Source: an optimization exercise on an open RTL-to-GDS flow (aim: small area). Production flows keep margins and buffers that such runs may drop.
Only simulation tests tie the RTL to the original design; equivalence was not proved.
The series may have gaps, and a smaller design here may also do less where the tests do not look.

$ cat design/flow/constraint.sdc
create_clock -name core_clock -period 60.0 [get_ports {clk}]
set_input_delay 12.0000 -clock core_clock [delete_from_list [all_inputs] [get_ports {clk}]]
set_output_delay 12.0000 -clock core_clock [all_outputs]
set_load 0.01 [all_outputs]
$ cat design/flow/run.sh
#!/bin/bash
# synth_recipe.tcl (not shown) runs the flow's synth.tcl, then flattens the netlist and writes it again
# the make line also repeats each setting of config.mk as NAME=value (left out here)
make -C /OpenROAD-flow-scripts/flow DESIGN_CONFIG=/design/flow/config.mk WORK_HOME=/design/flow/orfs CLKGATE_MAP_FILE= SYNTH_SCRIPT=/design/flow/synth_recipe.tcl finish
$ cat design/flow/design.v
`timescale 1ns / 1ps
module game_state(
    input wire clk,
    input wire reset,
    input wire tick,
    input wire start_game,
    input wire game_over,
    input wire restart,
    output reg [1:0] state
    );
    localparam
        GAME_INITIAL = 2'd0,
        GAME_PLAYING = 2'd1,
        GAME_OVER    = 2'd2;
    reg [1:0] next_state;
    always @ (posedge clk) begin
        if (reset)
            state <= GAME_INITIAL;
        else if (tick)
            state <= next_state;
    end
    always @ (*) begin
        next_state = state;
        case (state)
            GAME_INITIAL: begin
                if (start_game & ~restart)
                    next_state = GAME_PLAYING;
            end
            GAME_PLAYING: begin
                if (game_over)
                    next_state = GAME_OVER;
                else if (restart)
                    next_state = GAME_INITIAL;
            end
            GAME_OVER: begin
                if (restart)
                    next_state = GAME_INITIAL;
            end
        endcase
    end
endmodule
`timescale 1ns / 1ps
module bird(
    input wire clk,
    input wire reset,
    input wire tick,
    input wire rst,
    input wire start,
    input wire kill,
    input wire jump,
    input wire fall,
    output wire [9:0] x,
    output reg  [8:0] y,
    output reg  [2:0] state,
    output reg  [1:0] animation_state
    );
    localparam
        BIRD_INITIAL    = 3'd0,
        BIRD_ASCENDING  = 3'd1,
        BIRD_DESCENDING = 3'd2,
        BIRD_JUMPING    = 3'd3,  
        BIRD_FALLING    = 3'd4,  
        BIRD_DYING      = 3'd5;
    localparam
        BIRD_ANIMATION_WING_UP   = 2'd0,
        BIRD_ANIMATION_WING_MID  = 2'd1,
        BIRD_ANIMATION_WING_DOWN = 2'd2,
        BIRD_ANIMATION_DEAD      = 2'd3;
    localparam
        BIRD_INITIAL_X = 100,
        BIRD_INITIAL_Y = 180;
    localparam a_10x = 1;
    localparam DESCEND = 0, ASCEND = 1;
    reg [2:0] next_state;
    reg [4:0] animation_counter;
    reg [31:0] vy_10x;
    wire [31:0] vy = vy_10x / 10;
    assign x = BIRD_INITIAL_X;
    always @ (posedge clk) begin
        if (reset) begin
            state <= BIRD_INITIAL;
            y <= BIRD_INITIAL_Y;
            animation_counter <= 0;
            vy_10x <= 0;
        end
        else if (tick) begin
            state <= next_state;
            case (state)
                BIRD_INITIAL: begin
                    y <= BIRD_INITIAL_Y;
                    animation_counter <= animation_counter + 1;
                    vy_10x <= 0;
                end
                BIRD_ASCENDING: begin
                    animation_counter <= animation_counter + 1;
                    if (y * 10 < vy_10x) begin
                        y <= 0;
                        vy_10x <= 0;
                    end
                    else begin
                        vy_10x <= vy_10x - a_10x;
                        y <= y - vy;
                    end
                end
                BIRD_DESCENDING: begin
                    animation_counter <= animation_counter + 1;
                    if (y + vy > 376)
                        vy_10x <= 9 * (vy_10x - a_10x) / 10;
                    else begin
                        vy_10x <= vy_10x + a_10x;
                        y <= y + vy;
                    end
                end
                BIRD_JUMPING: begin
                    animation_counter <= animation_counter + 1;
                    if (y * 10 < vy_10x) begin
                        y <= 0;
                        vy_10x <= 0;
                    end
                    else begin
                        vy_10x <= 50;
                        y <= y - vy;
                    end
                end
                BIRD_FALLING: begin
                    animation_counter <= animation_counter + 1;
                    if (y + vy > 376)
                        vy_10x <= 9 * (vy_10x - a_10x) / 10;
                    else begin
                        vy_10x <= 30;
                        y <= y + vy;
                    end
                end
                BIRD_DYING: begin
                    if (y + vy > 376) begin
                        y <= 376;
                        vy_10x <= 0;
                    end
                    else begin
                        y <= y + vy;
                        vy_10x <= vy_10x + a_10x;
                    end
                end
            endcase
        end
    end
    always @ (*) begin
        if (state == BIRD_DYING)
            animation_state = BIRD_ANIMATION_DEAD;
        else begin
            case (animation_counter[4:3])
                2'd0: animation_state = BIRD_ANIMATION_WING_UP;
                2'd1: animation_state = BIRD_ANIMATION_WING_MID;
                2'd2: animation_state = BIRD_ANIMATION_WING_DOWN;
                2'd3: animation_state = BIRD_ANIMATION_WING_MID;
            endcase
        end
    end
    always @ (*) begin
        next_state = state;
        case (state)
            BIRD_INITIAL: begin
                if (start & ~rst)
                    next_state = BIRD_DESCENDING;
            end
            BIRD_ASCENDING: begin
                if (rst)
                    next_state = BIRD_INITIAL;
                else if (kill)
                    next_state = BIRD_DYING;
                else if (jump)
                    next_state = BIRD_JUMPING;
                else if (fall)
                    next_state = BIRD_FALLING;
                else if (vy_10x < 4)
                    next_state = BIRD_DESCENDING;
                else if (y * 10 < vy_10x)
                    next_state = BIRD_DESCENDING;
            end
            BIRD_DESCENDING: begin
                if (rst)
                    next_state = BIRD_INITIAL;
                else if (kill)
                    next_state = BIRD_DYING;
                else if (jump)
                    next_state = BIRD_JUMPING;
                else if (fall)
                    next_state = BIRD_FALLING;
                else if (y + vy > 376)
                    next_state = BIRD_ASCENDING;
            end
            BIRD_JUMPING: begin
                if (rst)
                    next_state = BIRD_INITIAL;
                else if (kill)
                    next_state = BIRD_DYING;
                next_state = BIRD_ASCENDING;
            end
            BIRD_FALLING: begin
                if (rst)
                    next_state = BIRD_INITIAL;
                else if (kill)
                    next_state = BIRD_DYING;
                next_state = BIRD_DESCENDING;
            end
            BIRD_DYING: begin
                if (rst)
                    next_state = BIRD_INITIAL;
            end
        endcase
    end
endmodule
`timescale 1ns / 1ps
module target(
    input wire clk,
    input wire reset,
    input wire tick,
    input wire rst,
    input wire start,
    input wire [2:0] din,
    input wire shot,
    output wire [9:0] x,
    output reg  [8:0] y,
    output reg  [1:0] state,
    output reg  [1:0] animation_state
    );
    localparam
        TARGET_INITIAL = 2'd0,
        TARGET_FLYING  = 2'd1,
        TARGET_DYING   = 2'd2;
    localparam
        TARGET_ANIMATION_WING_UP   = 2'd0,
        TARGET_ANIMATION_WING_MID  = 2'd1,
        TARGET_ANIMATION_WING_DOWN = 2'd2,
        TARGET_ANIMATION_DEAD      = 2'd3;
    localparam
        TARGET_INITIAL_X_OFFSET = 10'd674;
    localparam a_10x = 1;
    localparam vx_flying = 3, vx_dying = 2;
    wire [8:0] y_data = {6'd0, din} * 9'd40 + 9'd48;
    reg [1:0] next_state;
    reg [9:0] x_offset;
    reg [4:0] animation_counter;
    reg [31:0] vy_10x;
    assign x = x_offset - 10'd34;
    always @ (posedge clk) begin
        if (reset) begin
            state <= TARGET_INITIAL;
            y <= 0;
            x_offset <= TARGET_INITIAL_X_OFFSET;
            animation_counter <= 0;
            vy_10x <= 0;
        end
        else if (tick) begin
            state <= next_state;
            case (state)
                TARGET_INITIAL: begin
                    y <= y_data;
                    x_offset <= TARGET_INITIAL_X_OFFSET;
                    animation_counter <= 0;
                    vy_10x <= 0;
                end
                TARGET_FLYING: begin
                    animation_counter <= animation_counter + 1;
                    x_offset <= x_offset - vx_flying;
                end
                TARGET_DYING: begin
                    y <= y + (vy_10x / 10);
                    vy_10x <= vy_10x + a_10x;
                    x_offset <= x_offset - vx_dying;
                end
            endcase
        end
    end
    always @ (*) begin
        if (state == TARGET_DYING)
            animation_state = TARGET_ANIMATION_DEAD;
        else begin
            case (animation_counter[4:3])
                2'd0: animation_state = TARGET_ANIMATION_WING_UP;
                2'd1: animation_state = TARGET_ANIMATION_WING_MID;
                2'd2: animation_state = TARGET_ANIMATION_WING_DOWN;
                2'd3: animation_state = TARGET_ANIMATION_WING_MID;
            endcase
        end
    end
    always @ (*) begin
        next_state = state;
        case (state)
            TARGET_INITIAL: begin
                if (start & ~rst)
                    next_state = TARGET_FLYING;
            end
            TARGET_FLYING: begin
                if (rst)
                    next_state = TARGET_INITIAL;
                else if (x_offset <= 3 || y >= 400 || (y != 48 && y != 88 && y != 128 && y != 168 && y != 208 && y != 248 && y != 288 && y != 328))
                    next_state = TARGET_INITIAL;
                else if (shot)
                    next_state = TARGET_DYING;
            end
            TARGET_DYING: begin
                if (rst)
                    next_state = TARGET_INITIAL;
                else if (x_offset <= 3 || y >= 400)
                    next_state = TARGET_INITIAL;
            end
        endcase
    end
endmodule
`timescale 1ns / 1ps
module bullet(
    input wire clk,
    input wire reset,
    input wire tick,
    input wire rst,
    input wire fire,
    input wire [9:0] x_din,
    input wire [8:0] y_din,
    input wire [7:0] vx_din_16x,
    input wire signed [12:0] vy_din_16x,
    output wire [9:0] x,
    output wire [8:0] y,
    output reg state
    );
    localparam
        BULLET_INITIAL = 1'b0,
        BULLET_FIRING  = 1'b1;
    assign x = x_16x[13:4];
    assign y = y_16x[12:4];
    reg [7:0] vx_16x;
    reg signed [12:0] vy_16x;
    reg [13:0] x_16x;
    reg [12:0] y_16x;
    reg next_state;
    always @ (posedge clk) begin
        if (reset) begin
            state <= BULLET_INITIAL;
            x_16x <= 0;
            y_16x <= 0;
            vx_16x <= 0;
            vy_16x <= 0;
        end
        else if (tick) begin
            state <= next_state;
            case (state)
                BULLET_INITIAL: begin
                    x_16x <= {x_din, 4'h0};
                    y_16x <= {y_din, 4'h0};
                    vx_16x <= vx_din_16x;
                    vy_16x <= vy_din_16x;
                end
                BULLET_FIRING: begin
                    x_16x <= x_16x + vx_16x;
                    y_16x <= y_16x + vy_16x;
                end
            endcase
        end
    end
    always @ (*) begin
        next_state = state;
        case (state)
            BULLET_INITIAL: begin
                if (fire & ~rst)
                    next_state = BULLET_FIRING;
            end
            BULLET_FIRING: begin
                if (rst)
                    next_state = BULLET_INITIAL;
                if (x >= 640 || y >= 400)
                    next_state = BULLET_INITIAL;
            end
        endcase
    end
endmodule
`timescale 1ns / 1ps
module score_counter(clk, reset, tick, rst, data, number);
    parameter WIDTH = 6;
    input wire clk;
    input wire reset;
    input wire tick;
    input wire rst;
    input wire [WIDTH-1:0] data;
    output reg [31:0] number;  
    reg [31:0] number_dec;
    reg [WIDTH-1:0] sampling [0:1];
    always @ (posedge clk) begin
        if (reset) begin
            sampling[1] <= 0;
            sampling[0] <= 0;
        end
        else if (tick) begin
            sampling[1] <= sampling[0];
            sampling[0] <= data;
        end
    end
    wire [WIDTH-1:0] posedge_data;
    assign posedge_data =
        sampling[0] & ~sampling[1];
    reg [31:0] popcount;
    integer i;
    always @ (*) begin
        popcount = 0;
        for (i = 0; i < WIDTH; i = i + 1)
            popcount = popcount + posedge_data[i];
    end
    always @ (posedge clk) begin
        if (reset)
            number_dec <= 0;
        else if (tick) begin
            if (rst)
                number_dec <= 0;
            else
                number_dec <= number_dec + popcount;
        end
    end
    reg [63:0] bcd;
    integer j, d;
    always @ (*) begin
        bcd = 64'd0;
        for (j = 31; j >= 0; j = j - 1) begin
            for (d = 0; d < 10; d = d + 1)
                if (bcd[d*4 +: 4] >= 4'd5)
                    bcd[d*4 +: 4] = bcd[d*4 +: 4] + 4'd3;
            bcd = {bcd[62:0], number_dec[j]};
        end
        number = bcd[31:0];
    end
endmodule
`timescale 1ns / 1ps
module danmaku_engine(
    input wire clk,
    input wire rst,
    input wire tick,
    input wire key_valid,
    input wire [7:0] key_code,
    input wire [2:0] rnd,
    input wire [3:0] rd_sel,
    output wire [1:0] game_state,
    output wire [8:0] bird_y,
    output wire [2:0] bird_state,
    output wire [1:0] bird_anim,
    output wire [31:0] score_bcd,
    output reg [22:0] rd_data
    );
    localparam
        GAME_INITIAL = 2'd0,
        GAME_PLAYING = 2'd1,
        GAME_OVER    = 2'd2;
    wire start_game;
    wire game_over;
    wire restart;
    game_state game_state_handler (
        .clk(clk),
        .reset(rst),
        .tick(tick),
        .start_game(start_game),
        .game_over(game_over),
        .restart(restart),
        .state(game_state)
    );
    reg [4:0] slow_phase;
    wire slow_level = (slow_phase < 5'd13);
    wire slow_edge = tick && (slow_phase == 5'd24);
    always @ (posedge clk) begin
        if (rst)
            slow_phase <= 0;
        else if (tick)
            slow_phase <= (slow_phase == 5'd24) ? 5'd0 : slow_phase + 5'd1;
    end
    wire ps2_posedge_state = key_valid;
    wire [7:0] ps2_byte = key_code;
    wire keydown_ESC  = ps2_posedge_state && (ps2_byte == 8'h76);
    wire keydown_UP   = ps2_posedge_state && (ps2_byte == 8'h75);
    wire keydown_DOWN = ps2_posedge_state && (ps2_byte == 8'h72);
    assign start_game = ps2_posedge_state;
    assign restart = keydown_ESC;
    wire [9:0] bird_x;
    bird bird_instance (
        .clk(clk),
        .reset(rst),
        .tick(tick),
        .start(game_state == GAME_PLAYING),
        .rst(game_state == GAME_INITIAL),
        .kill(game_state == GAME_OVER),
        .jump(keydown_UP),
        .fall(keydown_DOWN),
        .x(bird_x), .y(bird_y),
        .state(bird_state),
        .animation_state(bird_anim)
    );
    localparam TARGET_NUM_MAX = 6;
    localparam
        TARGET_INITIAL = 2'd0,
        TARGET_FLYING  = 2'd1,
        TARGET_DYING   = 2'd2;
    reg [TARGET_NUM_MAX-1:0] target_start;
    wire target_shot [0:TARGET_NUM_MAX-1];
    wire [9:0] target_x [0:TARGET_NUM_MAX-1];
    wire [8:0] target_y [0:TARGET_NUM_MAX-1];
    wire [1:0] target_state [0:TARGET_NUM_MAX-1];
    wire [1:0] target_animation_state [0:TARGET_NUM_MAX-1];
    wire [TARGET_NUM_MAX-1:0] target_state_dying;
    generate
        genvar target_connection_index;
        for (target_connection_index = 0; target_connection_index < TARGET_NUM_MAX; target_connection_index = target_connection_index + 1)
        begin: target_connection
            target target_instance (
                .clk(clk),
                .reset(rst),
                .tick(tick),
                .rst(game_state == GAME_INITIAL),
                .start(target_start[target_connection_index] & slow_level & (game_state == GAME_PLAYING)),
                .din(rnd),
                .shot(target_shot[target_connection_index]),
                .x(target_x[target_connection_index]),
                .y(target_y[target_connection_index]),
                .state(target_state[target_connection_index]),
                .animation_state(target_animation_state[target_connection_index])
            );
            assign target_state_dying[target_connection_index] =
                (target_state[target_connection_index] == TARGET_DYING);
        end
    endgenerate
    always @ (posedge clk) begin
        if (rst)
            target_start <= {{(TARGET_NUM_MAX-1){1'b0}}, 1'b1};
        else if (slow_edge && game_state == GAME_PLAYING)
            target_start <= {target_start[TARGET_NUM_MAX-2:0], target_start[TARGET_NUM_MAX-1]};
    end
    score_counter #(.WIDTH(TARGET_NUM_MAX)) score_counter (
        .clk(clk),
        .reset(rst),
        .tick(tick),
        .rst(game_state == GAME_INITIAL),
        .data(target_state_dying),
        .number(score_bcd)
    );
    wire [9:0] bullet_initial_x = bird_x + 28;
    wire [8:0] bullet_initial_y = bird_y + 7;
    localparam  BULLET_NUM_MAX = 6;
    localparam
        BULLET_INITIAL = 1'b0,
        BULLET_FIRING  = 1'b1;
    localparam BULLET_GROUP_NUM = 3;
    reg [BULLET_NUM_MAX-1:0] bullet_fire;
    wire [7:0] bullet_vx_din_16x [0:BULLET_NUM_MAX-1];
    wire signed [12:0] bullet_vy_din_16x [0:BULLET_NUM_MAX-1];
    wire [9:0] bullet_x [0:BULLET_NUM_MAX-1];
    wire [8:0] bullet_y [0:BULLET_NUM_MAX-1];
    wire [0:BULLET_NUM_MAX-1] bullet_state;
    wire bullet_enable [0:BULLET_NUM_MAX/3-1];
    always @ (posedge clk) begin
        if (rst)
            bullet_fire <= 'b111;
        else if (slow_edge && game_state == GAME_PLAYING)
            bullet_fire <= {bullet_fire[BULLET_NUM_MAX-4:0], bullet_fire[BULLET_NUM_MAX-1:BULLET_NUM_MAX-3]};
    end
    generate
        genvar bullet_connection_index;
        for (bullet_connection_index = 0; bullet_connection_index < BULLET_NUM_MAX; bullet_connection_index = bullet_connection_index + 1)
        begin: bullet_connection
            bullet bullet_instance (
                .clk(clk),
                .reset(rst),
                .tick(tick),
                .fire(bullet_fire[bullet_connection_index] & bullet_enable[bullet_connection_index / 3] & (game_state == GAME_PLAYING)),
                .rst(game_state == GAME_INITIAL),
                .x_din(bullet_initial_x),
                .y_din(bullet_initial_y),
                .vx_din_16x(bullet_vx_din_16x[bullet_connection_index]),
                .vy_din_16x(bullet_vy_din_16x[bullet_connection_index]),
                .x(bullet_x[bullet_connection_index]),
                .y(bullet_y[bullet_connection_index]),
                .state(bullet_state[bullet_connection_index])
            );
        end
        for (bullet_connection_index = 0; bullet_connection_index < BULLET_NUM_MAX; bullet_connection_index = bullet_connection_index + 3)
        begin: bullet_connection_groups
            assign bullet_enable[bullet_connection_index / 3] =
                ~|bullet_state[bullet_connection_index+:3];
            assign bullet_vx_din_16x[bullet_connection_index    ] = 76;
            assign bullet_vy_din_16x[bullet_connection_index    ] = 25;
            assign bullet_vx_din_16x[bullet_connection_index + 1] = 80;
            assign bullet_vy_din_16x[bullet_connection_index + 1] = 0;
            assign bullet_vx_din_16x[bullet_connection_index + 2] = 76;
            assign bullet_vy_din_16x[bullet_connection_index + 2] = -25;
        end
    endgenerate
    reg [BULLET_NUM_MAX-1:0] target_intersect [0:TARGET_NUM_MAX-1];
    generate
        genvar target_intersect_index, bullet_intersect_index;
        for (target_intersect_index = 0; target_intersect_index != TARGET_NUM_MAX; target_intersect_index = target_intersect_index + 1)
        begin: target_intersect_generation
            for (bullet_intersect_index = 0; bullet_intersect_index != BULLET_NUM_MAX; bullet_intersect_index = bullet_intersect_index + 1)
            begin: target_intersect_generation_inner
                always @ (*) begin
                    target_intersect[target_intersect_index][bullet_intersect_index] =
                        (bullet_state[bullet_intersect_index] == BULLET_FIRING) && (
                        (bullet_x[bullet_intersect_index] >= target_x[target_intersect_index] + 4 &&
                         bullet_x[bullet_intersect_index] < target_x[target_intersect_index] + 30 &&
                         bullet_y[bullet_intersect_index] >= target_y[target_intersect_index] + 2 &&
                         bullet_y[bullet_intersect_index] < target_y[target_intersect_index] + 22) ||
                        (bullet_x[bullet_intersect_index] + 7 >= target_x[target_intersect_index] + 4 &&
                         bullet_x[bullet_intersect_index] + 7 < target_x[target_intersect_index] + 30 &&
                         bullet_y[bullet_intersect_index] >= target_y[target_intersect_index] + 2 &&
                         bullet_y[bullet_intersect_index] < target_y[target_intersect_index] + 22) ||
                        (bullet_x[bullet_intersect_index] >= target_x[target_intersect_index] + 4 &&
                         bullet_x[bullet_intersect_index] < target_x[target_intersect_index] + 30 &&
                         bullet_y[bullet_intersect_index] + 7 >= target_y[target_intersect_index] + 2 &&
                         bullet_y[bullet_intersect_index] + 7 < target_y[target_intersect_index] + 22) ||
                        (bullet_x[bullet_intersect_index] + 7 >= target_x[target_intersect_index] + 4 &&
                         bullet_x[bullet_intersect_index] + 7 < target_x[target_intersect_index] + 30 &&
                         bullet_y[bullet_intersect_index] + 7 >= target_y[target_intersect_index] + 2 &&
                         bullet_y[bullet_intersect_index] + 7 < target_y[target_intersect_index] + 22));
                end
            end
            assign target_shot[target_intersect_index] = |target_intersect[target_intersect_index];
        end
    endgenerate
    reg [TARGET_NUM_MAX-1:0] bird_collision;
    generate
        genvar target_collide_with_bird_index;
        for (target_collide_with_bird_index = 0; target_collide_with_bird_index != TARGET_NUM_MAX; target_collide_with_bird_index = target_collide_with_bird_index + 1)
        begin: bird_collision_generation
            always @ (*) begin
                bird_collision[target_collide_with_bird_index] =
                    (target_state[target_collide_with_bird_index] == TARGET_FLYING) && (
                    (bird_x + 4>= target_x[target_collide_with_bird_index] + 4 &&
                     bird_x + 4< target_x[target_collide_with_bird_index] + 30 &&
                     bird_y + 2>= target_y[target_collide_with_bird_index] + 2 &&
                     bird_y + 2< target_y[target_collide_with_bird_index] + 22) ||
                    (bird_x + 30>= target_x[target_collide_with_bird_index] + 4 &&
                     bird_x + 30 < target_x[target_collide_with_bird_index] + 30 &&
                     bird_y + 2>= target_y[target_collide_with_bird_index] + 2 &&
                     bird_y + 2< target_y[target_collide_with_bird_index] + 22) ||
                    (bird_x + 4>= target_x[target_collide_with_bird_index] + 4 &&
                     bird_x + 4< target_x[target_collide_with_bird_index] + 30 &&
                     bird_y + 22 >= target_y[target_collide_with_bird_index] + 2 &&
                     bird_y + 22 < target_y[target_collide_with_bird_index] + 22) ||
                    (bird_x + 30 >= target_x[target_collide_with_bird_index] + 4 &&
                     bird_x + 30 < target_x[target_collide_with_bird_index] + 30 &&
                     bird_y + 22 >= target_y[target_collide_with_bird_index] + 2 &&
                     bird_y + 22 < target_y[target_collide_with_bird_index] + 22));
            end
        end
    endgenerate
    assign game_over = |bird_collision;
    integer rd_index;
    always @ (*) begin
        rd_data = 23'd0;
        for (rd_index = 0; rd_index < TARGET_NUM_MAX; rd_index = rd_index + 1)
            if (rd_sel == rd_index)
                rd_data = {target_state[rd_index], target_animation_state[rd_index],
                           target_x[rd_index], target_y[rd_index]};
        for (rd_index = 0; rd_index < BULLET_NUM_MAX; rd_index = rd_index + 1)
            if (rd_sel == rd_index + TARGET_NUM_MAX)
                rd_data = {1'b0, bullet_state[rd_index], 2'b00,
                           bullet_x[rd_index], bullet_y[rd_index]};
    end
endmodule
$ cat design/flow/config.mk
export PLATFORM = sky130hd
export DESIGN_NAME = danmaku_engine
export DESIGN_NICKNAME = danmaku_engine
export VERILOG_FILES = /design/flow/design.v
export SDC_FILE = /design/flow/constraint.sdc
export NUM_CORES = 4
export LEC_CHECK = 0
export CAP_MARGIN = 20
export CORE_MARGIN = 2
export CORE_UTILIZATION = 40
export PLACE_DENSITY = 0.6
export SLEW_MARGIN = 20
Figure 1. Cell classes on the final placement (run 1).
(1 px per µm) Fill, decap, tap and diode cells in gray.
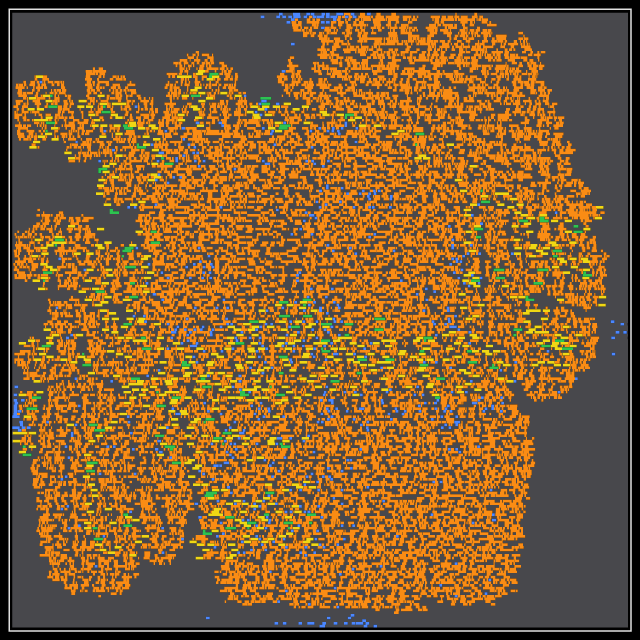
[green] clock drivers and dummy loads | cells: 152
[orange] remaining logic cells | cells: 18743
[blue] remaining buffers and delay cells | cells: 645
[yellow] registers | cells: 610

Figure 2. Clock distribution (run 1).
(1 px per µm)
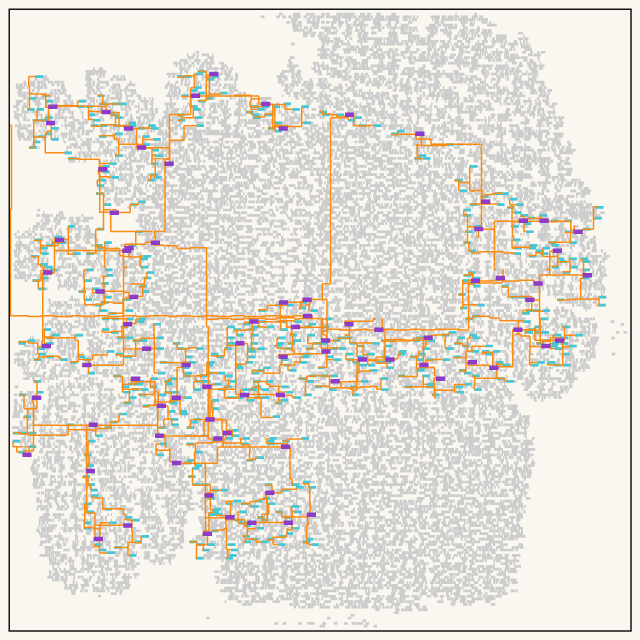
[orange] clock wires | length: 12500 µm
[cyan] flip-flops | count: 610
[purple] clock-net drivers | count: 84
routed clock nets: 85

Figure 3. Metal 3 (run 1).
(1 px per µm)
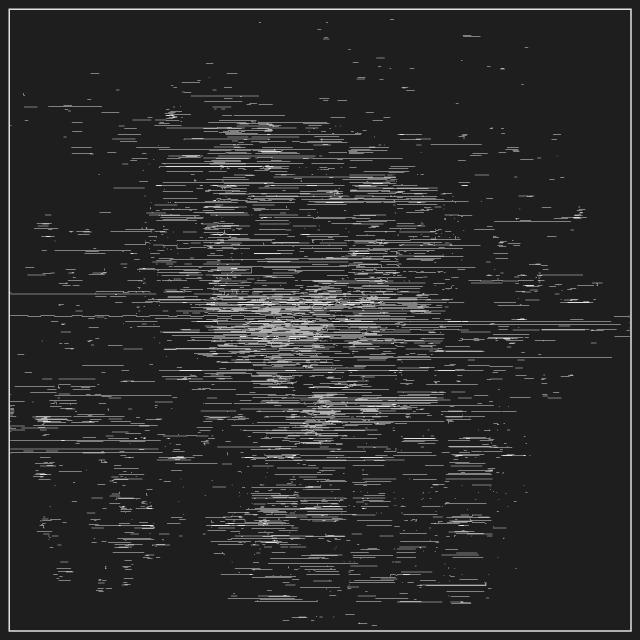
longest straight run: 348 µm
wire length on this layer: 47.1 mm
share of all routed wire: 8.3%

==> qor.tcl, run 1 <==
set qor(outcome) {timing/DRC/antenna clean}
set qor(period_minus_slack_ns) 50.09
set qor(portBuffers) 89
set qor(top_layer_used) {met5}
set qor(worst_hold_path_type) {flop to flop}
set qor(ff_latch_area_mm2) 0.01221
set qor(die_width_um) 620.2
set qor(worst-slew-pin-transition_ns) 1.257
set qor(finalSetupTns_ns) 0
set qor(yosys.cell_count.top_type) {sky130_fd_sc_hd__ha_1}
set qor(crit_path_start_kind) {flop}
set qor(finalWorstSetupSlack_ns) 9.912
set qor(cts_tree) {yes}
set qor(grt_pass1_wl_mm) 856.5
set qor(post-place-cells) 25012
set qor(arrival_ns) 38.09
set qor(detailroute.via_count) 152289
set qor(finalSetupViolations) 0
set qor(postCtsSetupRepairBufs) 0
set qor(met2RoutedLength_mm) 241.0
set qor(number_of_enable_flip_flop_cells_after_synthesis) 0
set qor(clkbuf_count) 111
set qor(drive_above_1_share_pct) 6.476
set qor(final.fill_count) 38378
set qor(insertedDiodeCount) 14
set qor(critPathBufInv) 23
set qor(layout.non_clock_buffers) 645
set qor(synth_top_flop_cell) {sky130_fd_sc_hd__dfxtp_1}
set qor(number_of_buffers_between_clock_root_and_the_deepest_sink) 3
set qor(worst_path_max_delay_cell) {sky130_fd_sc_hd__a311oi_2}
set qor(grt_util_met1_pct) 37.31
set qor(synth-seq-cells) 610
set qor(timing.critical_path.required_ns) 48.00
set qor(synth_commonest_cells) {3566 x sky130_fd_sc_hd__ha_1, 1919 x sky130_fd_sc_hd__a21oi_1, 1478 x sky130_fd_sc_hd__o21ai_0, 1364 x sky130_fd_sc_hd__nor2_1, 1095 x sky130_fd_sc_hd__nand2b_1}
set qor(most_heavily_used_metal_layer_in_global_routing) {met2}
set qor(floorplan.core_area_mm2) 0.3783
set qor(cp_top_family) {simple AND/OR/NAND/NOR gates}
set qor(place.gp.congestion) 1.000
set qor(num_io_pins) 90
set qor(path_class) {flop to output pin}
set qor(postPlaceCellArea_mm2) 0.1606
set qor(core.rowCount) 226
set qor(vias_per_cell) 6.048
set qor(grt_antenna_before_repair) 34
set qor(multi_input_area_share_pct) 81.61
set qor(final_cell_mix) {3565 x sky130_fd_sc_hd__ha_1, 1919 x sky130_fd_sc_hd__a21oi_1, 1474 x sky130_fd_sc_hd__o21ai_0}
set qor(drtAntennaViolNets) 0
set qor(finalNetCount) 23689
set qor(largest_class) {multi-input gates}
set qor(crit_top_cell) {sky130_fd_sc_hd__ha_1}
set qor(layout_worst_path_cycle_share_pct) 83.48
set qor(registers.top_by_ff_count) {target_connection.target_instance.vy_10x}
set qor(die_h_um) 620.2
set qor(synthTopCellsByArea) {sky130_fd_sc_hd__ha_1 29%, sky130_fd_sc_hd__dfxtp_1 8.0%, sky130_fd_sc_hd__a21oi_1 6.3%, sky130_fd_sc_hd__o21ai_0 4.9%, sky130_fd_sc_hd__nand2b_1 4.5%}
set qor(via_count_of_the_first_global_routing_pass) 138059
set qor(detail_route.wirelength_mm) 570.7
set qor(globalRouteMet2Util_pct) 44.08
set qor(cts_inserted_buffers) 84
set qor(final_worst_hold_slack_ns) 0.4837
set qor(routed_wire_length_per_instance_um) 22.67
set qor(syn_area_per_cell_um2) 7.546
set qor(floorplan.die_area_mm2) 0.3847
set qor(clk_share_pct) 1.853
set qor(final_area_mm2) 0.1637
set qor(synthToLayoutAreaGrowth_pct) 7.789
set qor(worstPathMaxFanout) 9
set qor(synth.yosys.seq_area_share_pct) 8.039
set qor(cp-end-kind) {output pin}
set qor(pin_count_of_the_biggest_net_entering_global_routing) 163
set qor(layout.cells.most_common) {sky130_fd_sc_hd__ha_1}
set qor(number_of_multi_input_logic_gates) 17824
set qor(root_buffer) {sky130_fd_sc_hd__clkbuf_16}
set qor(detail_route.first_pass.iterations) 9
set qor(post_cts_resize_count) 0
set qor(post-route-util_pct) 43.27
set qor(syn-instance-count) 20130
set qor(nonClkBufAreaFrac_pct) 3.114
set qor(max_cap_violations) 0
set qor(seq_share_pct) 7.460
set qor(post_synth_design_cell_area_mm2) 0.1519
set qor(maxSlewViolCount) 0
set qor(fraction_of_synthesized_cell_area_taken_by_the_top_area_cell_type_pct) 29.37
set qor(design.seq.count) 610
set qor(ff2ff_setup_slack_ns) 39.74
set qor(non_clk_invs) 919
set qor(fin_skew_ns) 0.08512
set qor(clkSlewWorstSetupHoldPaths_ns) 0.06
set qor(met1_length_mm) 246.9
set qor(post_syn_nets) 23735
set qor(yosys.cell_types.count) 147
set qor(htree_levels) 3
set qor(preCtsSetupSlack_ns) 11.01
set qor(max_freq_mhz) 19.96
set qor(cts_hold_repair.buffers) 0
set qor(max_stage_delay_ns) 0.51
set qor(total_area_of_multi_input_combinational_cells_mm2) 0.1336
set qor(met3_wirelength_mm) 47.10
set qor(ys_warn_count) 9
set qor(grt_overflow_total) 0
set qor(dp.final_hpwl_mm) 428.0
set qor(detail_route.iter0.violations) 14573
set qor(postSynth.asyncResetShare_pct) 0
set qor(hold_viol) 0
set qor(clk-insertion-delay-late_ns) 0.78
set qor(grtUsageTotal_pct) 28.48
set qor(yosys.area.top_type) {sky130_fd_sc_hd__ha_1}
set qor(clk_sink_count) 610
set qor(biggestRegsByFlops) {target_connection.target_instance.vy_10x (192), bullet_connection.bullet_instance.y_16x (70), bullet_connection.bullet_instance.x_16x (68)}
set qor(rsz0062_at_grt) {no}
set qor(max_slew_margin_pct) 15.94
set qor(drc) 0
set qor(floorplan.initialDensity_pct) 40.15
set qor(fin_cells) 25180
set qor(met3_grt_util_pct) 5.260
set qor(largest_register_ff_count) 192
set qor(taps) 5016
## run 1: cells by family (layout without fill, tap and decap cells)
group | count (synthesis) | in the layout | share of synthesized area, %
AND/OR/NAND/NOR | 6575 | 6575 | 22.71
adder cells (fa/ha/maj) | 3617 | 3617 | 29.84
buffers and inverters | 1696 | 1716 | 4.251
AO/OA/AOI/OAI | 6257 | 6257 | 26.47
multiplexers | 464 | 464 | 3.355
flip-flops | 610 | 610 | 8.039
other | 0 | 14 | 0
XOR/XNOR | 911 | 911 | 5.335
## run 1: path summary, 6_finish.rpt
path | start | end | cells after the start
hold reg to reg | score_counter.sampling[1][4] | score_counter.sampling[1][4] | 2
setup / recovery | score_counter.number_dec[29] | score_bcd[26] | 170
hold / removal | score_counter.sampling[1][4] | score_counter.sampling[1][4] | 2
setup reg to reg | bird_instance.vy_10x[28] | bird_instance.y[4] | 69
--- run 2 (changed files replaced; the others as in run 1) ---
==> design/flow/design.v <==
`timescale 1ns / 1ps
module game_state(
    input wire clk,
    input wire reset,
    input wire upd,
    input wire start_game,
    input wire game_over,
    input wire restart,
    output reg [1:0] state
    );
    localparam
        GAME_INITIAL = 2'd0,
        GAME_PLAYING = 2'd1,
        GAME_OVER    = 2'd2;
    reg [1:0] next_state;
    always @ (posedge clk) begin
        if (reset)
            state <= GAME_INITIAL;
        else if (upd)
            state <= next_state;
    end
    always @ (*) begin
        next_state = state;
        case (state)
            GAME_INITIAL: begin
                if (start_game & ~restart)
                    next_state = GAME_PLAYING;
            end
            GAME_PLAYING: begin
                if (game_over)
                    next_state = GAME_OVER;
                else if (restart)
                    next_state = GAME_INITIAL;
            end
            GAME_OVER: begin
                if (restart)
                    next_state = GAME_INITIAL;
            end
            default: ;
        endcase
    end
endmodule
`timescale 1ns / 1ps
module bird(
    input wire clk,
    input wire reset,
    input wire upd,
    input wire rst,
    input wire start,
    input wire kill,
    input wire jump,
    input wire fall,
    output reg  [8:0] y,
    output reg  [2:0] state,
    output reg  [1:0] animation_state
    );
    localparam
        BIRD_INITIAL    = 3'd0,
        BIRD_ASCENDING  = 3'd1,
        BIRD_DESCENDING = 3'd2,
        BIRD_JUMPING    = 3'd3,  
        BIRD_FALLING    = 3'd4,  
        BIRD_DYING      = 3'd5;
    localparam
        BIRD_INITIAL_Y = 180;
    localparam [6:0] CHAIN_LAST = 7'd111;
    reg [2:0] next_state;
    reg [4:0] animation_counter;
    reg big;
    reg [8:0] q;
    reg [3:0] r;
    wire above = big | (y < q) | ((y == q) & (r != 4'd0));
    wire [9:0] y_down = {1'b0, y} + {1'b0, q};
    wire over = big | (y_down > 10'd376);
    wire slow = ~big & (q == 9'd0) & (r < 4'd4);
    wire [8:0] inc_q = (r == 4'd9) ? q + 9'd1 : q;
    wire [3:0] inc_r = (r == 4'd9) ? 4'd0 : r + 4'd1;
    wire dec_wrap = (q == 9'd0) & (r == 4'd0);
    wire [8:0] dec_q = (r == 4'd0) ? q - 9'd1 : q;
    wire [3:0] dec_r = (r == 4'd0) ? 4'd9 : r - 4'd1;
    wire [3:0] g = (dec_r == 4'd0) ? 4'd0 : dec_r - 4'd1;
    wire [9:0] d = {1'b0, dec_q} - {6'd0, g};
    wire d_pos = ~d[9] & (d != 10'd0);
    wire [9:0] d_neg = 10'd0 - d;
    wire [8:0] d9 = d[8:0];
    wire [5:0] d_div = d9 / 9'd10;
    wire [3:0] d_mod = d9 % 9'd10;
    wire [8:0] b_q = d_pos ? dec_q - {3'd0, d_div} - {8'd0, (d_mod != 4'd0)} : dec_q;
    wire [3:0] b_r = d_pos ? ((d_mod == 4'd0) ? 4'd0 : 4'd10 - d_mod) : d_neg[3:0];
    always @ (posedge clk) begin
        if (reset) begin
            state <= BIRD_INITIAL;
            y <= BIRD_INITIAL_Y;
            animation_counter <= 0;
            big <= 1'b0;
            q <= 9'd0;
            r <= 4'd0;
        end
        else if (upd) begin
            state <= next_state;
            case (state)
                BIRD_INITIAL: begin
                    y <= BIRD_INITIAL_Y;
                    animation_counter <= animation_counter + 1;
                    big <= 1'b0; q <= 9'd0; r <= 4'd0;
                end
                BIRD_ASCENDING, BIRD_JUMPING: begin
                    animation_counter <= animation_counter + 1;
                    if (above) begin
                        y <= 0;
                        big <= 1'b0; q <= 9'd0; r <= 4'd0;
                    end
                    else begin
                        y <= y - q;
                        if (state == BIRD_JUMPING) begin
                            q <= 9'd5; r <= 4'd0;
                        end
                        else if (dec_wrap) begin
                            big <= 1'b1; q <= 9'd0;
                        end
                        else begin
                            q <= dec_q; r <= dec_r;
                        end
                    end
                end
                BIRD_DESCENDING, BIRD_FALLING: begin
                    animation_counter <= animation_counter + 1;
                    if (over) begin
                        if (big) begin
                            if (q[6:0] == CHAIN_LAST) begin
                                big <= 1'b0; q <= 9'd356; r <= 4'd5;
                            end
                            else
                                q <= q + 9'd1;
                        end
                        else if (dec_wrap) begin
                            big <= 1'b1; q <= 9'd1;
                        end
                        else begin
                            q <= b_q; r <= b_r;
                        end
                    end
                    else begin
                        y <= y_down[8:0];
                        if (state == BIRD_FALLING) begin
                            q <= 9'd3; r <= 4'd0;
                        end
                        else begin
                            q <= inc_q; r <= inc_r;
                        end
                    end
                end
                BIRD_DYING: begin
                    if (over) begin
                        y <= 376;
                        big <= 1'b0; q <= 9'd0; r <= 4'd0;
                    end
                    else begin
                        y <= y_down[8:0];
                        q <= inc_q; r <= inc_r;
                    end
                end
                default: ;
            endcase
        end
    end
    always @ (*) begin
        if (state == BIRD_DYING)
            animation_state = 2'd3;
        else begin
            case (animation_counter[4:3])
                2'd0: animation_state = 2'd0;
                2'd1: animation_state = 2'd1;
                2'd2: animation_state = 2'd2;
                2'd3: animation_state = 2'd1;
            endcase
        end
    end
    always @ (*) begin
        next_state = state;
        case (state)
            BIRD_INITIAL: begin
                if (start & ~rst)
                    next_state = BIRD_DESCENDING;
            end
            BIRD_ASCENDING: begin
                if (rst)
                    next_state = BIRD_INITIAL;
                else if (kill)
                    next_state = BIRD_DYING;
                else if (jump)
                    next_state = BIRD_JUMPING;
                else if (fall)
                    next_state = BIRD_FALLING;
                else if (slow)
                    next_state = BIRD_DESCENDING;
                else if (above)
                    next_state = BIRD_DESCENDING;
            end
            BIRD_DESCENDING: begin
                if (rst)
                    next_state = BIRD_INITIAL;
                else if (kill)
                    next_state = BIRD_DYING;
                else if (jump)
                    next_state = BIRD_JUMPING;
                else if (fall)
                    next_state = BIRD_FALLING;
                else if (over)
                    next_state = BIRD_ASCENDING;
            end
            BIRD_JUMPING:
                next_state = BIRD_ASCENDING;
            BIRD_FALLING:
                next_state = BIRD_DESCENDING;
            BIRD_DYING: begin
                if (rst)
                    next_state = BIRD_INITIAL;
            end
            default: ;
        endcase
    end
endmodule
`timescale 1ns / 1ps
module target(
    input wire [28:0] t,
    input wire rst,
    input wire start,
    input wire [2:0] din,
    output reg [28:0] t_next,
    output wire died2
    );
    localparam
        TARGET_INITIAL = 2'd0,
        TARGET_FLYING  = 2'd1,
        TARGET_DYING   = 2'd2;
    wire [1:0] state = t[1:0];
    wire [9:0] x = t[11:2];
    wire [8:0] y = t[20:12];
    wire shot = t[21];
    wire [6:0] vy = t[28:22];
    wire [8:0] y_data = {6'd0, din} * 9'd40 + 9'd48;
    wire on_lane = (y == 9'd48) || (y == 9'd88) || (y == 9'd128) || (y == 9'd168) ||
                   (y == 9'd208) || (y == 9'd248) || (y == 9'd288) || (y == 9'd328);
    wire x_end = (x >= 10'd990) && (x <= 10'd993);
    wire y_end = (y >= 9'd400);
    wire [8:0] y_fall = y + {5'd0, vy / 7'd10};
    assign died2 = (state != TARGET_FLYING) && (vy == 7'd1);
    reg [1:0] next_state;
    always @ (*) begin
        next_state = state;
        case (state)
            TARGET_INITIAL: begin
                if (start & ~rst)
                    next_state = TARGET_FLYING;
            end
            TARGET_FLYING: begin
                if (rst)
                    next_state = TARGET_INITIAL;
                else if (x_end || y_end || !on_lane)
                    next_state = TARGET_INITIAL;
                else if (shot)
                    next_state = TARGET_DYING;
            end
            TARGET_DYING: begin
                if (rst)
                    next_state = TARGET_INITIAL;
                else if (x_end || y_end)
                    next_state = TARGET_INITIAL;
            end
            default: ;
        endcase
    end
    always @ (*) begin
        case (state)
            TARGET_INITIAL:
                t_next = {7'd0, 1'b0, y_data, 10'd640, next_state};
            TARGET_FLYING:
                t_next = {vy, 1'b0, y, x - 10'd3, next_state};
            TARGET_DYING:
                t_next = {vy + 7'd1, 1'b0, y_fall, x - 10'd2, next_state};
            default:
                t_next = {vy, 1'b0, y, x, next_state};
        endcase
    end
endmodule
`timescale 1ns / 1ps
module bullet(
    input wire [25:0] b,
    input wire [1:0] kind,
    input wire rst,
    input wire fire,
    input wire [8:0] y_din,
    output reg [25:0] b_next
    );
    localparam
        BULLET_INITIAL = 1'b0,
        BULLET_FIRING  = 1'b1;
    wire state = b[0];
    wire [11:0] x4 = b[12:1];
    wire [12:0] y16 = b[25:13];
    wire [9:0] x = x4[11:2];
    wire [8:0] y = y16[12:4];
    wire [11:0] vx4 = (kind == 2'd1) ? 12'd20 : 12'd19;
    wire [12:0] vy16 = (kind == 2'd0) ? 13'd25 : (kind == 2'd2) ? 13'h1fe7 : 13'd0;
    reg next_state;
    always @ (*) begin
        next_state = state;
        case (state)
            BULLET_INITIAL: begin
                if (fire & ~rst)
                    next_state = BULLET_FIRING;
            end
            BULLET_FIRING: begin
                if (rst)
                    next_state = BULLET_INITIAL;
                if (x >= 640 || y >= 400)
                    next_state = BULLET_INITIAL;
            end
        endcase
    end
    always @ (*) begin
        if (state == BULLET_INITIAL)
            b_next = {y_din, 4'h0, 12'd512, next_state};
        else
            b_next = {y16 + vy16, x4 + vx4, next_state};
    end
endmodule
`timescale 1ns / 1ps
module score_counter(
    input wire clk,
    input wire reset,
    input wire clr,
    input wire inc,
    output reg [31:0] number
    );
    reg [5:0] hi;
    wire wrap = (hi == 6'd42) && (number == 32'h94967295);
    reg [31:0] nxt;
    reg carry;
    integer d;
    always @ (*) begin
        carry = 1'b1;
        for (d = 0; d < 8; d = d + 1) begin
            if (carry && number[d*4 +: 4] == 4'd9) begin
                nxt[d*4 +: 4] = 4'd0;
            end
            else begin
                nxt[d*4 +: 4] = number[d*4 +: 4] + {3'd0, carry};
                carry = 1'b0;
            end
        end
    end
    always @ (posedge clk) begin
        if (reset || clr) begin
            number <= 32'd0;
            hi <= 6'd0;
        end
        else if (inc) begin
            if (wrap) begin
                number <= 32'd0;
                hi <= 6'd0;
            end
            else begin
                number <= nxt;
                hi <= hi + {5'd0, carry};
            end
        end
    end
endmodule
`timescale 1ns / 1ps
module danmaku_engine(
    input wire clk,
    input wire rst,
    input wire tick,
    input wire key_valid,
    input wire [7:0] key_code,
    input wire [2:0] rnd,
    input wire [3:0] rd_sel,
    output wire [1:0] game_state,
    output wire [8:0] bird_y,
    output wire [2:0] bird_state,
    output wire [1:0] bird_anim,
    output wire [31:0] score_bcd,
    output reg [22:0] rd_data
    );
    localparam
        GAME_INITIAL = 2'd0,
        GAME_PLAYING = 2'd1,
        GAME_OVER    = 2'd2;
    localparam TW = 29;    
    localparam BW = 26;    
    reg [2:0] step;        
    reg fresh;             
    reg [2:0] ph6, ph7;    
    wire t_pass = tick | (step <= 3'd5);
    wire b_pass = tick | (step != 3'd7);
    wire upd    = ~tick & (step == 3'd6);
    wire sweep  = ~tick & (step == 3'd7);
    wire clear  = rst | (fresh & ~tick);
    always @ (posedge clk) begin
        if (rst) begin
            step <= 3'd7;
            fresh <= 1'b1;
            ph6 <= 3'd0;
            ph7 <= 3'd0;
        end
        else begin
            if (tick) begin
                step <= 3'd1;
                fresh <= 1'b0;
            end
            else if (step != 3'd7)
                step <= step + 3'd1;
            ph6 <= (ph6 == 3'd5) ? 3'd0 : ph6 + 3'd1;
            ph7 <= (ph7 == 3'd6) ? 3'd0 : ph7 + 3'd1;
        end
    end
    reg [2:0] rnd_q;
    reg key_q, up_q, down_q, esc_q;
    wire [2:0] rnd_f = tick ? rnd : rnd_q;
    always @ (posedge clk) begin
        rnd_q <= rnd_f;
        if (tick) begin
            key_q  <= key_valid;
            up_q   <= key_valid && (key_code == 8'h75);
            down_q <= key_valid && (key_code == 8'h72);
            esc_q  <= key_valid && (key_code == 8'h76);
        end
    end
    reg game_over;
    game_state game_state_handler (
        .clk(clk),
        .reset(rst),
        .upd(upd),
        .start_game(key_q),
        .game_over(game_over),
        .restart(esc_q),
        .state(game_state)
    );
    wire g_init = (game_state == GAME_INITIAL);
    wire g_play = (game_state == GAME_PLAYING);
    bird bird_instance (
        .clk(clk),
        .reset(rst),
        .upd(upd),
        .rst(g_init),
        .start(g_play),
        .kill(game_state == GAME_OVER),
        .jump(up_q),
        .fall(down_q),
        .y(bird_y),
        .state(bird_state),
        .animation_state(bird_anim)
    );
    reg [4:0] slow_phase;
    wire slow_level = (slow_phase < 5'd13);
    wire slow_edge = (slow_phase == 5'd24);
    reg [2:0] t_sel;       
    reg b_sel;             
    always @ (posedge clk) begin
        if (rst) begin
            slow_phase <= 0;
            t_sel <= 0;
            b_sel <= 0;
        end
        else if (upd) begin
            slow_phase <= slow_edge ? 5'd0 : slow_phase + 5'd1;
            if (slow_edge && g_play) begin
                t_sel <= (t_sel == 3'd5) ? 3'd0 : t_sel + 3'd1;
                b_sel <= ~b_sel;
            end
        end
    end
    reg [6*TW-1:0] tr;
    reg [7*BW-1:0] br;
    wire [TW-1:0] t_last = tr[6*TW-1 -: TW];
    wire [BW-1:0] b_last = br[7*BW-1 -: BW];
    wire [2:0] t_idx = (ph6 == 3'd0) ? 3'd5 : 3'd5 - ph6;
    wire [2:0] b_idx = 3'd6 - ph7;
    wire [TW-1:0] t_upd;
    wire died2;
    target target_instance (
        .t(t_last),
        .rst(g_init),
        .start((t_idx == t_sel) & slow_level & g_play),
        .din(rnd_f),
        .t_next(t_upd),
        .died2(died2)
    );
    reg [1:0] busy;        
    wire b_grp = (b_idx >= 3'd3);
    wire [1:0] b_kind = (b_idx == 3'd0 || b_idx == 3'd3) ? 2'd0 :
                        (b_idx == 3'd1 || b_idx == 3'd4) ? 2'd1 : 2'd2;
    wire [BW-1:0] b_upd;
    bullet bullet_instance (
        .b(b_last),
        .kind(b_kind),
        .rst(g_init),
        .fire((b_grp == b_sel) & ~busy[b_grp] & g_play),
        .y_din(bird_y + 9'd7),
        .b_next(b_upd)
    );
    wire [9:0] tx = t_last[11:2];
    wire [8:0] ty = t_last[20:12];
    wire [9:0] bx = b_last[12:3];
    wire [8:0] by = b_last[25:17];
    wire hit = b_last[0] &&
               ({1'b0, bx} + 11'd3 >= {1'b0, tx}) && ({1'b0, bx} < {1'b0, tx} + 11'd30) &&
               ({1'b0, by} + 10'd5 >= {1'b0, ty}) && ({1'b0, by} < {1'b0, ty} + 10'd22);
    wire bird_hit = (t_last[1:0] == 2'd1) &&
                    (tx >= 10'd75) && (tx <= 10'd126) &&
                    ({1'b0, bird_y} + 10'd20 >= {1'b0, ty}) && ({1'b0, bird_y} < {1'b0, ty} + 10'd20);
    wire b_real = (b_idx != 3'd6);
    always @ (posedge clk) begin
        if (clear) begin
            tr <= {tr[5*TW-1:0], 7'd0, 1'b0, 9'd0, 10'd640, 2'd0};
            br <= {br[6*BW-1:0], {BW{1'b0}}};
        end
        else begin
            if (t_pass)
                tr <= {tr[5*TW-1:0], t_upd};
            else
                tr <= {tr[5*TW-1:0], t_last[TW-1:22], t_last[21] | (sweep & hit), t_last[20:0]};
            if (b_pass)
                br <= {br[6*BW-1:0], b_real ? b_upd : {BW{1'b0}}};
            else
                br <= {br[6*BW-1:0], b_last};
        end
    end
    always @ (posedge clk) begin
        if (rst || upd) begin
            game_over <= 1'b0;
            busy <= 2'b00;
        end
        else if (sweep) begin
            if (bird_hit)
                game_over <= 1'b1;
            if (b_real && b_last[0])
                busy[b_grp] <= 1'b1;
        end
    end
    score_counter score_counter (
        .clk(clk),
        .reset(rst),
        .clr(t_pass & g_init),
        .inc(t_pass & died2),
        .number(score_bcd)
    );
    wire [3:0] t_sum = {1'b0, rd_sel[2:0]} + {1'b0, ph6};
    wire [2:0] t_pos = (t_sum >= 4'd6) ? t_sum[2:0] - 3'd6 : t_sum[2:0];
    wire [3:0] b_k = rd_sel - 4'd6;
    wire [3:0] b_sum = b_k + {1'b0, ph7};
    wire [2:0] b_pos = (b_sum >= 4'd7) ? b_sum[2:0] - 3'd7 : b_sum[2:0];
    reg [TW-1:0] t_rd;
    reg [BW-1:0] b_rd;
    integer i;
    always @ (*) begin
        t_rd = {TW{1'b0}};
        for (i = 0; i < 6; i = i + 1)
            if (t_pos == i)
                t_rd = tr[i*TW +: TW];
        b_rd = {BW{1'b0}};
        for (i = 0; i < 7; i = i + 1)
            if (b_pos == i)
                b_rd = br[i*BW +: BW];
    end
    wire [4:0] t_n = 5'd0 - (t_rd[6:2] + {t_rd[25:22], 1'b0});
    wire [4:0] t_anim_cnt = {t_n[4:0], 3'd0} + {t_n[4:0], 1'b0} + t_n[4:0];
    wire [1:0] t_anim = (t_rd[1:0] == 2'd2) ? 2'd3 :
                        (t_anim_cnt[4:3] == 2'd3) ? 2'd1 : t_anim_cnt[4:3];
    always @ (*) begin
        if (rd_sel < 4'd6)
            rd_data = {t_rd[1:0], t_anim, t_rd[11:2], t_rd[20:12]};
        else if (rd_sel < 4'd12)
            rd_data = {1'b0, b_rd[0], 2'b00, b_rd[12:3], b_rd[25:17]};
        else
            rd_data = 23'd0;
    end
endmodule
Figure 4. The clock tree on the layout (run 2).
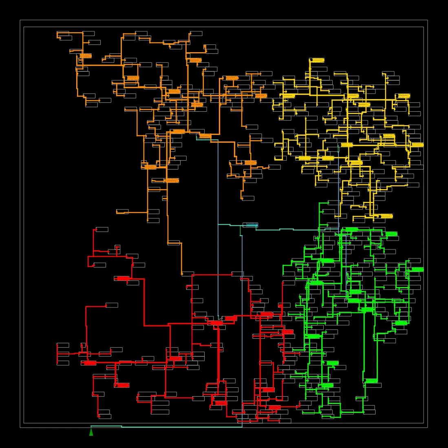
number of levels in the clock H-tree: 2
Inserted Clock Buffers: 49

Figure 5. M1 wires (run 2).
(1.5 px per µm)
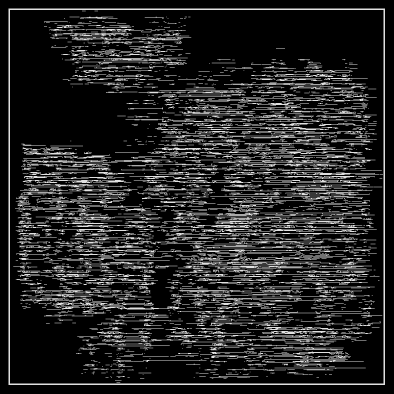
nets with wire on the layer: 2800
main direction: horizontal

Figure 6. Clock distribution (run 2).
(2 px per µm)
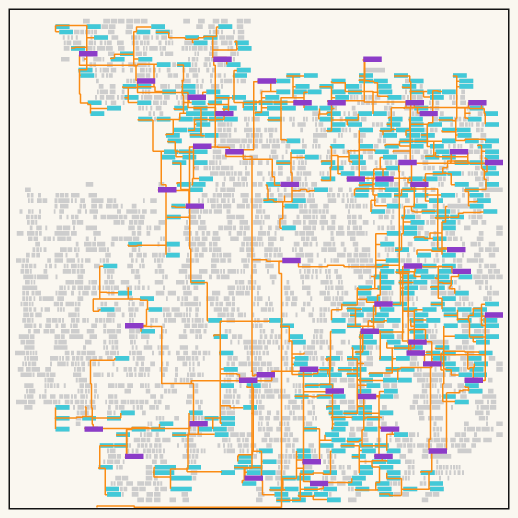
[orange] clock wires | length: 5770 µm
[purple] clock-net drivers | count: 49
[cyan] flip-flops | count: 456
routed clock nets: 50

==> run 2 against run 1 <==
Sequential cell count fell by 154. Sequential share of layout area rose by 26 points. Non-clock buffer count fell by 528. Critical endpoint is now rd_data[20].
==> qor.tcl, run 2 <==
set qor(synthTopCellsByArea) {sky130_fd_sc_hd__dfxtp_1 38%, sky130_fd_sc_hd__ha_1 10%, sky130_fd_sc_hd__a21oi_1 4.7%, sky130_fd_sc_hd__nand2_1 4.0%, sky130_fd_sc_hd__xnor2_1 3.8%}
set qor(layout_worst_path_cycle_share_pct) 51.77
set qor(whs_path_depth) 0
set qor(portBuffers) 89
set qor(worst_path_max_delay_cell) {sky130_fd_sc_hd__a21oi_1}
set qor(critical_path.reg2reg.endpoint) {bird_instance.q[8]}
set qor(worstSetupStartpoint) {rd_sel[1]}
set qor(synth_compound_gate_area_share_pct) 21.37
set qor(grt_pass1_wl_mm) 113.9
set qor(clk_sink_count) 456
set qor(post_synth_design_cell_area_mm2) 0.02401
set qor(xor_xnor_share_of_the_synthesized_area_pct) 5.810
set qor(detail_route.first_pass.iterations) 8
set qor(detailroute.via_count) 20568
set qor(ff2ff_setup_slack_ns) 49.94
set qor(cp-end-kind) {output pin}
set qor(drtAntennaViolNets) 0
set qor(ys_warn_count) 6
set qor(r2r_cells) 38
set qor(insertedDiodeCount) 0
set qor(met3_wirelength_mm) 4.313
set qor(yosys.cell_count.top_type) {sky130_fd_sc_hd__dfxtp_1}
set qor(finalNetCount) 2992
set qor(maxSlewViolCount) 0
set qor(floorplan.die_area_mm2) 0.06201
set qor(registers.top_by_ff_count) {br}
set qor(floorplan.initialDensity_pct) 40.61
set qor(outcome) {timing/DRC/antenna clean}
set qor(fin_cells) 3579
set qor(syn_area_per_cell_um2) 8.722
set qor(max_slew_margin_pct) 29.19
set qor(post-place-cells) 3487
set qor(num_io_pins) 90
set qor(floorplan.core_area_mm2) 0.05913
set qor(clkSlewWorstSetupHoldPaths_ns) 0.06
set qor(crit-reg2reg-launch) {bird_instance.r[0]}
set qor(fin_skew_ns) 0.01696
set qor(crit_top_cell) {sky130_fd_sc_hd__xnor2_1}
set qor(synth.yosys.seq_area_share_pct) 38.18
set qor(core.rowCount) 89
set qor(vias_per_cell) 5.747
set qor(syn-instance-count) 2753
set qor(final_cell_mix) {452 x sky130_fd_sc_hd__dfxtp_1, 256 x sky130_fd_sc_hd__nand2_1, 223 x sky130_fd_sc_hd__a21oi_1}
set qor(cp_top_family) {adder cells}
set qor(yosys.area.top_type) {sky130_fd_sc_hd__dfxtp_1}
set qor(final_worst_hold_slack_ns) 0.3202
set qor(biggestRegsByFlops) {br (182), tr (174), score_counter.number (32)}
set qor(cts_tree) {yes}
set qor(postSynth.asyncResetShare_pct) 0
set qor(crit_path_start_kind) {input pin}
set qor(synth-seq-cells) 456
set qor(timing.critical_path.required_ns) 48.00
set qor(top_layer_used) {met4}
set qor(synth_adder_area_share_pct) 11.28
set qor(via_count_of_the_first_global_routing_pass) 20079
set qor(postPlaceCellArea_mm2) 0.02547
set qor(arrival_ns) 19.06
set qor(hold-path-endpoint) {br[106]}
set qor(clk-insertion-delay-late_ns) 0.59
set qor(postCtsSetupRepairBufs) 0
set qor(finalSetupViolations) 0
set qor(layout.cells.most_common) {sky130_fd_sc_hd__dfxtp_1}
set qor(detail_route.wirelength_mm) 72.49
set qor(post_cts_resize_count) 0
set qor(grtUsageTotal_pct) 22.73
set qor(die_width_um) 249.0
set qor(crit_path_end) {rd_data[20]}
set qor(met1_length_mm) 31.39
set qor(post_synth_mux_area_share_pct) 2.053
set qor(drive_above_1_share_pct) 7.199
set qor(synthToLayoutAreaGrowth_pct) 13.32
set qor(final_area_mm2) 0.02721
set qor(fraction_of_synthesized_cell_area_taken_by_the_top_area_cell_type_pct) 37.68
set qor(die_h_um) 249.0
set qor(max_freq_mhz) 32.19
set qor(worst-slew-pin-transition_ns) 1.061
## run 2: metrics by stage
step	utilization (%)	setup slack, ns
finish	46.02	28.94
global route	46.02	28.50
CTS	45.99	28.97
detailed placement	43.08	28.98
global placement	43.07	29.09
floorplan	-	30.47
## run 2: layout make-up
class / instances / area, µm² / area share, %
Multi-Input combinational cell: 2008 / 13760 / 50.55
Sequential cell: 456 / 9169 / 33.70
Inverter: 134 / 503.0 / 1.848
Clock buffer: 67 / 1426 / 5.242
Clock inverter: 24 / 294.0 / 1.081
Tap cell: 773 / 967.2 / 3.554
Timing Repair Buffer: 117 / 1096 / 4.028
## run 2: layer usage
| layer | vias up | track usage [%] |
|---|---|---|
| li1 | 9912 | - |
| met1 | 9863 | 29.27 |
| met2 | 647 | 38.74 |
| met3 | 146 | 3.030 |
| met4 | 0 | 8.503 |
| met5 | - | 0 |
--- run 3 (changed files replaced; the others as in run 2) ---
==> design/flow/design.v <==
`timescale 1ns / 1ps
module game_state(
    input wire clk,
    input wire reset,
    input wire upd,
    input wire start_game,
    input wire game_over,
    input wire restart,
    output reg [1:0] state
    );
    localparam
        GAME_INITIAL = 2'd0,
        GAME_PLAYING = 2'd1,
        GAME_OVER    = 2'd2;
    reg [1:0] next_state;
    always @ (posedge clk) begin
        if (reset)
            state <= GAME_INITIAL;
        else if (upd)
            state <= next_state;
    end
    always @ (*) begin
        next_state = state;
        case (state)
            GAME_INITIAL: begin
                if (start_game & ~restart)
                    next_state = GAME_PLAYING;
            end
            GAME_PLAYING: begin
                if (game_over)
                    next_state = GAME_OVER;
                else if (restart)
                    next_state = GAME_INITIAL;
            end
            GAME_OVER: begin
                if (restart)
                    next_state = GAME_INITIAL;
            end
            default: ;
        endcase
    end
endmodule
`timescale 1ns / 1ps
module bird(
    input wire clk,
    input wire reset,
    input wire upd,
    input wire rst,
    input wire start,
    input wire kill,
    input wire jump,
    input wire fall,
    output reg  [8:0] y,
    output reg  [2:0] state,
    output reg  [1:0] animation_state
    );
    localparam
        BIRD_INITIAL    = 3'd0,
        BIRD_ASCENDING  = 3'd1,
        BIRD_DESCENDING = 3'd2,
        BIRD_JUMPING    = 3'd3,  
        BIRD_FALLING    = 3'd4,  
        BIRD_DYING      = 3'd5;
    localparam
        BIRD_INITIAL_Y = 180;
    reg [2:0] next_state;
    reg [4:0] animation_counter;
    reg big;
    reg [1:0] v3;
    reg [3:0] v2, v1, v0;
    wire up_st = (state == BIRD_ASCENDING) || (state == BIRD_JUMPING);
    wire down_st = (state == BIRD_DESCENDING) || (state == BIRD_FALLING);
    wire [8:0] vy = {v3, 6'd0} + {v3, 5'd0} + {5'd0, v3, 2'd0} +
                    {2'd0, v2, 3'd0} + {4'd0, v2, 1'b0} + {5'd0, v1};
    wire [9:0] s = {1'b0, y} + (up_st ? {1'b1, ~vy} : {1'b0, vy}) + {9'd0, up_st};
    wire above = big | s[9] | ((s[8:0] == 9'd0) & (v0 != 4'd0));
    wire over = big | (s > 10'd376);
    wire slow = ~big & (v3 == 2'd0) & (v2 == 4'd0) & (v1 == 4'd0) & (v0 < 4'd4);
    wire zero = (v3 == 2'd0) & (v2 == 4'd0) & (v1 == 4'd0) & (v0 == 4'd0);
    wire dn = up_st | (down_st & ~big & over);
    wire [3:0] e0 = dn ? 4'd0 : 4'd9;
    wire c0 = (v0 == e0);
    wire c1 = c0 & (v1 == e0);
    wire c2 = c1 & (v2 == e0);
    wire [3:0] p0 = c0 ? (dn ? 4'd9 : 4'd0) : (dn ? v0 - 4'd1 : v0 + 4'd1);
    wire [3:0] p1 = c0 ? (c1 ? (dn ? 4'd9 : 4'd0) : (dn ? v1 - 4'd1 : v1 + 4'd1)) : v1;
    wire [3:0] p2 = c1 ? (c2 ? (dn ? 4'd9 : 4'd0) : (dn ? v2 - 4'd1 : v2 + 4'd1)) : v2;
    wire [1:0] p3 = c2 ? (dn ? v3 - 2'd1 : v3 + 2'd1) : v3;
    wire [4:0] m0 = {1'b0, p0} - {1'b0, p1} - {4'd0, (p0 != 4'd0)};
    wire [3:0] b0 = m0[4] ? m0[3:0] + 4'd10 : m0[3:0];
    wire [4:0] m1 = {1'b0, p1} - {1'b0, p2} - {4'd0, m0[4]};
    wire [3:0] b1 = m1[4] ? m1[3:0] + 4'd10 : m1[3:0];
    wire [4:0] m2 = {1'b0, p2} - {3'b0, p3} - {4'd0, m1[4]};
    wire [3:0] b2 = m2[4] ? m2[3:0] + 4'd10 : m2[3:0];
    wire [1:0] b3 = p3 - {1'b0, m2[4]};
    reg [8:0] y_n;
    reg big_n;
    reg [13:0] v_n;
    wire [13:0] v_pm = {p3, p2, p1, p0};
    wire [13:0] v_b = {b3, b2, b1, b0};
    always @ (*) begin
        y_n = y; big_n = big; v_n = {v3, v2, v1, v0};
        case (state)
            BIRD_INITIAL: begin
                y_n = BIRD_INITIAL_Y;
                big_n = 1'b0; v_n = 14'd0;
            end
            BIRD_ASCENDING, BIRD_JUMPING: begin
                if (above) begin
                    y_n = 9'd0;
                    big_n = 1'b0; v_n = 14'd0;
                end
                else begin
                    y_n = s[8:0];
                    if (state == BIRD_JUMPING)
                        v_n = {2'd0, 4'd0, 4'd5, 4'd0};
                    else if (zero) begin
                        big_n = 1'b1; v_n = 14'd0;
                    end
                    else
                        v_n = v_pm;
                end
            end
            BIRD_DESCENDING, BIRD_FALLING: begin
                if (over) begin
                    if (big) begin
                        if (v_n == {2'd0, 4'd1, 4'd1, 4'd1}) begin
                            big_n = 1'b0; v_n = {2'd3, 4'd5, 4'd6, 4'd5};
                        end
                        else
                            v_n = v_pm;
                    end
                    else
                        v_n = v_b;
                end
                else begin
                    y_n = s[8:0];
                    if (state == BIRD_FALLING)
                        v_n = {2'd0, 4'd0, 4'd3, 4'd0};
                    else
                        v_n = v_pm;
                end
            end
            BIRD_DYING: begin
                if (over) begin
                    y_n = 9'd376;
                    big_n = 1'b0; v_n = 14'd0;
                end
                else begin
                    y_n = s[8:0];
                    v_n = v_pm;
                end
            end
            default: ;
        endcase
    end
    always @ (posedge clk) begin
        if (reset) begin
            state <= BIRD_INITIAL;
            y <= BIRD_INITIAL_Y;
            animation_counter <= 0;
            big <= 1'b0;
            {v3, v2, v1, v0} <= 14'd0;
        end
        else if (upd) begin
            state <= next_state;
            if (state < BIRD_DYING)
                animation_counter <= animation_counter + 1;
            y <= y_n;
            big <= big_n;
            {v3, v2, v1, v0} <= v_n;
        end
    end
    always @ (*) begin
        if (state == BIRD_DYING)
            animation_state = 2'd3;
        else begin
            case (animation_counter[4:3])
                2'd0: animation_state = 2'd0;
                2'd1: animation_state = 2'd1;
                2'd2: animation_state = 2'd2;
                2'd3: animation_state = 2'd1;
            endcase
        end
    end
    always @ (*) begin
        next_state = state;
        case (state)
            BIRD_INITIAL: begin
                if (start & ~rst)
                    next_state = BIRD_DESCENDING;
            end
            BIRD_ASCENDING: begin
                if (rst)
                    next_state = BIRD_INITIAL;
                else if (kill)
                    next_state = BIRD_DYING;
                else if (jump)
                    next_state = BIRD_JUMPING;
                else if (fall)
                    next_state = BIRD_FALLING;
                else if (slow)
                    next_state = BIRD_DESCENDING;
                else if (above)
                    next_state = BIRD_DESCENDING;
            end
            BIRD_DESCENDING: begin
                if (rst)
                    next_state = BIRD_INITIAL;
                else if (kill)
                    next_state = BIRD_DYING;
                else if (jump)
                    next_state = BIRD_JUMPING;
                else if (fall)
                    next_state = BIRD_FALLING;
                else if (over)
                    next_state = BIRD_ASCENDING;
            end
            BIRD_JUMPING:
                next_state = BIRD_ASCENDING;
            BIRD_FALLING:
                next_state = BIRD_DESCENDING;
            BIRD_DYING: begin
                if (rst)
                    next_state = BIRD_INITIAL;
            end
            default: ;
        endcase
    end
endmodule
`timescale 1ns / 1ps
module target(
    input wire [28:0] t,
    input wire rst,
    input wire start,
    input wire [2:0] din,
    output reg [28:0] t_next,
    output wire died2
    );
    localparam
        TARGET_INITIAL = 2'd0,
        TARGET_FLYING  = 2'd1,
        TARGET_DYING   = 2'd2;
    wire [1:0] state = t[1:0];
    wire [9:0] x = t[11:2];
    wire [8:0] y = t[20:12];
    wire shot = t[21];
    wire [6:0] vy = t[28:22];
    wire [8:0] y_data = {6'd0, din} * 9'd40 + 9'd48;
    wire on_lane = (y == 9'd48) || (y == 9'd88) || (y == 9'd128) || (y == 9'd168) ||
                   (y == 9'd208) || (y == 9'd248) || (y == 9'd288) || (y == 9'd328);
    wire x_end = (x >= 10'd990) && (x <= 10'd993);
    wire y_end = (y >= 9'd400);
    wire [8:0] y_fall = y + {5'd0, vy / 7'd10};
    assign died2 = (state != TARGET_FLYING) && (vy == 7'd1);
    reg [1:0] next_state;
    always @ (*) begin
        next_state = state;
        case (state)
            TARGET_INITIAL: begin
                if (start & ~rst)
                    next_state = TARGET_FLYING;
            end
            TARGET_FLYING: begin
                if (rst)
                    next_state = TARGET_INITIAL;
                else if (x_end || y_end || !on_lane)
                    next_state = TARGET_INITIAL;
                else if (shot)
                    next_state = TARGET_DYING;
            end
            TARGET_DYING: begin
                if (rst)
                    next_state = TARGET_INITIAL;
                else if (x_end || y_end)
                    next_state = TARGET_INITIAL;
            end
            default: ;
        endcase
    end
    always @ (*) begin
        case (state)
            TARGET_INITIAL:
                t_next = {7'd0, 1'b0, y_data, 10'd640, next_state};
            TARGET_FLYING:
                t_next = {vy, 1'b0, y, x - 10'd3, next_state};
            TARGET_DYING:
                t_next = {vy + 7'd1, 1'b0, y_fall, x - 10'd2, next_state};
            default:
                t_next = {vy, 1'b0, y, x, next_state};
        endcase
    end
endmodule
`timescale 1ns / 1ps
module bullet(
    input wire [25:0] b,
    input wire [1:0] kind,
    input wire rst,
    input wire fire,
    input wire [8:0] y_din,
    output reg [25:0] b_next
    );
    localparam
        BULLET_INITIAL = 1'b0,
        BULLET_FIRING  = 1'b1;
    wire state = b[0];
    wire [11:0] x4 = b[12:1];
    wire [12:0] y16 = b[25:13];
    wire [9:0] x = x4[11:2];
    wire [8:0] y = y16[12:4];
    wire [11:0] vx4 = (kind == 2'd1) ? 12'd20 : 12'd19;
    wire [12:0] vy16 = (kind == 2'd0) ? 13'd25 : (kind == 2'd2) ? 13'h1fe7 : 13'd0;
    reg next_state;
    always @ (*) begin
        next_state = state;
        case (state)
            BULLET_INITIAL: begin
                if (fire & ~rst)
                    next_state = BULLET_FIRING;
            end
            BULLET_FIRING: begin
                if (rst)
                    next_state = BULLET_INITIAL;
                if (x >= 640 || y >= 400)
                    next_state = BULLET_INITIAL;
            end
        endcase
    end
    always @ (*) begin
        if (state == BULLET_INITIAL)
            b_next = {y_din, 4'h0, 12'd512, next_state};
        else
            b_next = {y16 + vy16, x4 + vx4, next_state};
    end
endmodule
`timescale 1ns / 1ps
module score_counter(
    input wire clk,
    input wire reset,
    input wire clr,
    input wire inc,
    output reg [31:0] number
    );
    reg [5:0] hi;
    wire wrap = (hi == 6'd42) && (number == 32'h94967295);
    reg [31:0] nxt;
    reg carry;
    integer d;
    always @ (*) begin
        carry = 1'b1;
        for (d = 0; d < 8; d = d + 1) begin
            if (carry && number[d*4 +: 4] == 4'd9) begin
                nxt[d*4 +: 4] = 4'd0;
            end
            else begin
                nxt[d*4 +: 4] = number[d*4 +: 4] + {3'd0, carry};
                carry = 1'b0;
            end
        end
    end
    always @ (posedge clk) begin
        if (reset || clr) begin
            number <= 32'd0;
            hi <= 6'd0;
        end
        else if (inc) begin
            if (wrap) begin
                number <= 32'd0;
                hi <= 6'd0;
            end
            else begin
                number <= nxt;
                hi <= hi + {5'd0, carry};
            end
        end
    end
endmodule
`timescale 1ns / 1ps
module danmaku_engine(
    input wire clk,
    input wire rst,
    input wire tick,
    input wire key_valid,
    input wire [7:0] key_code,
    input wire [2:0] rnd,
    input wire [3:0] rd_sel,
    output wire [1:0] game_state,
    output wire [8:0] bird_y,
    output wire [2:0] bird_state,
    output wire [1:0] bird_anim,
    output wire [31:0] score_bcd,
    output reg [22:0] rd_data
    );
    localparam
        GAME_INITIAL = 2'd0,
        GAME_PLAYING = 2'd1,
        GAME_OVER    = 2'd2;
    localparam TW = 29;    
    localparam BW = 26;    
    reg [2:0] step;        
    reg fresh;             
    reg [2:0] ph6, ph7;    
    wire t_pass = tick | (step <= 3'd5);
    wire b_pass = tick | (step != 3'd7);
    wire upd    = ~tick & (step == 3'd6);
    wire sweep  = ~tick & (step == 3'd7);
    wire clear  = rst | (fresh & ~tick);
    always @ (posedge clk) begin
        if (rst) begin
            step <= 3'd7;
            fresh <= 1'b1;
            ph6 <= 3'd0;
            ph7 <= 3'd0;
        end
        else begin
            if (tick) begin
                step <= 3'd1;
                fresh <= 1'b0;
            end
            else if (step != 3'd7)
                step <= step + 3'd1;
            ph6 <= (ph6 == 3'd5) ? 3'd0 : ph6 + 3'd1;
            ph7 <= (ph7 == 3'd6) ? 3'd0 : ph7 + 3'd1;
        end
    end
    reg [2:0] rnd_q;
    reg key_q, up_q, down_q, esc_q;
    wire [2:0] rnd_f = tick ? rnd : rnd_q;
    always @ (posedge clk) begin
        rnd_q <= rnd_f;
        if (tick) begin
            key_q  <= key_valid;
            up_q   <= key_valid && (key_code == 8'h75);
            down_q <= key_valid && (key_code == 8'h72);
            esc_q  <= key_valid && (key_code == 8'h76);
        end
    end
    reg game_over;
    game_state game_state_handler (
        .clk(clk),
        .reset(rst),
        .upd(upd),
        .start_game(key_q),
        .game_over(game_over),
        .restart(esc_q),
        .state(game_state)
    );
    wire g_init = (game_state == GAME_INITIAL);
    wire g_play = (game_state == GAME_PLAYING);
    bird bird_instance (
        .clk(clk),
        .reset(rst),
        .upd(upd),
        .rst(g_init),
        .start(g_play),
        .kill(game_state == GAME_OVER),
        .jump(up_q),
        .fall(down_q),
        .y(bird_y),
        .state(bird_state),
        .animation_state(bird_anim)
    );
    reg [4:0] slow_phase;
    wire slow_level = (slow_phase < 5'd13);
    wire slow_edge = (slow_phase == 5'd24);
    reg [2:0] t_sel;       
    reg b_sel;             
    always @ (posedge clk) begin
        if (rst) begin
            slow_phase <= 0;
            t_sel <= 0;
            b_sel <= 0;
        end
        else if (upd) begin
            slow_phase <= slow_edge ? 5'd0 : slow_phase + 5'd1;
            if (slow_edge && g_play) begin
                t_sel <= (t_sel == 3'd5) ? 3'd0 : t_sel + 3'd1;
                b_sel <= ~b_sel;
            end
        end
    end
    reg [6*TW-1:0] tr;
    reg [7*BW-1:0] br;
    wire [TW-1:0] t_last = tr[6*TW-1 -: TW];
    wire [BW-1:0] b_last = br[7*BW-1 -: BW];
    wire [2:0] t_idx = 3'd5 - ph6;
    wire [2:0] b_idx = 3'd6 - ph7;
    wire [TW-1:0] t_upd;
    wire died2;
    target target_instance (
        .t(t_last),
        .rst(g_init),
        .start((t_idx == t_sel) & slow_level & g_play),
        .din(rnd_f),
        .t_next(t_upd),
        .died2(died2)
    );
    reg [1:0] busy;        
    wire b_grp = (b_idx >= 3'd3);
    wire [1:0] b_kind = (b_idx == 3'd0 || b_idx == 3'd3) ? 2'd0 :
                        (b_idx == 3'd1 || b_idx == 3'd4) ? 2'd1 : 2'd2;
    wire [BW-1:0] b_upd;
    bullet bullet_instance (
        .b(b_last),
        .kind(b_kind),
        .rst(g_init),
        .fire((b_grp == b_sel) & ~busy[b_grp] & g_play),
        .y_din(bird_y + 9'd7),
        .b_next(b_upd)
    );
    wire [9:0] tx = t_last[11:2];
    wire [8:0] ty = t_last[20:12];
    wire [9:0] bx = b_last[12:3];
    wire [8:0] by = b_last[25:17];
    wire [11:0] dx = {2'b0, bx} + 12'd3 - {2'b0, tx};
    wire [10:0] dy = {2'b0, by} + 11'd5 - {2'b0, ty};
    wire hit = b_last[0] && (dx <= 12'd32) && (dy <= 11'd26);
    wire [10:0] dby = {2'b0, bird_y} + 11'd20 - {2'b0, ty};
    wire bird_hit = (t_last[1:0] == 2'd1) &&
                    (tx >= 10'd75) && (tx <= 10'd126) && (dby <= 11'd39);
    wire b_real = (b_idx != 3'd6);
    always @ (posedge clk) begin
        if (clear) begin
            tr <= {tr[5*TW-1:0], 7'd0, 1'b0, 9'd0, 10'd640, 2'd0};
            br <= {br[6*BW-1:0], {BW{1'b0}}};
        end
        else begin
            if (t_pass)
                tr <= {tr[5*TW-1:0], t_upd};
            else
                tr <= {tr[5*TW-1:0], t_last[TW-1:22], t_last[21] | (sweep & hit), t_last[20:0]};
            if (b_pass)
                br <= {br[6*BW-1:0], b_real ? b_upd : {BW{1'b0}}};
            else
                br <= {br[6*BW-1:0], b_last};
        end
    end
    always @ (posedge clk) begin
        if (rst || upd) begin
            game_over <= 1'b0;
            busy <= 2'b00;
        end
        else if (sweep) begin
            if (bird_hit)
                game_over <= 1'b1;
            if (b_real && b_last[0])
                busy[b_grp] <= 1'b1;
        end
    end
    score_counter score_counter (
        .clk(clk),
        .reset(rst),
        .clr(t_pass & g_init),
        .inc(t_pass & died2),
        .number(score_bcd)
    );
    wire [3:0] t_sum = {1'b0, rd_sel[2:0]} + {1'b0, ph6};
    wire [2:0] t_pos = (t_sum >= 4'd6) ? t_sum[2:0] - 3'd6 : t_sum[2:0];
    wire [3:0] b_k = rd_sel - 4'd6;
    wire [3:0] b_sum = b_k + {1'b0, ph7};
    wire [2:0] b_pos = (b_sum >= 4'd7) ? b_sum[2:0] - 3'd7 : b_sum[2:0];
    wire t_on = (rd_sel < 4'd6);
    wire b_on = (rd_sel >= 4'd6) && (rd_sel < 4'd12);
    reg [5:0] t_hot;
    reg [6:0] b_hot;
    integer i;
    always @ (*) begin
        for (i = 0; i < 6; i = i + 1)
            t_hot[i] = t_on && (t_pos == i);
        for (i = 0; i < 7; i = i + 1)
            b_hot[i] = b_on && (b_pos == i);
    end
    reg [9:0] rx;
    reg [8:0] ry;
    reg [1:0] rs;
    reg [3:0] rv;
    reg rbs;
    always @ (*) begin
        rx = 10'd0; ry = 9'd0; rs = 2'd0; rv = 4'd0; rbs = 1'b0;
        for (i = 0; i < 6; i = i + 1) begin
            rx = rx | ({10{t_hot[i]}} & tr[i*TW+2 +: 10]);
            ry = ry | ({9{t_hot[i]}} & tr[i*TW+12 +: 9]);
            rs = rs | ({2{t_hot[i]}} & tr[i*TW +: 2]);
            rv = rv | ({4{t_hot[i]}} & tr[i*TW+22 +: 4]);
        end
        for (i = 0; i < 7; i = i + 1) begin
            rx = rx | ({10{b_hot[i]}} & br[i*BW+3 +: 10]);
            ry = ry | ({9{b_hot[i]}} & br[i*BW+17 +: 9]);
            rbs = rbs | (b_hot[i] & br[i*BW]);
        end
    end
    wire [4:0] t_n = 5'd0 - (rx[4:0] + {rv, 1'b0});
    wire [4:0] t_anim_cnt = {t_n[4:0], 3'd0} + {t_n[4:0], 1'b0} + t_n[4:0];
    wire [1:0] t_anim = ~t_on ? 2'd0 : (rs == 2'd2) ? 2'd3 :
                        (t_anim_cnt[4:3] == 2'd3) ? 2'd1 : t_anim_cnt[4:3];
    always @ (*)
        rd_data = {rs[1], rs[0] | rbs, t_anim, rx, ry};
endmodule
==> design/flow/config.mk <==
export PLATFORM = sky130hd
export DESIGN_NAME = danmaku_engine
export DESIGN_NICKNAME = danmaku_engine
export VERILOG_FILES = /design/flow/design.v
export SDC_FILE = /design/flow/constraint.sdc
export NUM_CORES = 4
export LEC_CHECK = 0
export ABC_AREA = 1
export CAP_MARGIN = 20
export CORE_MARGIN = 2
export CORE_UTILIZATION = 40
export PLACE_DENSITY = 0.6
export SLEW_MARGIN = 20
Figure 7. Clock distribution (run 3).
(2 px per µm)
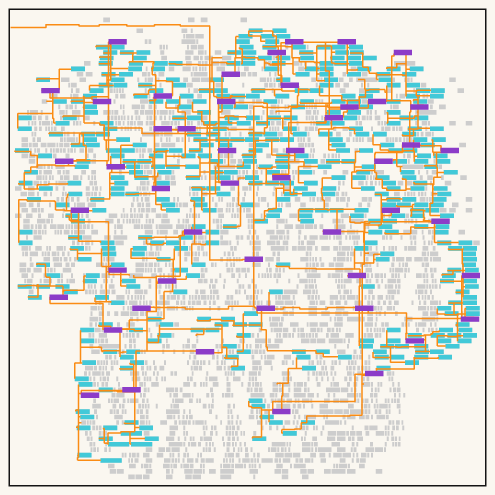
[cyan] flip-flops | count: 457
[orange] clock wires | length: 5850 µm
[purple] clock-net drivers | count: 49
routed clock nets: 50

Figure 8. The clock tree on the layout (run 3).
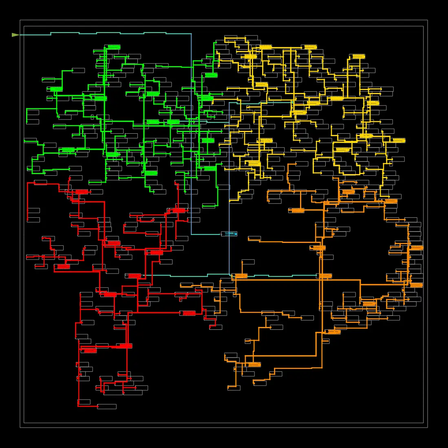
clk sink count: 457
clock root buffer master: sky130_fd_sc_hd__clkbuf_16
total number of sequential cells: 457

Figure 9. M1 wires (run 3).
(1.5 px per µm)
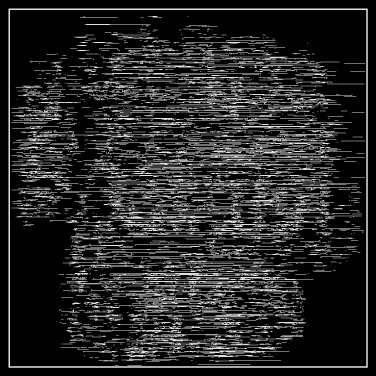
nets with wire on the layer: 2848
main direction: horizontal
longest straight run: 85.6 µm
wire length on this layer: 29.6 mm

==> run 3 against run 2 <==
Final cell count shrank 2.3%. Largest cell class unchanged. Synthesized cell count fell by 3.4%. Hold slack worse by 0.0087 ns. First-iteration DRC count is 2.2% higher. Via count down 9.4%. Register-to-register slack got worse by 0.84 ns. Critical endpoint unchanged.
==> qor.tcl, run 3 <==
set qor(hold_viol) 0
set qor(cts_hold_repair.buffers) 0
set qor(ff2ff_setup_slack_ns) 49.10
set qor(detail_route.wirelength_mm) 65.60
set qor(largest_register_ff_count) 182
set qor(worst_hold_path_type) {flop to flop}
set qor(finalNetCount) 2984
set qor(synth_top_family_by_area) {simple AND/OR/NAND/NOR gates}
set qor(pin_count_of_the_biggest_net_entering_global_routing) 42
set qor(detailroute.via_count) 18634
set qor(fin_skew_ns) 0.01982
set qor(synthToLayoutAreaGrowth_pct) 15.24
set qor(drc) 0
set qor(fraction_of_synthesized_cell_area_taken_by_the_top_area_cell_type_pct) 41.58
set qor(timing.critical_path.required_ns) 48.00
set qor(synthTopCellsByArea) {sky130_fd_sc_hd__dfxtp_1 42%, sky130_fd_sc_hd__ha_1 10%, sky130_fd_sc_hd__nand2_1 9.1%, sky130_fd_sc_hd__inv_1 6.0%, sky130_fd_sc_hd__a21oi_1 4.1%}
set qor(floorplan.initialDensity_pct) 40.53
set qor(drive_above_1_share_pct) 6.355
set qor(preCtsSetupSlack_ns) 28.42
set qor(r2r_cells) 65
set qor(core.rowCount) 85
set qor(post-route-util_pct) 46.71
set qor(xor_xnor_share_of_the_synthesized_area_pct) 3.362
set qor(post_synth_design_cell_area_mm2) 0.02181
set qor(cp_top_family) {adder cells}
set qor(synth.yosys.seq_area_share_pct) 42.13
set qor(ff_latch_area_mm2) 0.009189
set qor(most_heavily_used_metal_layer_in_global_routing) {met2}
set qor(synth_commonest_cells) {526 x sky130_fd_sc_hd__nand2_1, 453 x sky130_fd_sc_hd__dfxtp_1, 347 x sky130_fd_sc_hd__inv_1, 188 x sky130_fd_sc_hd__nor2_1, 179 x sky130_fd_sc_hd__ha_1}
set qor(max_stage_delay_ns) 0.58
set qor(final.fill_count) 5218
set qor(die_h_um) 237.5
set qor(path_class) {input pin to output pin}
set qor(final_worst_hold_slack_ns) 0.3115
set qor(postPlaceCellArea_mm2) 0.02342
set qor(number_of_buffers_between_clock_root_and_the_deepest_sink) 3
set qor(postSynth.asyncResetShare_pct) 0
set qor(hold-path-endpoint) {tr[108]}
set qor(critical_path.reg2reg.endpoint) {bird_instance.v2[3]}
set qor(layout_worst_path_cycle_share_pct) 52.68
set qor(insertedDiodeCount) 0
set qor(critPathBufInv) 9
set qor(arrival_ns) 19.61
set qor(postCtsSetupRepairBufs) 0
set qor(rsz0062_at_grt) {no}
set qor(yosys.cell_count.top_type) {sky130_fd_sc_hd__nand2_1}
set qor(outcome) {timing/DRC/antenna clean}
set qor(post_synth_mux_area_share_pct) 0
set qor(maxSlewViolCount) 0
set qor(met2RoutedLength_mm) 29.61
set qor(layout.cells.most_common) {sky130_fd_sc_hd__nand2_1}
set qor(drtAntennaViolNets) 0
set qor(top_layer_used) {met5}
set qor(dp.final_hpwl_mm) 48.88
set qor(clk-insertion-delay-late_ns) 0.60
set qor(met3_grt_util_pct) 4.192
set qor(via_count_of_the_first_global_routing_pass) 18188
set qor(max_cap_violations) 0
set qor(min_from) {tr[79]}
set qor(detail_route.iter0.violations) 1601
set qor(max_freq_mhz) 31.64
set qor(cts_tree) {yes}
set qor(number_of_enable_flip_flop_cells_after_synthesis) 4
set qor(crit_top_cell) {sky130_fd_sc_hd__inv_1}
set qor(period_minus_slack_ns) 31.61
set qor(portBuffers) 89
set qor(vias_per_cell) 5.329
set qor(synth_compound_gate_area_share_pct) 13.99
set qor(worst-slew-pin-transition_ns) 1.010
set qor(final_area_mm2) 0.02513
set qor(worst_path_max_delay_cell) {sky130_fd_sc_hd__nor2_1}
set qor(finalSetupViolations) 0
set qor(crit_path_end) {rd_data[20]}
set qor(finalWorstSetupSlack_ns) 28.39
set qor(crit_path_start_kind) {input pin}
set qor(floorplan.die_area_mm2) 0.05641
set qor(met3_wirelength_mm) 4.376
set qor(grt_overflow_total) 0
set qor(worstPathMaxFanout) 12
set qor(syn-instance-count) 2660
set qor(synth_top_flop_cell) {sky130_fd_sc_hd__dfxtp_1}
set qor(cp_depth) 33
set qor(registers.top_by_ff_count) {br}
set qor(max_slew_margin_pct) 32.39
set qor(synth_adder_area_share_pct) 12.65
set qor(post-place-cells) 3404
set qor(routed_wire_length_per_instance_um) 18.76
set qor(num_io_pins) 90
set qor(cts_inserted_buffers) 49
set qor(floorplan.core_area_mm2) 0.05381
set qor(yosys.cell_types.count) 73
set qor(detail_route.first_pass.iterations) 6
set qor(biggestRegsByFlops) {br (182), tr (174), score_counter.number (32)}
set qor(synth-seq-cells) 457
set qor(synth_simple_gate_area_share_pct) 20.30
set qor(die_width_um) 237.5
set qor(yosys.area.top_type) {sky130_fd_sc_hd__dfxtp_1}
set qor(final_cell_mix) {526 x sky130_fd_sc_hd__nand2_1, 453 x sky130_fd_sc_hd__dfxtp_1, 347 x sky130_fd_sc_hd__inv_1}
set qor(finalSetupTns_ns) 0
set qor(globalRouteMet2Util_pct) 38.03
set qor(ys_warn_count) 6
set qor(post_cts_resize_count) 0
set qor(grtUsageTotal_pct) 23.16
set qor(met1_length_mm) 29.64
set qor(whs_path_depth) 0
set qor(syn_area_per_cell_um2) 8.200
set qor(htree_levels) 2
set qor(grt_pass1_wl_mm) 102.7
set qor(clkSlewWorstSetupHoldPaths_ns) 0.07
set qor(worstSetupStartpoint) {rd_sel[1]}
==> run 3: cell types whose count changed after synthesis, moves of 28 or more <==
| cell | change |
|---|---|
| sky130_fd_sc_hd__nand2_1 | +270 |
| sky130_fd_sc_hd__inv_1 | +221 |
| sky130_fd_sc_hd__clkbuf_1 | -88 |
| sky130_fd_sc_hd__xnor2_1 | -76 |
| sky130_fd_sc_hd__nand3_1 | +47 |
| sky130_fd_sc_hd__a21oi_1 | -46 |
| sky130_fd_sc_hd__nor2b_1 | -36 |
| sky130_fd_sc_hd__nand2b_1 | -35 |
| sky130_fd_sc_hd__nor2_1 | -35 |
| sky130_fd_sc_hd__a221oi_1 | +34 |
| sky130_fd_sc_hd__a31oi_1 | -29 |
| sky130_fd_sc_hd__a222oi_1 | -28 |
==> run 3: layout make-up <==
cell class,instances,share of cell area (%)
clock buffers,66,5.496
clock inverters,26,1.294
inverters,360,5.376
repair buffers,108,4.112
well taps,696,3.465
multi-input cells,1784,43.70
flip-flops and latches,457,36.56
## Run 4: what changed since run 3
==> design/flow/flow/run.sh (new file) <==
#!/bin/bash
# Standard ORFS layout, with smaller port buffers and a clock tree of
# clkbuf_8 cells without dummy loads. Each tool's output is kept in
# standard.log (make and ORFS) and ORFS's own logs under orfs/logs.
set -euo pipefail
export BUFFER_PORTS_ARGS="-buffer_cell sky130_fd_sc_hd__buf_1"
export CTS_ARGS="-sink_clustering_enable -repair_clock_nets -dont_use_dummy_load -buf_list sky130_fd_sc_hd__clkbuf_8 -root_buf sky130_fd_sc_hd__clkbuf_8 -sink_clustering_size 16 -sink_clustering_max_diameter 60"
bash standard.sh > standard.log 2>&1
==> design/flow/standard.sh (new file) <==
#!/bin/bash
# synth_recipe.tcl (not shown) runs the flow's synth.tcl, then flattens the netlist and writes it again
# the make line also repeats each setting of config.mk as NAME=value (left out here)
make -C /OpenROAD-flow-scripts/flow DESIGN_CONFIG=/design/flow/config.mk WORK_HOME=/design/flow/orfs CLKGATE_MAP_FILE= SYNTH_SCRIPT=/design/flow/synth_recipe.tcl "${@:-finish}"
removed: design/flow/run.sh
Figure 10. Clock distribution (run 4).
(2 px per µm)
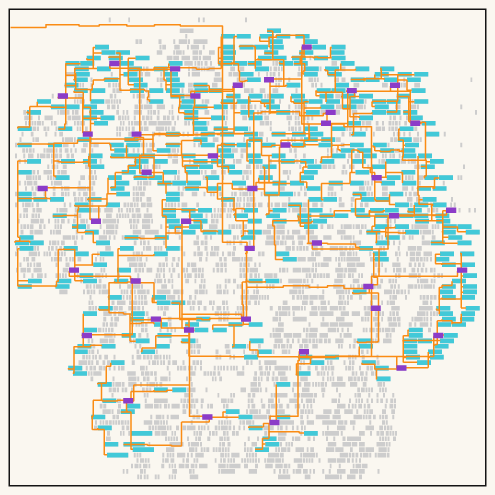
[orange] clock wires | length: 5600 µm
[purple] clock-net drivers | count: 41
[cyan] flip-flops | count: 457
routed clock nets: 42

Figure 11. M1 wires (run 4).
(1.5 px per µm)
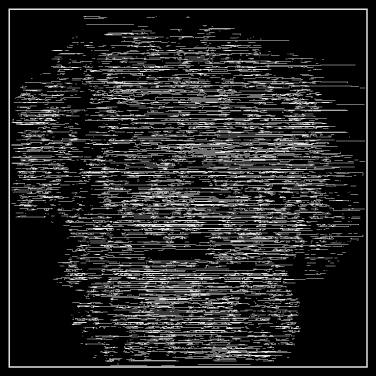
share of all routed wire: 45%
wire length on this layer: 29.0 mm

Figure 12. Cell classes on the final placement (run 4).
(3 px per µm) Fill, decap, tap and diode cells in gray.
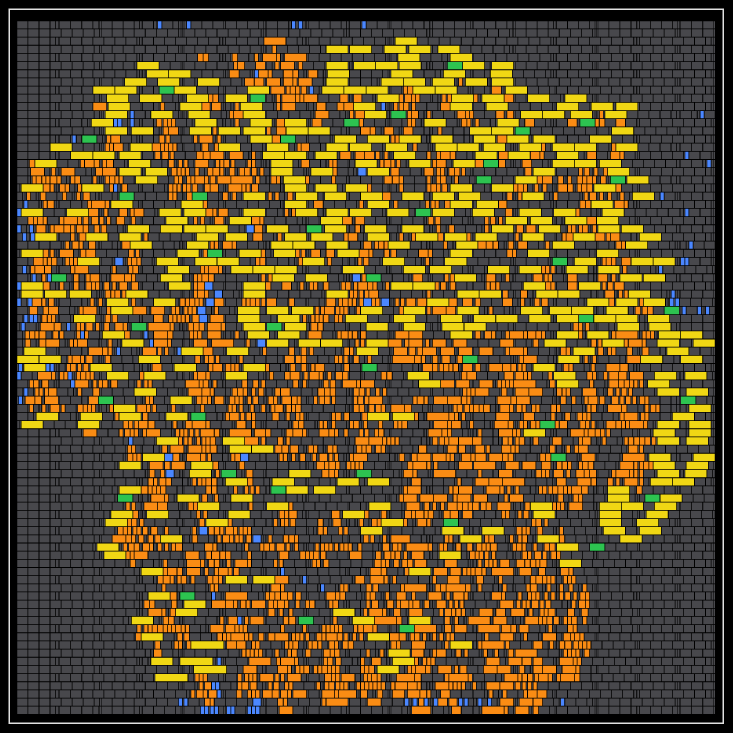
[orange] remaining logic cells | cells: 2144
[blue] remaining buffers and delay cells | cells: 107
[green] clock-net drivers | cells: 41
[yellow] registers | cells: 457

==> run 4 against run 3 <==
Critical path depth did not move. First-iteration DRC count decreased by 2.7%. Sequential cell count did not move. Final area is 6.8% lower. Critical path type unchanged. Hold slack got worse by 0.024 ns. Register-to-register slack better by 0.03 ns. Clock skew up 0.035 ns. Clock-buffer cell count shrank 25. Worst setup slack improved by 0.65 ns. Die area is the same.
==> qor.tcl, run 4 <==
set qor(largest_register_ff_count) 182
set qor(htree_levels) 2
set qor(non_clk_invs) 360
set qor(routed_wire_length_per_instance_um) 18.72
set qor(globalRouteMet2Util_pct) 37.60
set qor(ff_latch_area_mm2) 0.009189
set qor(clk_sink_count) 457
set qor(grtUsageTotal_pct) 22.94
set qor(cp-end-kind) {output pin}
set qor(root_buffer) {sky130_fd_sc_hd__clkbuf_8}
set qor(postPlaceCellArea_mm2) 0.02286
set qor(cts_hold_repair.buffers) 0
set qor(rsz0062_at_grt) {no}
set qor(path_class) {input pin to output pin}
set qor(pin_count_of_the_biggest_net_entering_global_routing) 42
set qor(synth.yosys.seq_area_share_pct) 42.13
set qor(die_width_um) 237.5
set qor(detailroute.via_count) 18442
set qor(final.fill_count) 5393
set qor(finalSetupTns_ns) 0
set qor(layout.cells.most_common) {sky130_fd_sc_hd__nand2_1}
set qor(critPathBufInv) 9
set qor(finalWorstSetupSlack_ns) 29.05
set qor(place.gp.congestion) 0.9326
set qor(ff2ff_setup_slack_ns) 49.13
set qor(synthTopCellsByArea) {sky130_fd_sc_hd__dfxtp_1 42%, sky130_fd_sc_hd__ha_1 10%, sky130_fd_sc_hd__nand2_1 9.1%, sky130_fd_sc_hd__inv_1 6.0%, sky130_fd_sc_hd__a21oi_1 4.1%}
set qor(final_area_mm2) 0.02343
set qor(fin_skew_ns) 0.05524
set qor(portBuffers) 89
set qor(detail_route.wirelength_mm) 64.51
set qor(post-place-cells) 3404
set qor(via_count_of_the_first_global_routing_pass) 17994
set qor(post_synth_design_cell_area_mm2) 0.02181
set qor(layout_worst_path_cycle_share_pct) 51.59
set qor(floorplan.core_area_mm2) 0.05381
set qor(die_h_um) 237.5
set qor(drc) 0
set qor(cts_inserted_buffers) 41
set qor(max_stage_delay_ns) 0.63
set qor(clk-insertion-delay-late_ns) 0.64
set qor(met2RoutedLength_mm) 29.48
set qor(crit_top_cell) {sky130_fd_sc_hd__inv_1}
set qor(fin_cells) 3446
set qor(finalSetupViolations) 0
set qor(preCtsSetupSlack_ns) 29.15
set qor(maxSlewViolCount) 0
set qor(post_syn_nets) 2884
set qor(worst-slew-pin-transition_ns) 1.147
set qor(cts_tree) {yes}
set qor(synth_commonest_cells) {526 x sky130_fd_sc_hd__nand2_1, 453 x sky130_fd_sc_hd__dfxtp_1, 347 x sky130_fd_sc_hd__inv_1, 188 x sky130_fd_sc_hd__nor2_1, 179 x sky130_fd_sc_hd__ha_1}
set qor(syn_area_per_cell_um2) 8.200
set qor(hold_viol) 0
set qor(taps) 696
set qor(yosys.cell_types.count) 73
set qor(clk_share_pct) 2.408
set qor(drtAntennaViolNets) 0
set qor(synthToLayoutAreaGrowth_pct) 7.423
set qor(drive_above_1_share_pct) 5.020
set qor(fraction_of_synthesized_cell_area_taken_by_the_top_area_cell_type_pct) 41.58
set qor(detail_route.first_pass.iterations) 5
set qor(num_io_pins) 90
set qor(detail_route.iter0.violations) 1558
set qor(synth_top_flop_cell) {sky130_fd_sc_hd__dfxtp_1}
set qor(yosys.area.top_type) {sky130_fd_sc_hd__dfxtp_1}
set qor(most_heavily_used_metal_layer_in_global_routing) {met2}
set qor(floorplan.initialDensity_pct) 40.53
set qor(post-route-util_pct) 43.54
set qor(syn-instance-count) 2660
set qor(grt_util_met1_pct) 31.08
set qor(cp_top_family) {adder cells}
set qor(clkbuf_count) 41
set qor(max_slew_margin_pct) 23.15
set qor(final_cell_mix) {526 x sky130_fd_sc_hd__nand2_1, 453 x sky130_fd_sc_hd__dfxtp_1, 347 x sky130_fd_sc_hd__inv_1}
set qor(multi_input_area_share_pct) 46.88
set qor(met3_wirelength_mm) 4.447
set qor(period_minus_slack_ns) 30.95
set qor(number_of_enable_flip_flop_cells_after_synthesis) 4
set qor(synth-seq-cells) 457
set qor(postCtsSetupRepairBufs) 0
set qor(timing.critical_path.required_ns) 48.00
set qor(core.rowCount) 85
set qor(grt_overflow_total) 0
set qor(number_of_buffers_between_clock_root_and_the_deepest_sink) 3
set qor(outcome) {timing/DRC/antenna clean}
set qor(worst_hold_path_type) {flop to flop}
set qor(final_worst_hold_slack_ns) 0.2879
set qor(number_of_multi_input_logic_gates) 1784
set qor(nonClkBufAreaFrac_pct) 2.003
set qor(total_area_of_multi_input_combinational_cells_mm2) 0.01098
set qor(registers.top_by_ff_count) {br}
set qor(max_cap_violations) 0
set qor(ys_warn_count) 6
set qor(arrival_ns) 18.95
## run 4: cell counts after synthesis
No cell type changed its count.
## run 4: final timing paths
path | start | endpoint | cells after the start
worst max-delay path | rd_sel[1] | rd_data[20] | 33
worst min-delay path | br[66] | br[92] | 0
worst max register to register | bird_instance.v2[0] | bird_instance.v2[3] | 64
worst min register to register | br[66] | br[92] | 0
## run 4: cells by family (layout without fill, tap and decap cells)
kind of cell / after synthesis / in the layout / synth area share, %
flip-flops: 457 / 457 / 42.13
other: 0 / 1 / 0
AND/OR/NAND/NOR: 996 / 996 / 20.30
XOR/XNOR: 82 / 82 / 3.362
buffers and inverters: 419 / 508 / 7.561
adder cells (fa/ha/maj): 205 / 205 / 12.65
AO/OA/AOI/OAI: 501 / 501 / 13.99
## Run 5: what changed since run 4
==> design/flow/flow/run.sh (replaced) <==
#!/bin/bash
# Standard ORFS layout, with smaller port buffers and a clock tree of
# clkbuf_4 cells without dummy loads. Each tool's output is kept in
# standard.log (make and ORFS) and ORFS's own logs under orfs/logs.
set -euo pipefail
export BUFFER_PORTS_ARGS="-buffer_cell sky130_fd_sc_hd__buf_1"
export CTS_ARGS="-sink_clustering_enable -repair_clock_nets -dont_use_dummy_load -buf_list sky130_fd_sc_hd__clkbuf_4 -root_buf sky130_fd_sc_hd__clkbuf_8 -sink_clustering_size 10 -sink_clustering_max_diameter 40"
bash standard.sh > standard.log 2>&1
Figure 13. Cell classes on the final placement (run 5).
(3 px per µm) Fill, decap, tap and diode cells in gray.
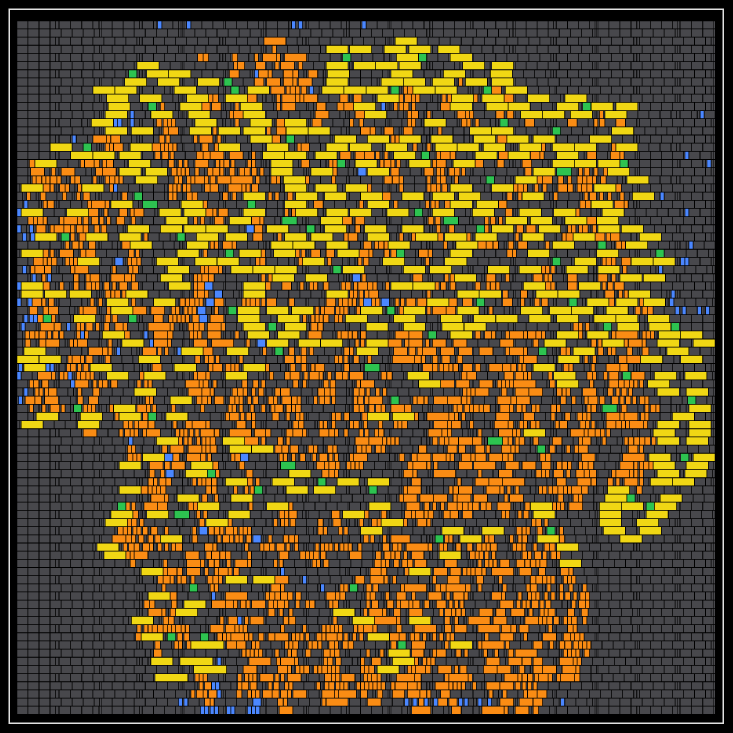
[blue] remaining buffers and delay cells | cells: 107
[green] clock-net drivers | cells: 72
[orange] remaining logic cells | cells: 2144
[yellow] registers | cells: 457

Figure 14. Clock distribution (run 5).
(2 px per µm)
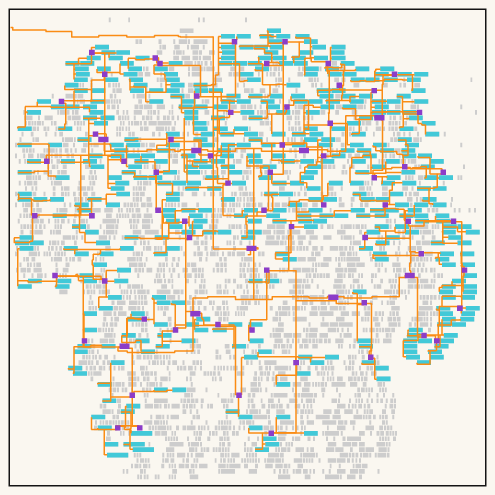
[cyan] flip-flops | count: 457
[purple] clock-net drivers | count: 72
[orange] clock wires | length: 5780 µm
routed clock nets: 73

Figure 15. The clock tree on the layout (run 5).
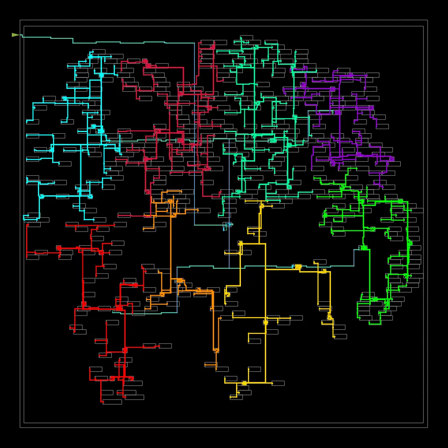
clock root buffer master: sky130_fd_sc_hd__clkbuf_8
Inserted Clock Buffers: 72
number of levels in the clock H-tree: 3

==> run 5 against run 4 <==
Still clean. First-iteration DRC count shrank 6.9%. Critical path depth is the same. Sequential cell count is the same. Synthesized cell count is the same.
==> qor.tcl, run 5 <==
set qor(outcome) {timing/DRC/antenna clean}
set qor(yosys.cell_types.count) 73
set qor(floorplan.initialDensity_pct) 40.53
set qor(synth_simple_gate_area_share_pct) 20.30
set qor(die_h_um) 237.5
set qor(post-place-cells) 3404
set qor(pin_count_of_the_biggest_net_entering_global_routing) 42
set qor(period_minus_slack_ns) 30.95
set qor(layout.cells.most_common) {sky130_fd_sc_hd__nand2_1}
set qor(hold_viol) 0
set qor(clkSlewWorstSetupHoldPaths_ns) 0.09
set qor(detailroute.via_count) 18644
set qor(vias_per_cell) 5.359
set qor(synth-seq-cells) 457
set qor(crit_top_cell) {sky130_fd_sc_hd__inv_1}
set qor(detail_route.first_pass.iterations) 6
set qor(synth_top_flop_cell) {sky130_fd_sc_hd__dfxtp_1}
set qor(routed_wire_length_per_instance_um) 18.63
set qor(yosys.area.top_type) {sky130_fd_sc_hd__dfxtp_1}
set qor(finalSetupViolations) 0
set qor(post-route-util_pct) 43.61
set qor(synth_commonest_cells) {526 x sky130_fd_sc_hd__nand2_1, 453 x sky130_fd_sc_hd__dfxtp_1, 347 x sky130_fd_sc_hd__inv_1, 188 x sky130_fd_sc_hd__nor2_1, 179 x sky130_fd_sc_hd__ha_1}
set qor(via_count_of_the_first_global_routing_pass) 18267
set qor(finalNetCount) 3006
set qor(dp.final_hpwl_mm) 48.58
set qor(postSynth.asyncResetShare_pct) 0
set qor(drc) 0
set qor(synthTopCellsByArea) {sky130_fd_sc_hd__dfxtp_1 42%, sky130_fd_sc_hd__ha_1 10%, sky130_fd_sc_hd__nand2_1 9.1%, sky130_fd_sc_hd__inv_1 6.0%, sky130_fd_sc_hd__a21oi_1 4.1%}
set qor(xor_xnor_share_of_the_synthesized_area_pct) 3.362
set qor(post_cts_resize_count) 0
set qor(worstSetupStartpoint) {rd_sel[1]}
set qor(cp_top_family) {adder cells}
set qor(synth_compound_gate_area_share_pct) 13.99
set qor(postCtsSetupRepairBufs) 0
set qor(grt_overflow_total) 0
set qor(arrival_ns) 18.95
set qor(worstPathMaxFanout) 12
set qor(fraction_of_synthesized_cell_area_taken_by_the_top_area_cell_type_pct) 41.58
set qor(registers.top_by_ff_count) {br}
set qor(place.gp.congestion) 0.9326
set qor(post_synth_design_cell_area_mm2) 0.02181
set qor(path_class) {input pin to output pin}
set qor(max_freq_mhz) 32.31
set qor(finalSetupTns_ns) 0
set qor(portBuffers) 89
set qor(postPlaceCellArea_mm2) 0.02286
set qor(number_of_enable_flip_flop_cells_after_synthesis) 4
set qor(max_stage_delay_ns) 0.63
set qor(maxSlewViolCount) 0
set qor(ys_warn_count) 6
set qor(grt_antenna_before_repair) 2
set qor(crit_path_end) {rd_data[20]}
set qor(whs_path_depth) 0
set qor(cp_depth) 33
set qor(final_worst_hold_slack_ns) 0.2791
set qor(critPathBufInv) 9
set qor(final_cell_mix) {526 x sky130_fd_sc_hd__nand2_1, 453 x sky130_fd_sc_hd__dfxtp_1, 347 x sky130_fd_sc_hd__inv_1}
set qor(worst_hold_path_type) {flop to flop}
set qor(clk-insertion-delay-late_ns) 0.68
set qor(grtUsageTotal_pct) 23.13
set qor(grt_pass1_wl_mm) 101.9
set qor(critical_path.reg2reg.endpoint) {bird_instance.v2[3]}
set qor(num_io_pins) 90
set qor(syn_area_per_cell_um2) 8.200
set qor(core.rowCount) 85
set qor(post_synth_mux_area_share_pct) 0
set qor(max_cap_violations) 0
set qor(fin_cells) 3479
set qor(cp-end-kind) {output pin}
set qor(cts_hold_repair.buffers) 0
set qor(worst_path_max_delay_cell) {sky130_fd_sc_hd__nor2_1}
set qor(crit-reg2reg-launch) {bird_instance.v2[0]}
set qor(min_from) {br[66]}
set qor(drtAntennaViolNets) 0
set qor(detail_route.iter0.violations) 1450
set qor(floorplan.die_area_mm2) 0.05641
set qor(synthToLayoutAreaGrowth_pct) 7.595
set qor(timing.critical_path.required_ns) 48.00
set qor(floorplan.core_area_mm2) 0.05381
set qor(clk_sink_count) 457
set qor(layout_worst_path_cycle_share_pct) 51.59
set qor(r2r_cells) 64
set qor(syn-instance-count) 2660
set qor(rsz0062_at_grt) {no}
set qor(synth_adder_area_share_pct) 12.65
set qor(die_width_um) 237.5
set qor(hold-path-endpoint) {br[92]}
set qor(synth.yosys.seq_area_share_pct) 42.13
set qor(yosys.cell_count.top_type) {sky130_fd_sc_hd__nand2_1}
set qor(finalWorstSetupSlack_ns) 29.05
set qor(crit_path_start_kind) {input pin}
set qor(post_syn_nets) 2884
set qor(preCtsSetupSlack_ns) 29.15
set qor(detail_route.wirelength_mm) 64.83
set qor(fin_skew_ns) 0.09369
set qor(number_of_buffers_between_clock_root_and_the_deepest_sink) 3
set qor(max_slew_margin_pct) 23.88
set qor(ff2ff_setup_slack_ns) 49.13
set qor(synth_top_family_by_area) {simple AND/OR/NAND/NOR gates}
set qor(biggestRegsByFlops) {br (182), tr (174), score_counter.number (32)}
set qor(drive_above_1_share_pct) 6.079
set qor(final_area_mm2) 0.02347
set qor(cts_tree) {yes}
set qor(worst-slew-pin-transition_ns) 1.137
set qor(largest_register_ff_count) 182
[run 5: cell counts after synthesis]
No cell type changed its count.
[run 5: area by class of cell]
type                       count  area, µm²
fill                        5437      30350
multi-input combinational   1784      10980
sequential                   457       9189
inverter                     360       1351
tap                          696      870.8
clock buffer                  72      596.8
timing repair buffer         107      469.2
antenna                        3      7.507
[run 5: cell families (layout without fill, tap and decap cells)]
logic type / after synthesis / in the layout
AND/OR/NAND/NOR: 996 / 996
other: 0 / 3
adder cells (fa/ha/maj): 205 / 205
buffers and inverters: 419 / 539
XOR/XNOR: 82 / 82
flip-flops: 457 / 457
AO/OA/AOI/OAI: 501 / 501
[run 5: routing by layer]
layer  vias to the layer above  global-route usage [%]  share of wire (%)
met5                         -                       0              0.020
met3                       126                   4.680                6.8
li1                       9119                       -                  -
met1                      8802                   30.85                 45
met2                       595                   37.32                 45
met4                         2                   7.909                3.1
## Run 6: what changed since run 5
==> design/flow/flow/run.sh (replaced) <==
#!/bin/bash
# The standard ORFS layout (standard.sh) with three changes:
#  - synthesis maps the logic with an area-oriented ABC script
#    (flow/abc_area.script, used through ABC_AREA=1); everything else in
#    synthesis, and so every register, is as in the standard synthesis;
#  - ports are buffered with buf_1 cells;
#  - the clock tree is built from clkbuf_8 cells without dummy loads.
# make's output goes to standard.log; ORFS keeps each tool's log under
# orfs/logs.
set -euo pipefail
here=$(pwd)
rm -rf "$here/scripts_mod"
cp -r "$FLOW_HOME/scripts" "$here/scripts_mod"
cp "$here/flow/abc_area.script" "$here/scripts_mod/abc_area.script"
export SCRIPTS_DIR="$here/scripts_mod"
export BUFFER_PORTS_ARGS="-buffer_cell sky130_fd_sc_hd__buf_1"
export CTS_ARGS="-sink_clustering_enable -repair_clock_nets -dont_use_dummy_load -buf_list sky130_fd_sc_hd__clkbuf_8 -root_buf sky130_fd_sc_hd__clkbuf_8 -sink_clustering_size 16 -sink_clustering_max_diameter 60"
bash standard.sh > standard.log 2>&1
==> design/flow/flow/abc_area.script (new file) <==
strash
&get -n
&deepsyn -T 30
&dch -f
&nf -R 1000 -p -a
&put
topo
stime -c
Figure 16. The clock tree on the layout (run 6).
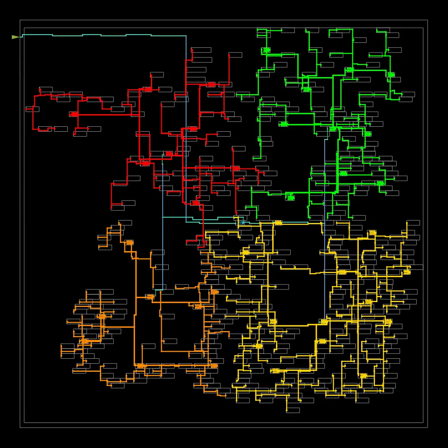
Inserted Clock Buffers: 40
number of levels in the clock H-tree: 2

Figure 17. Cell classes on the final placement (run 6).
(3 px per µm) Fill, decap, tap and diode cells in gray.
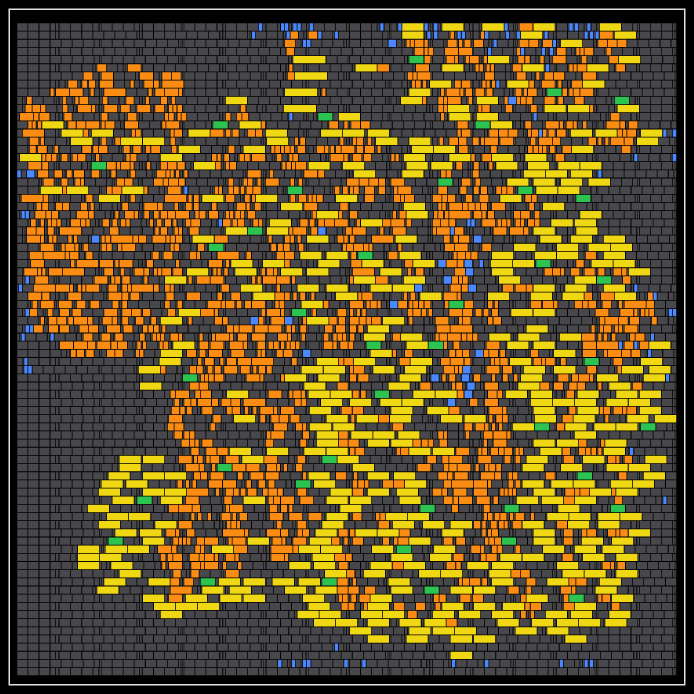
[yellow] registers | cells: 457
[green] clock-net drivers | cells: 40
[blue] remaining buffers and delay cells | cells: 112
[orange] remaining logic cells | cells: 1462

Figure 18. Clock distribution (run 6).
(2 px per µm)
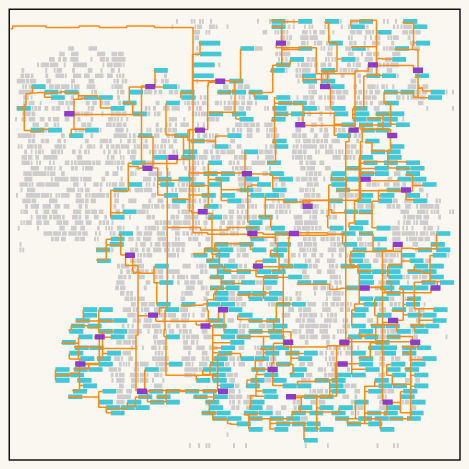
[orange] clock wires | length: 5230 µm
[purple] clock-net drivers | count: 40
[cyan] flip-flops | count: 457
flops lie: spread over the die
routed clock nets: 41

==> run 6 against run 5 <==
Clock-buffer cell count shrank 32. Via count is 19% lower. Critical path depth decreased by 2. Clock skew increased by 0.013 ns. Fmax increased by 0.61%. Final cell count down 23%. Synthesized cell count down 28%. Sequential share of layout area grew 3.9 points. Register-to-register slack got worse by 2.4 ns.
==> qor.tcl, run 6 <==
set qor(synth_top_flop_cell) {sky130_fd_sc_hd__dfxtp_1}
set qor(synth_compound_gate_area_share_pct) 16.42
set qor(final_cell_mix) {453 x sky130_fd_sc_hd__dfxtp_1, 179 x sky130_fd_sc_hd__ha_1, 135 x sky130_fd_sc_hd__clkinv_1}
set qor(ff2ff_setup_slack_ns) 46.69
set qor(via_count_of_the_first_global_routing_pass) 14973
set qor(finalSetupTns_ns) 0
set qor(yosys.cell_types.count) 61
set qor(synth_simple_gate_area_share_pct) 13.31
set qor(preCtsSetupSlack_ns) 29.28
set qor(floorplan.initialDensity_pct) 40.70
set qor(routed_wire_length_per_instance_um) 19.59
set qor(post-place-cells) 2646
set qor(grtUsageTotal_pct) 20.91
set qor(critical_path.reg2reg.endpoint) {bird_instance.v2[2]}
set qor(finalWorstSetupSlack_ns) 29.23
set qor(globalRouteMet2Util_pct) 33.86
set qor(registers.top_by_ff_count) {br}
set qor(synth.yosys.seq_area_share_pct) 47.19
set qor(clkSlewWorstSetupHoldPaths_ns) 0.10
set qor(most_heavily_used_metal_layer_in_global_routing) {met2}
set qor(die_h_um) 224.6
set qor(detailroute.via_count) 15060
set qor(num_io_pins) 90
set qor(synth-seq-cells) 457
set qor(fin_cells) 2689
set qor(top_layer_used) {met5}
set qor(die_width_um) 224.6
set qor(grt_pass1_wl_mm) 83.12
set qor(max_slew_margin_pct) 29.80
set qor(rsz0062_at_grt) {no}
set qor(cts_tree) {yes}
set qor(post_synth_mux_area_share_pct) 0.5397
set qor(drtAntennaViolNets) 0
set qor(crit-reg2reg-launch) {bird_instance.v2[0]}
set qor(max_stage_delay_ns) 0.88
set qor(worst_path_max_delay_cell) {sky130_fd_sc_hd__and3_1}
set qor(worstSetupStartpoint) {rd_sel[1]}
set qor(yosys.cell_count.top_type) {sky130_fd_sc_hd__dfxtp_1}
set qor(cp-end-kind) {output pin}
set qor(arrival_ns) 18.77
set qor(worstPathMaxFanout) 20
set qor(yosys.area.top_type) {sky130_fd_sc_hd__dfxtp_1}
set qor(detail_route.iter0.violations) 1265
set qor(met1_length_mm) 23.63
set qor(fin_skew_ns) 0.1069
set qor(met3_grt_util_pct) 3.501
set qor(syn_area_per_cell_um2) 10.15
set qor(layout.cells.most_common) {sky130_fd_sc_hd__dfxtp_1}
set qor(crit_path_end) {rd_data[20]}
set qor(floorplan.core_area_mm2) 0.04785
set qor(finalSetupViolations) 0
set qor(min_from) {br[102]}
set qor(outcome) {timing/DRC/antenna clean}
set qor(floorplan.die_area_mm2) 0.05046
set qor(maxSlewViolCount) 0
set qor(core.rowCount) 80
set qor(timing.critical_path.required_ns) 48.00
set qor(layout_worst_path_cycle_share_pct) 51.28
set qor(postSynth.asyncResetShare_pct) 0
set qor(grt_overflow_total) 0
set qor(grt_antenna_before_repair) 5
set qor(crit_top_cell) {sky130_fd_sc_hd__xnor2_1}
set qor(max_freq_mhz) 32.50
set qor(post_cts_resize_count) 0
set qor(pin_count_of_the_biggest_net_entering_global_routing) 26
set qor(detail_route.wirelength_mm) 52.67
set qor(fraction_of_synthesized_cell_area_taken_by_the_top_area_cell_type_pct) 46.57
set qor(finalNetCount) 2297
set qor(syn-instance-count) 1919
set qor(worst-slew-pin-transition_ns) 1.053
set qor(final_area_mm2) 0.02134
set qor(hold-path-endpoint) {br[128]}
set qor(grt_util_met1_pct) 28.12
set qor(postCtsSetupRepairBufs) 0
set qor(worst_hold_path_type) {flop to flop}
set qor(synthToLayoutAreaGrowth_pct) 9.568
set qor(cts_hold_repair.buffers) 0
set qor(largest_register_ff_count) 182
set qor(post_syn_nets) 2143
set qor(clk_sink_count) 457
set qor(synth_commonest_cells) {453 x sky130_fd_sc_hd__dfxtp_1, 179 x sky130_fd_sc_hd__ha_1, 135 x sky130_fd_sc_hd__clkinv_1, 133 x sky130_fd_sc_hd__nand2_1, 127 x sky130_fd_sc_hd__nor2_1}
set qor(vias_per_cell) 5.601
set qor(root_buffer) {sky130_fd_sc_hd__clkbuf_8}
set qor(synth_top_family_by_area) {compound AO/OA/AOI/OAI gates}
set qor(r2r_cells) 48
set qor(hold_viol) 0
set qor(met2RoutedLength_mm) 24.16
set qor(post-route-util_pct) 44.59
set qor(dp.final_hpwl_mm) 39.01
set qor(xor_xnor_share_of_the_synthesized_area_pct) 5.757
set qor(max_cap_violations) 0
set qor(final_worst_hold_slack_ns) 0.2639
set qor(detail_route.first_pass.iterations) 7
set qor(portBuffers) 89
set qor(crit_path_start_kind) {input pin}
set qor(path_class) {input pin to output pin}
set qor(period_minus_slack_ns) 30.77
set qor(biggestRegsByFlops) {br (182), tr (174), score_counter.number (32)}
set qor(met3_wirelength_mm) 3.396
set qor(drive_above_1_share_pct) 3.380
set qor(postPlaceCellArea_mm2) 0.02078
set qor(number_of_enable_flip_flop_cells_after_synthesis) 4
set qor(post_synth_design_cell_area_mm2) 0.01947
set qor(place.gp.congestion) 0.8931
set qor(drc) 0
set qor(ys_warn_count) 6
set qor(synth_adder_area_share_pct) 14.17
set qor(whs_path_depth) 0
set qor(number_of_buffers_between_clock_root_and_the_deepest_sink) 3
set qor(synthTopCellsByArea) {sky130_fd_sc_hd__dfxtp_1 47%, sky130_fd_sc_hd__ha_1 12%, sky130_fd_sc_hd__xnor2_1 3.6%, sky130_fd_sc_hd__fa_1 2.7%, sky130_fd_sc_hd__clkinv_1 2.6%}
set qor(clk-insertion-delay-late_ns) 0.66
-- run 6: cell types whose count changed after synthesis, sizes merged, moves of 49 or more --
cell / previous run / this run
a21oi: 183 / 91
o21ai: 149 / 83
nor2: 194 / 127
nand2: 551 / 133
nand3: 113 / 48
xnor2: 28 / 79
a222oi: 0 / 49
clkinv: 6 / 135
inv: 354 / 0
-- run 6: cell type report --
class	instances	area, µm²
flip-flops and latches	457	9189
repair buffers	112	506.7
diodes	3	7.507
fillers	4601	26510
inverters	135	506.7
multi-input cells	1327	9806
clock buffers	40	550.5
well taps	615	769.5
-- run 6: critical path: cells and delay by family --
family | cells | cell delay, ns
adders and majority gates | 7 | 2.45
and+or+nand+nor | 4 | 1.51
AOI/OAI and AO/OA | 6 | 0.83
buffers and inverters | 7 | 0.87
xor gates and xnor gates | 7 | 1.08

==> gallery <==
M1 wires.
(a)
(1 px per µm)
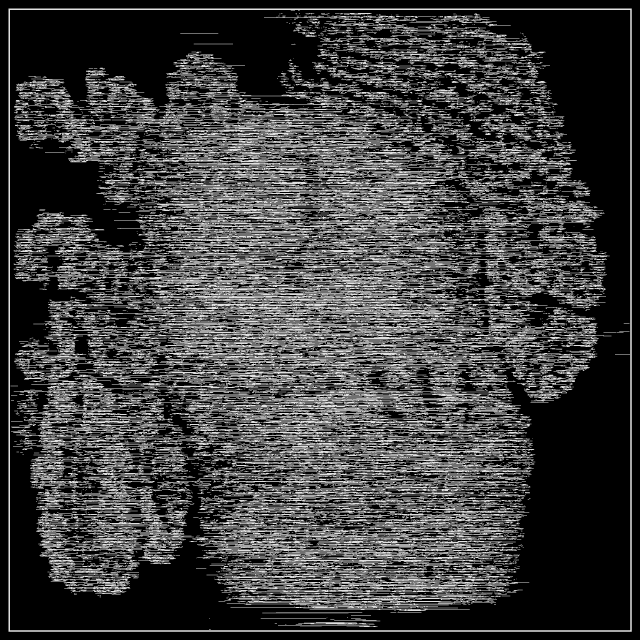
(b)
(1.5 px per µm)
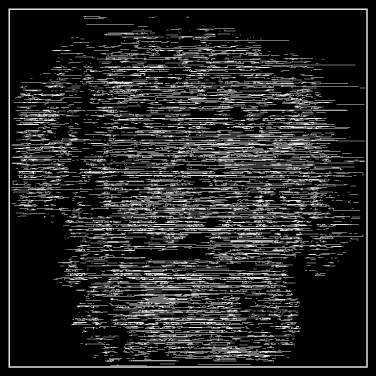
(c)
(1.5 px per µm)
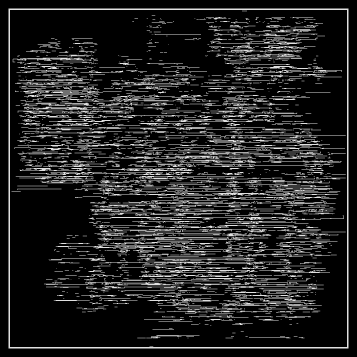
| picture | from |
|---|---|
| (b) | run 5 |
| (c) | run 6 |
| (a) | run 1 |
- largest die: (a)


==> gallery <==
Metal 3.
(2 px per µm)
Plate I
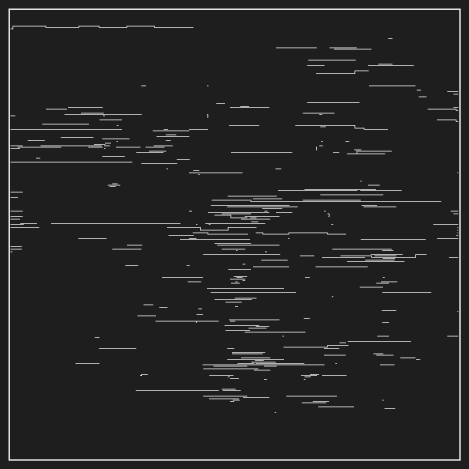
Plate II
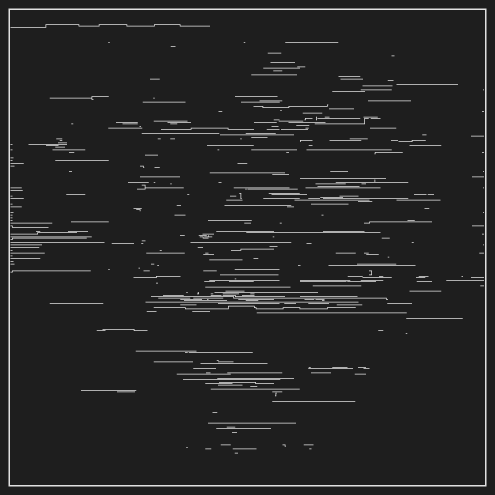
Plate III
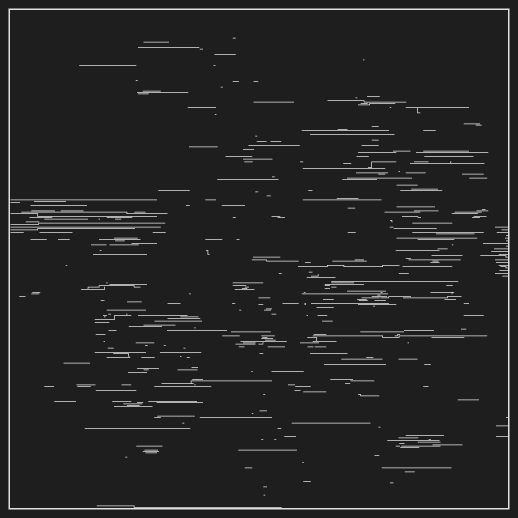
- Plate II = run 3
- Plate III = run 2
- Plate I = run 6

## separate check: timing with driven ports
In the flow no input, the clock included, has a driving cell. The finished layouts below were timed again as built, in two steps. Step 1: set_driving_cell puts a clkbuf_16 on clk and a buf_2 on each other input, an assumption about the parent block. Step 2 adds t to the input delays and takes it off the output delays; t is the mean of the earliest and latest rising clock arrival at the registers after step 1. Input paths then give back, and output paths get back, about the clock's delay inside the block. Three values: no drivers, after step 1, after step 2; two values: the first two.
run | shift t [ns] | slack for setup (ns) | worst setup path after step 2 | slew at the worst register clock pin (ns)
run 1 | 0.838 | 9.912 / 9.814 / 10.652 | register to output | 0.07 / 0.07
run 2 | 0.631 | 28.935 / 28.909 / 28.909 | input to output | 0.06 / 0.06
run 3 | 0.653 | 28.393 / 28.343 / 28.343 | input to output | 0.07 / 0.07
run 4 | 0.670 | 29.045 / 28.988 / 28.988 | input to output | 0.11 / 0.11
run 5 | 0.681 | 29.046 / 28.989 / 28.989 | input to output | 0.12 / 0.12
run 6 | 0.657 | 29.234 / 29.149 / 29.149 | input to output | 0.10 / 0.10
After both steps setup and hold are still met in every run listed. The setup slack of run 6, which loses most, moves by -0.085 ns with the drivers and by -0.085 ns with both steps.
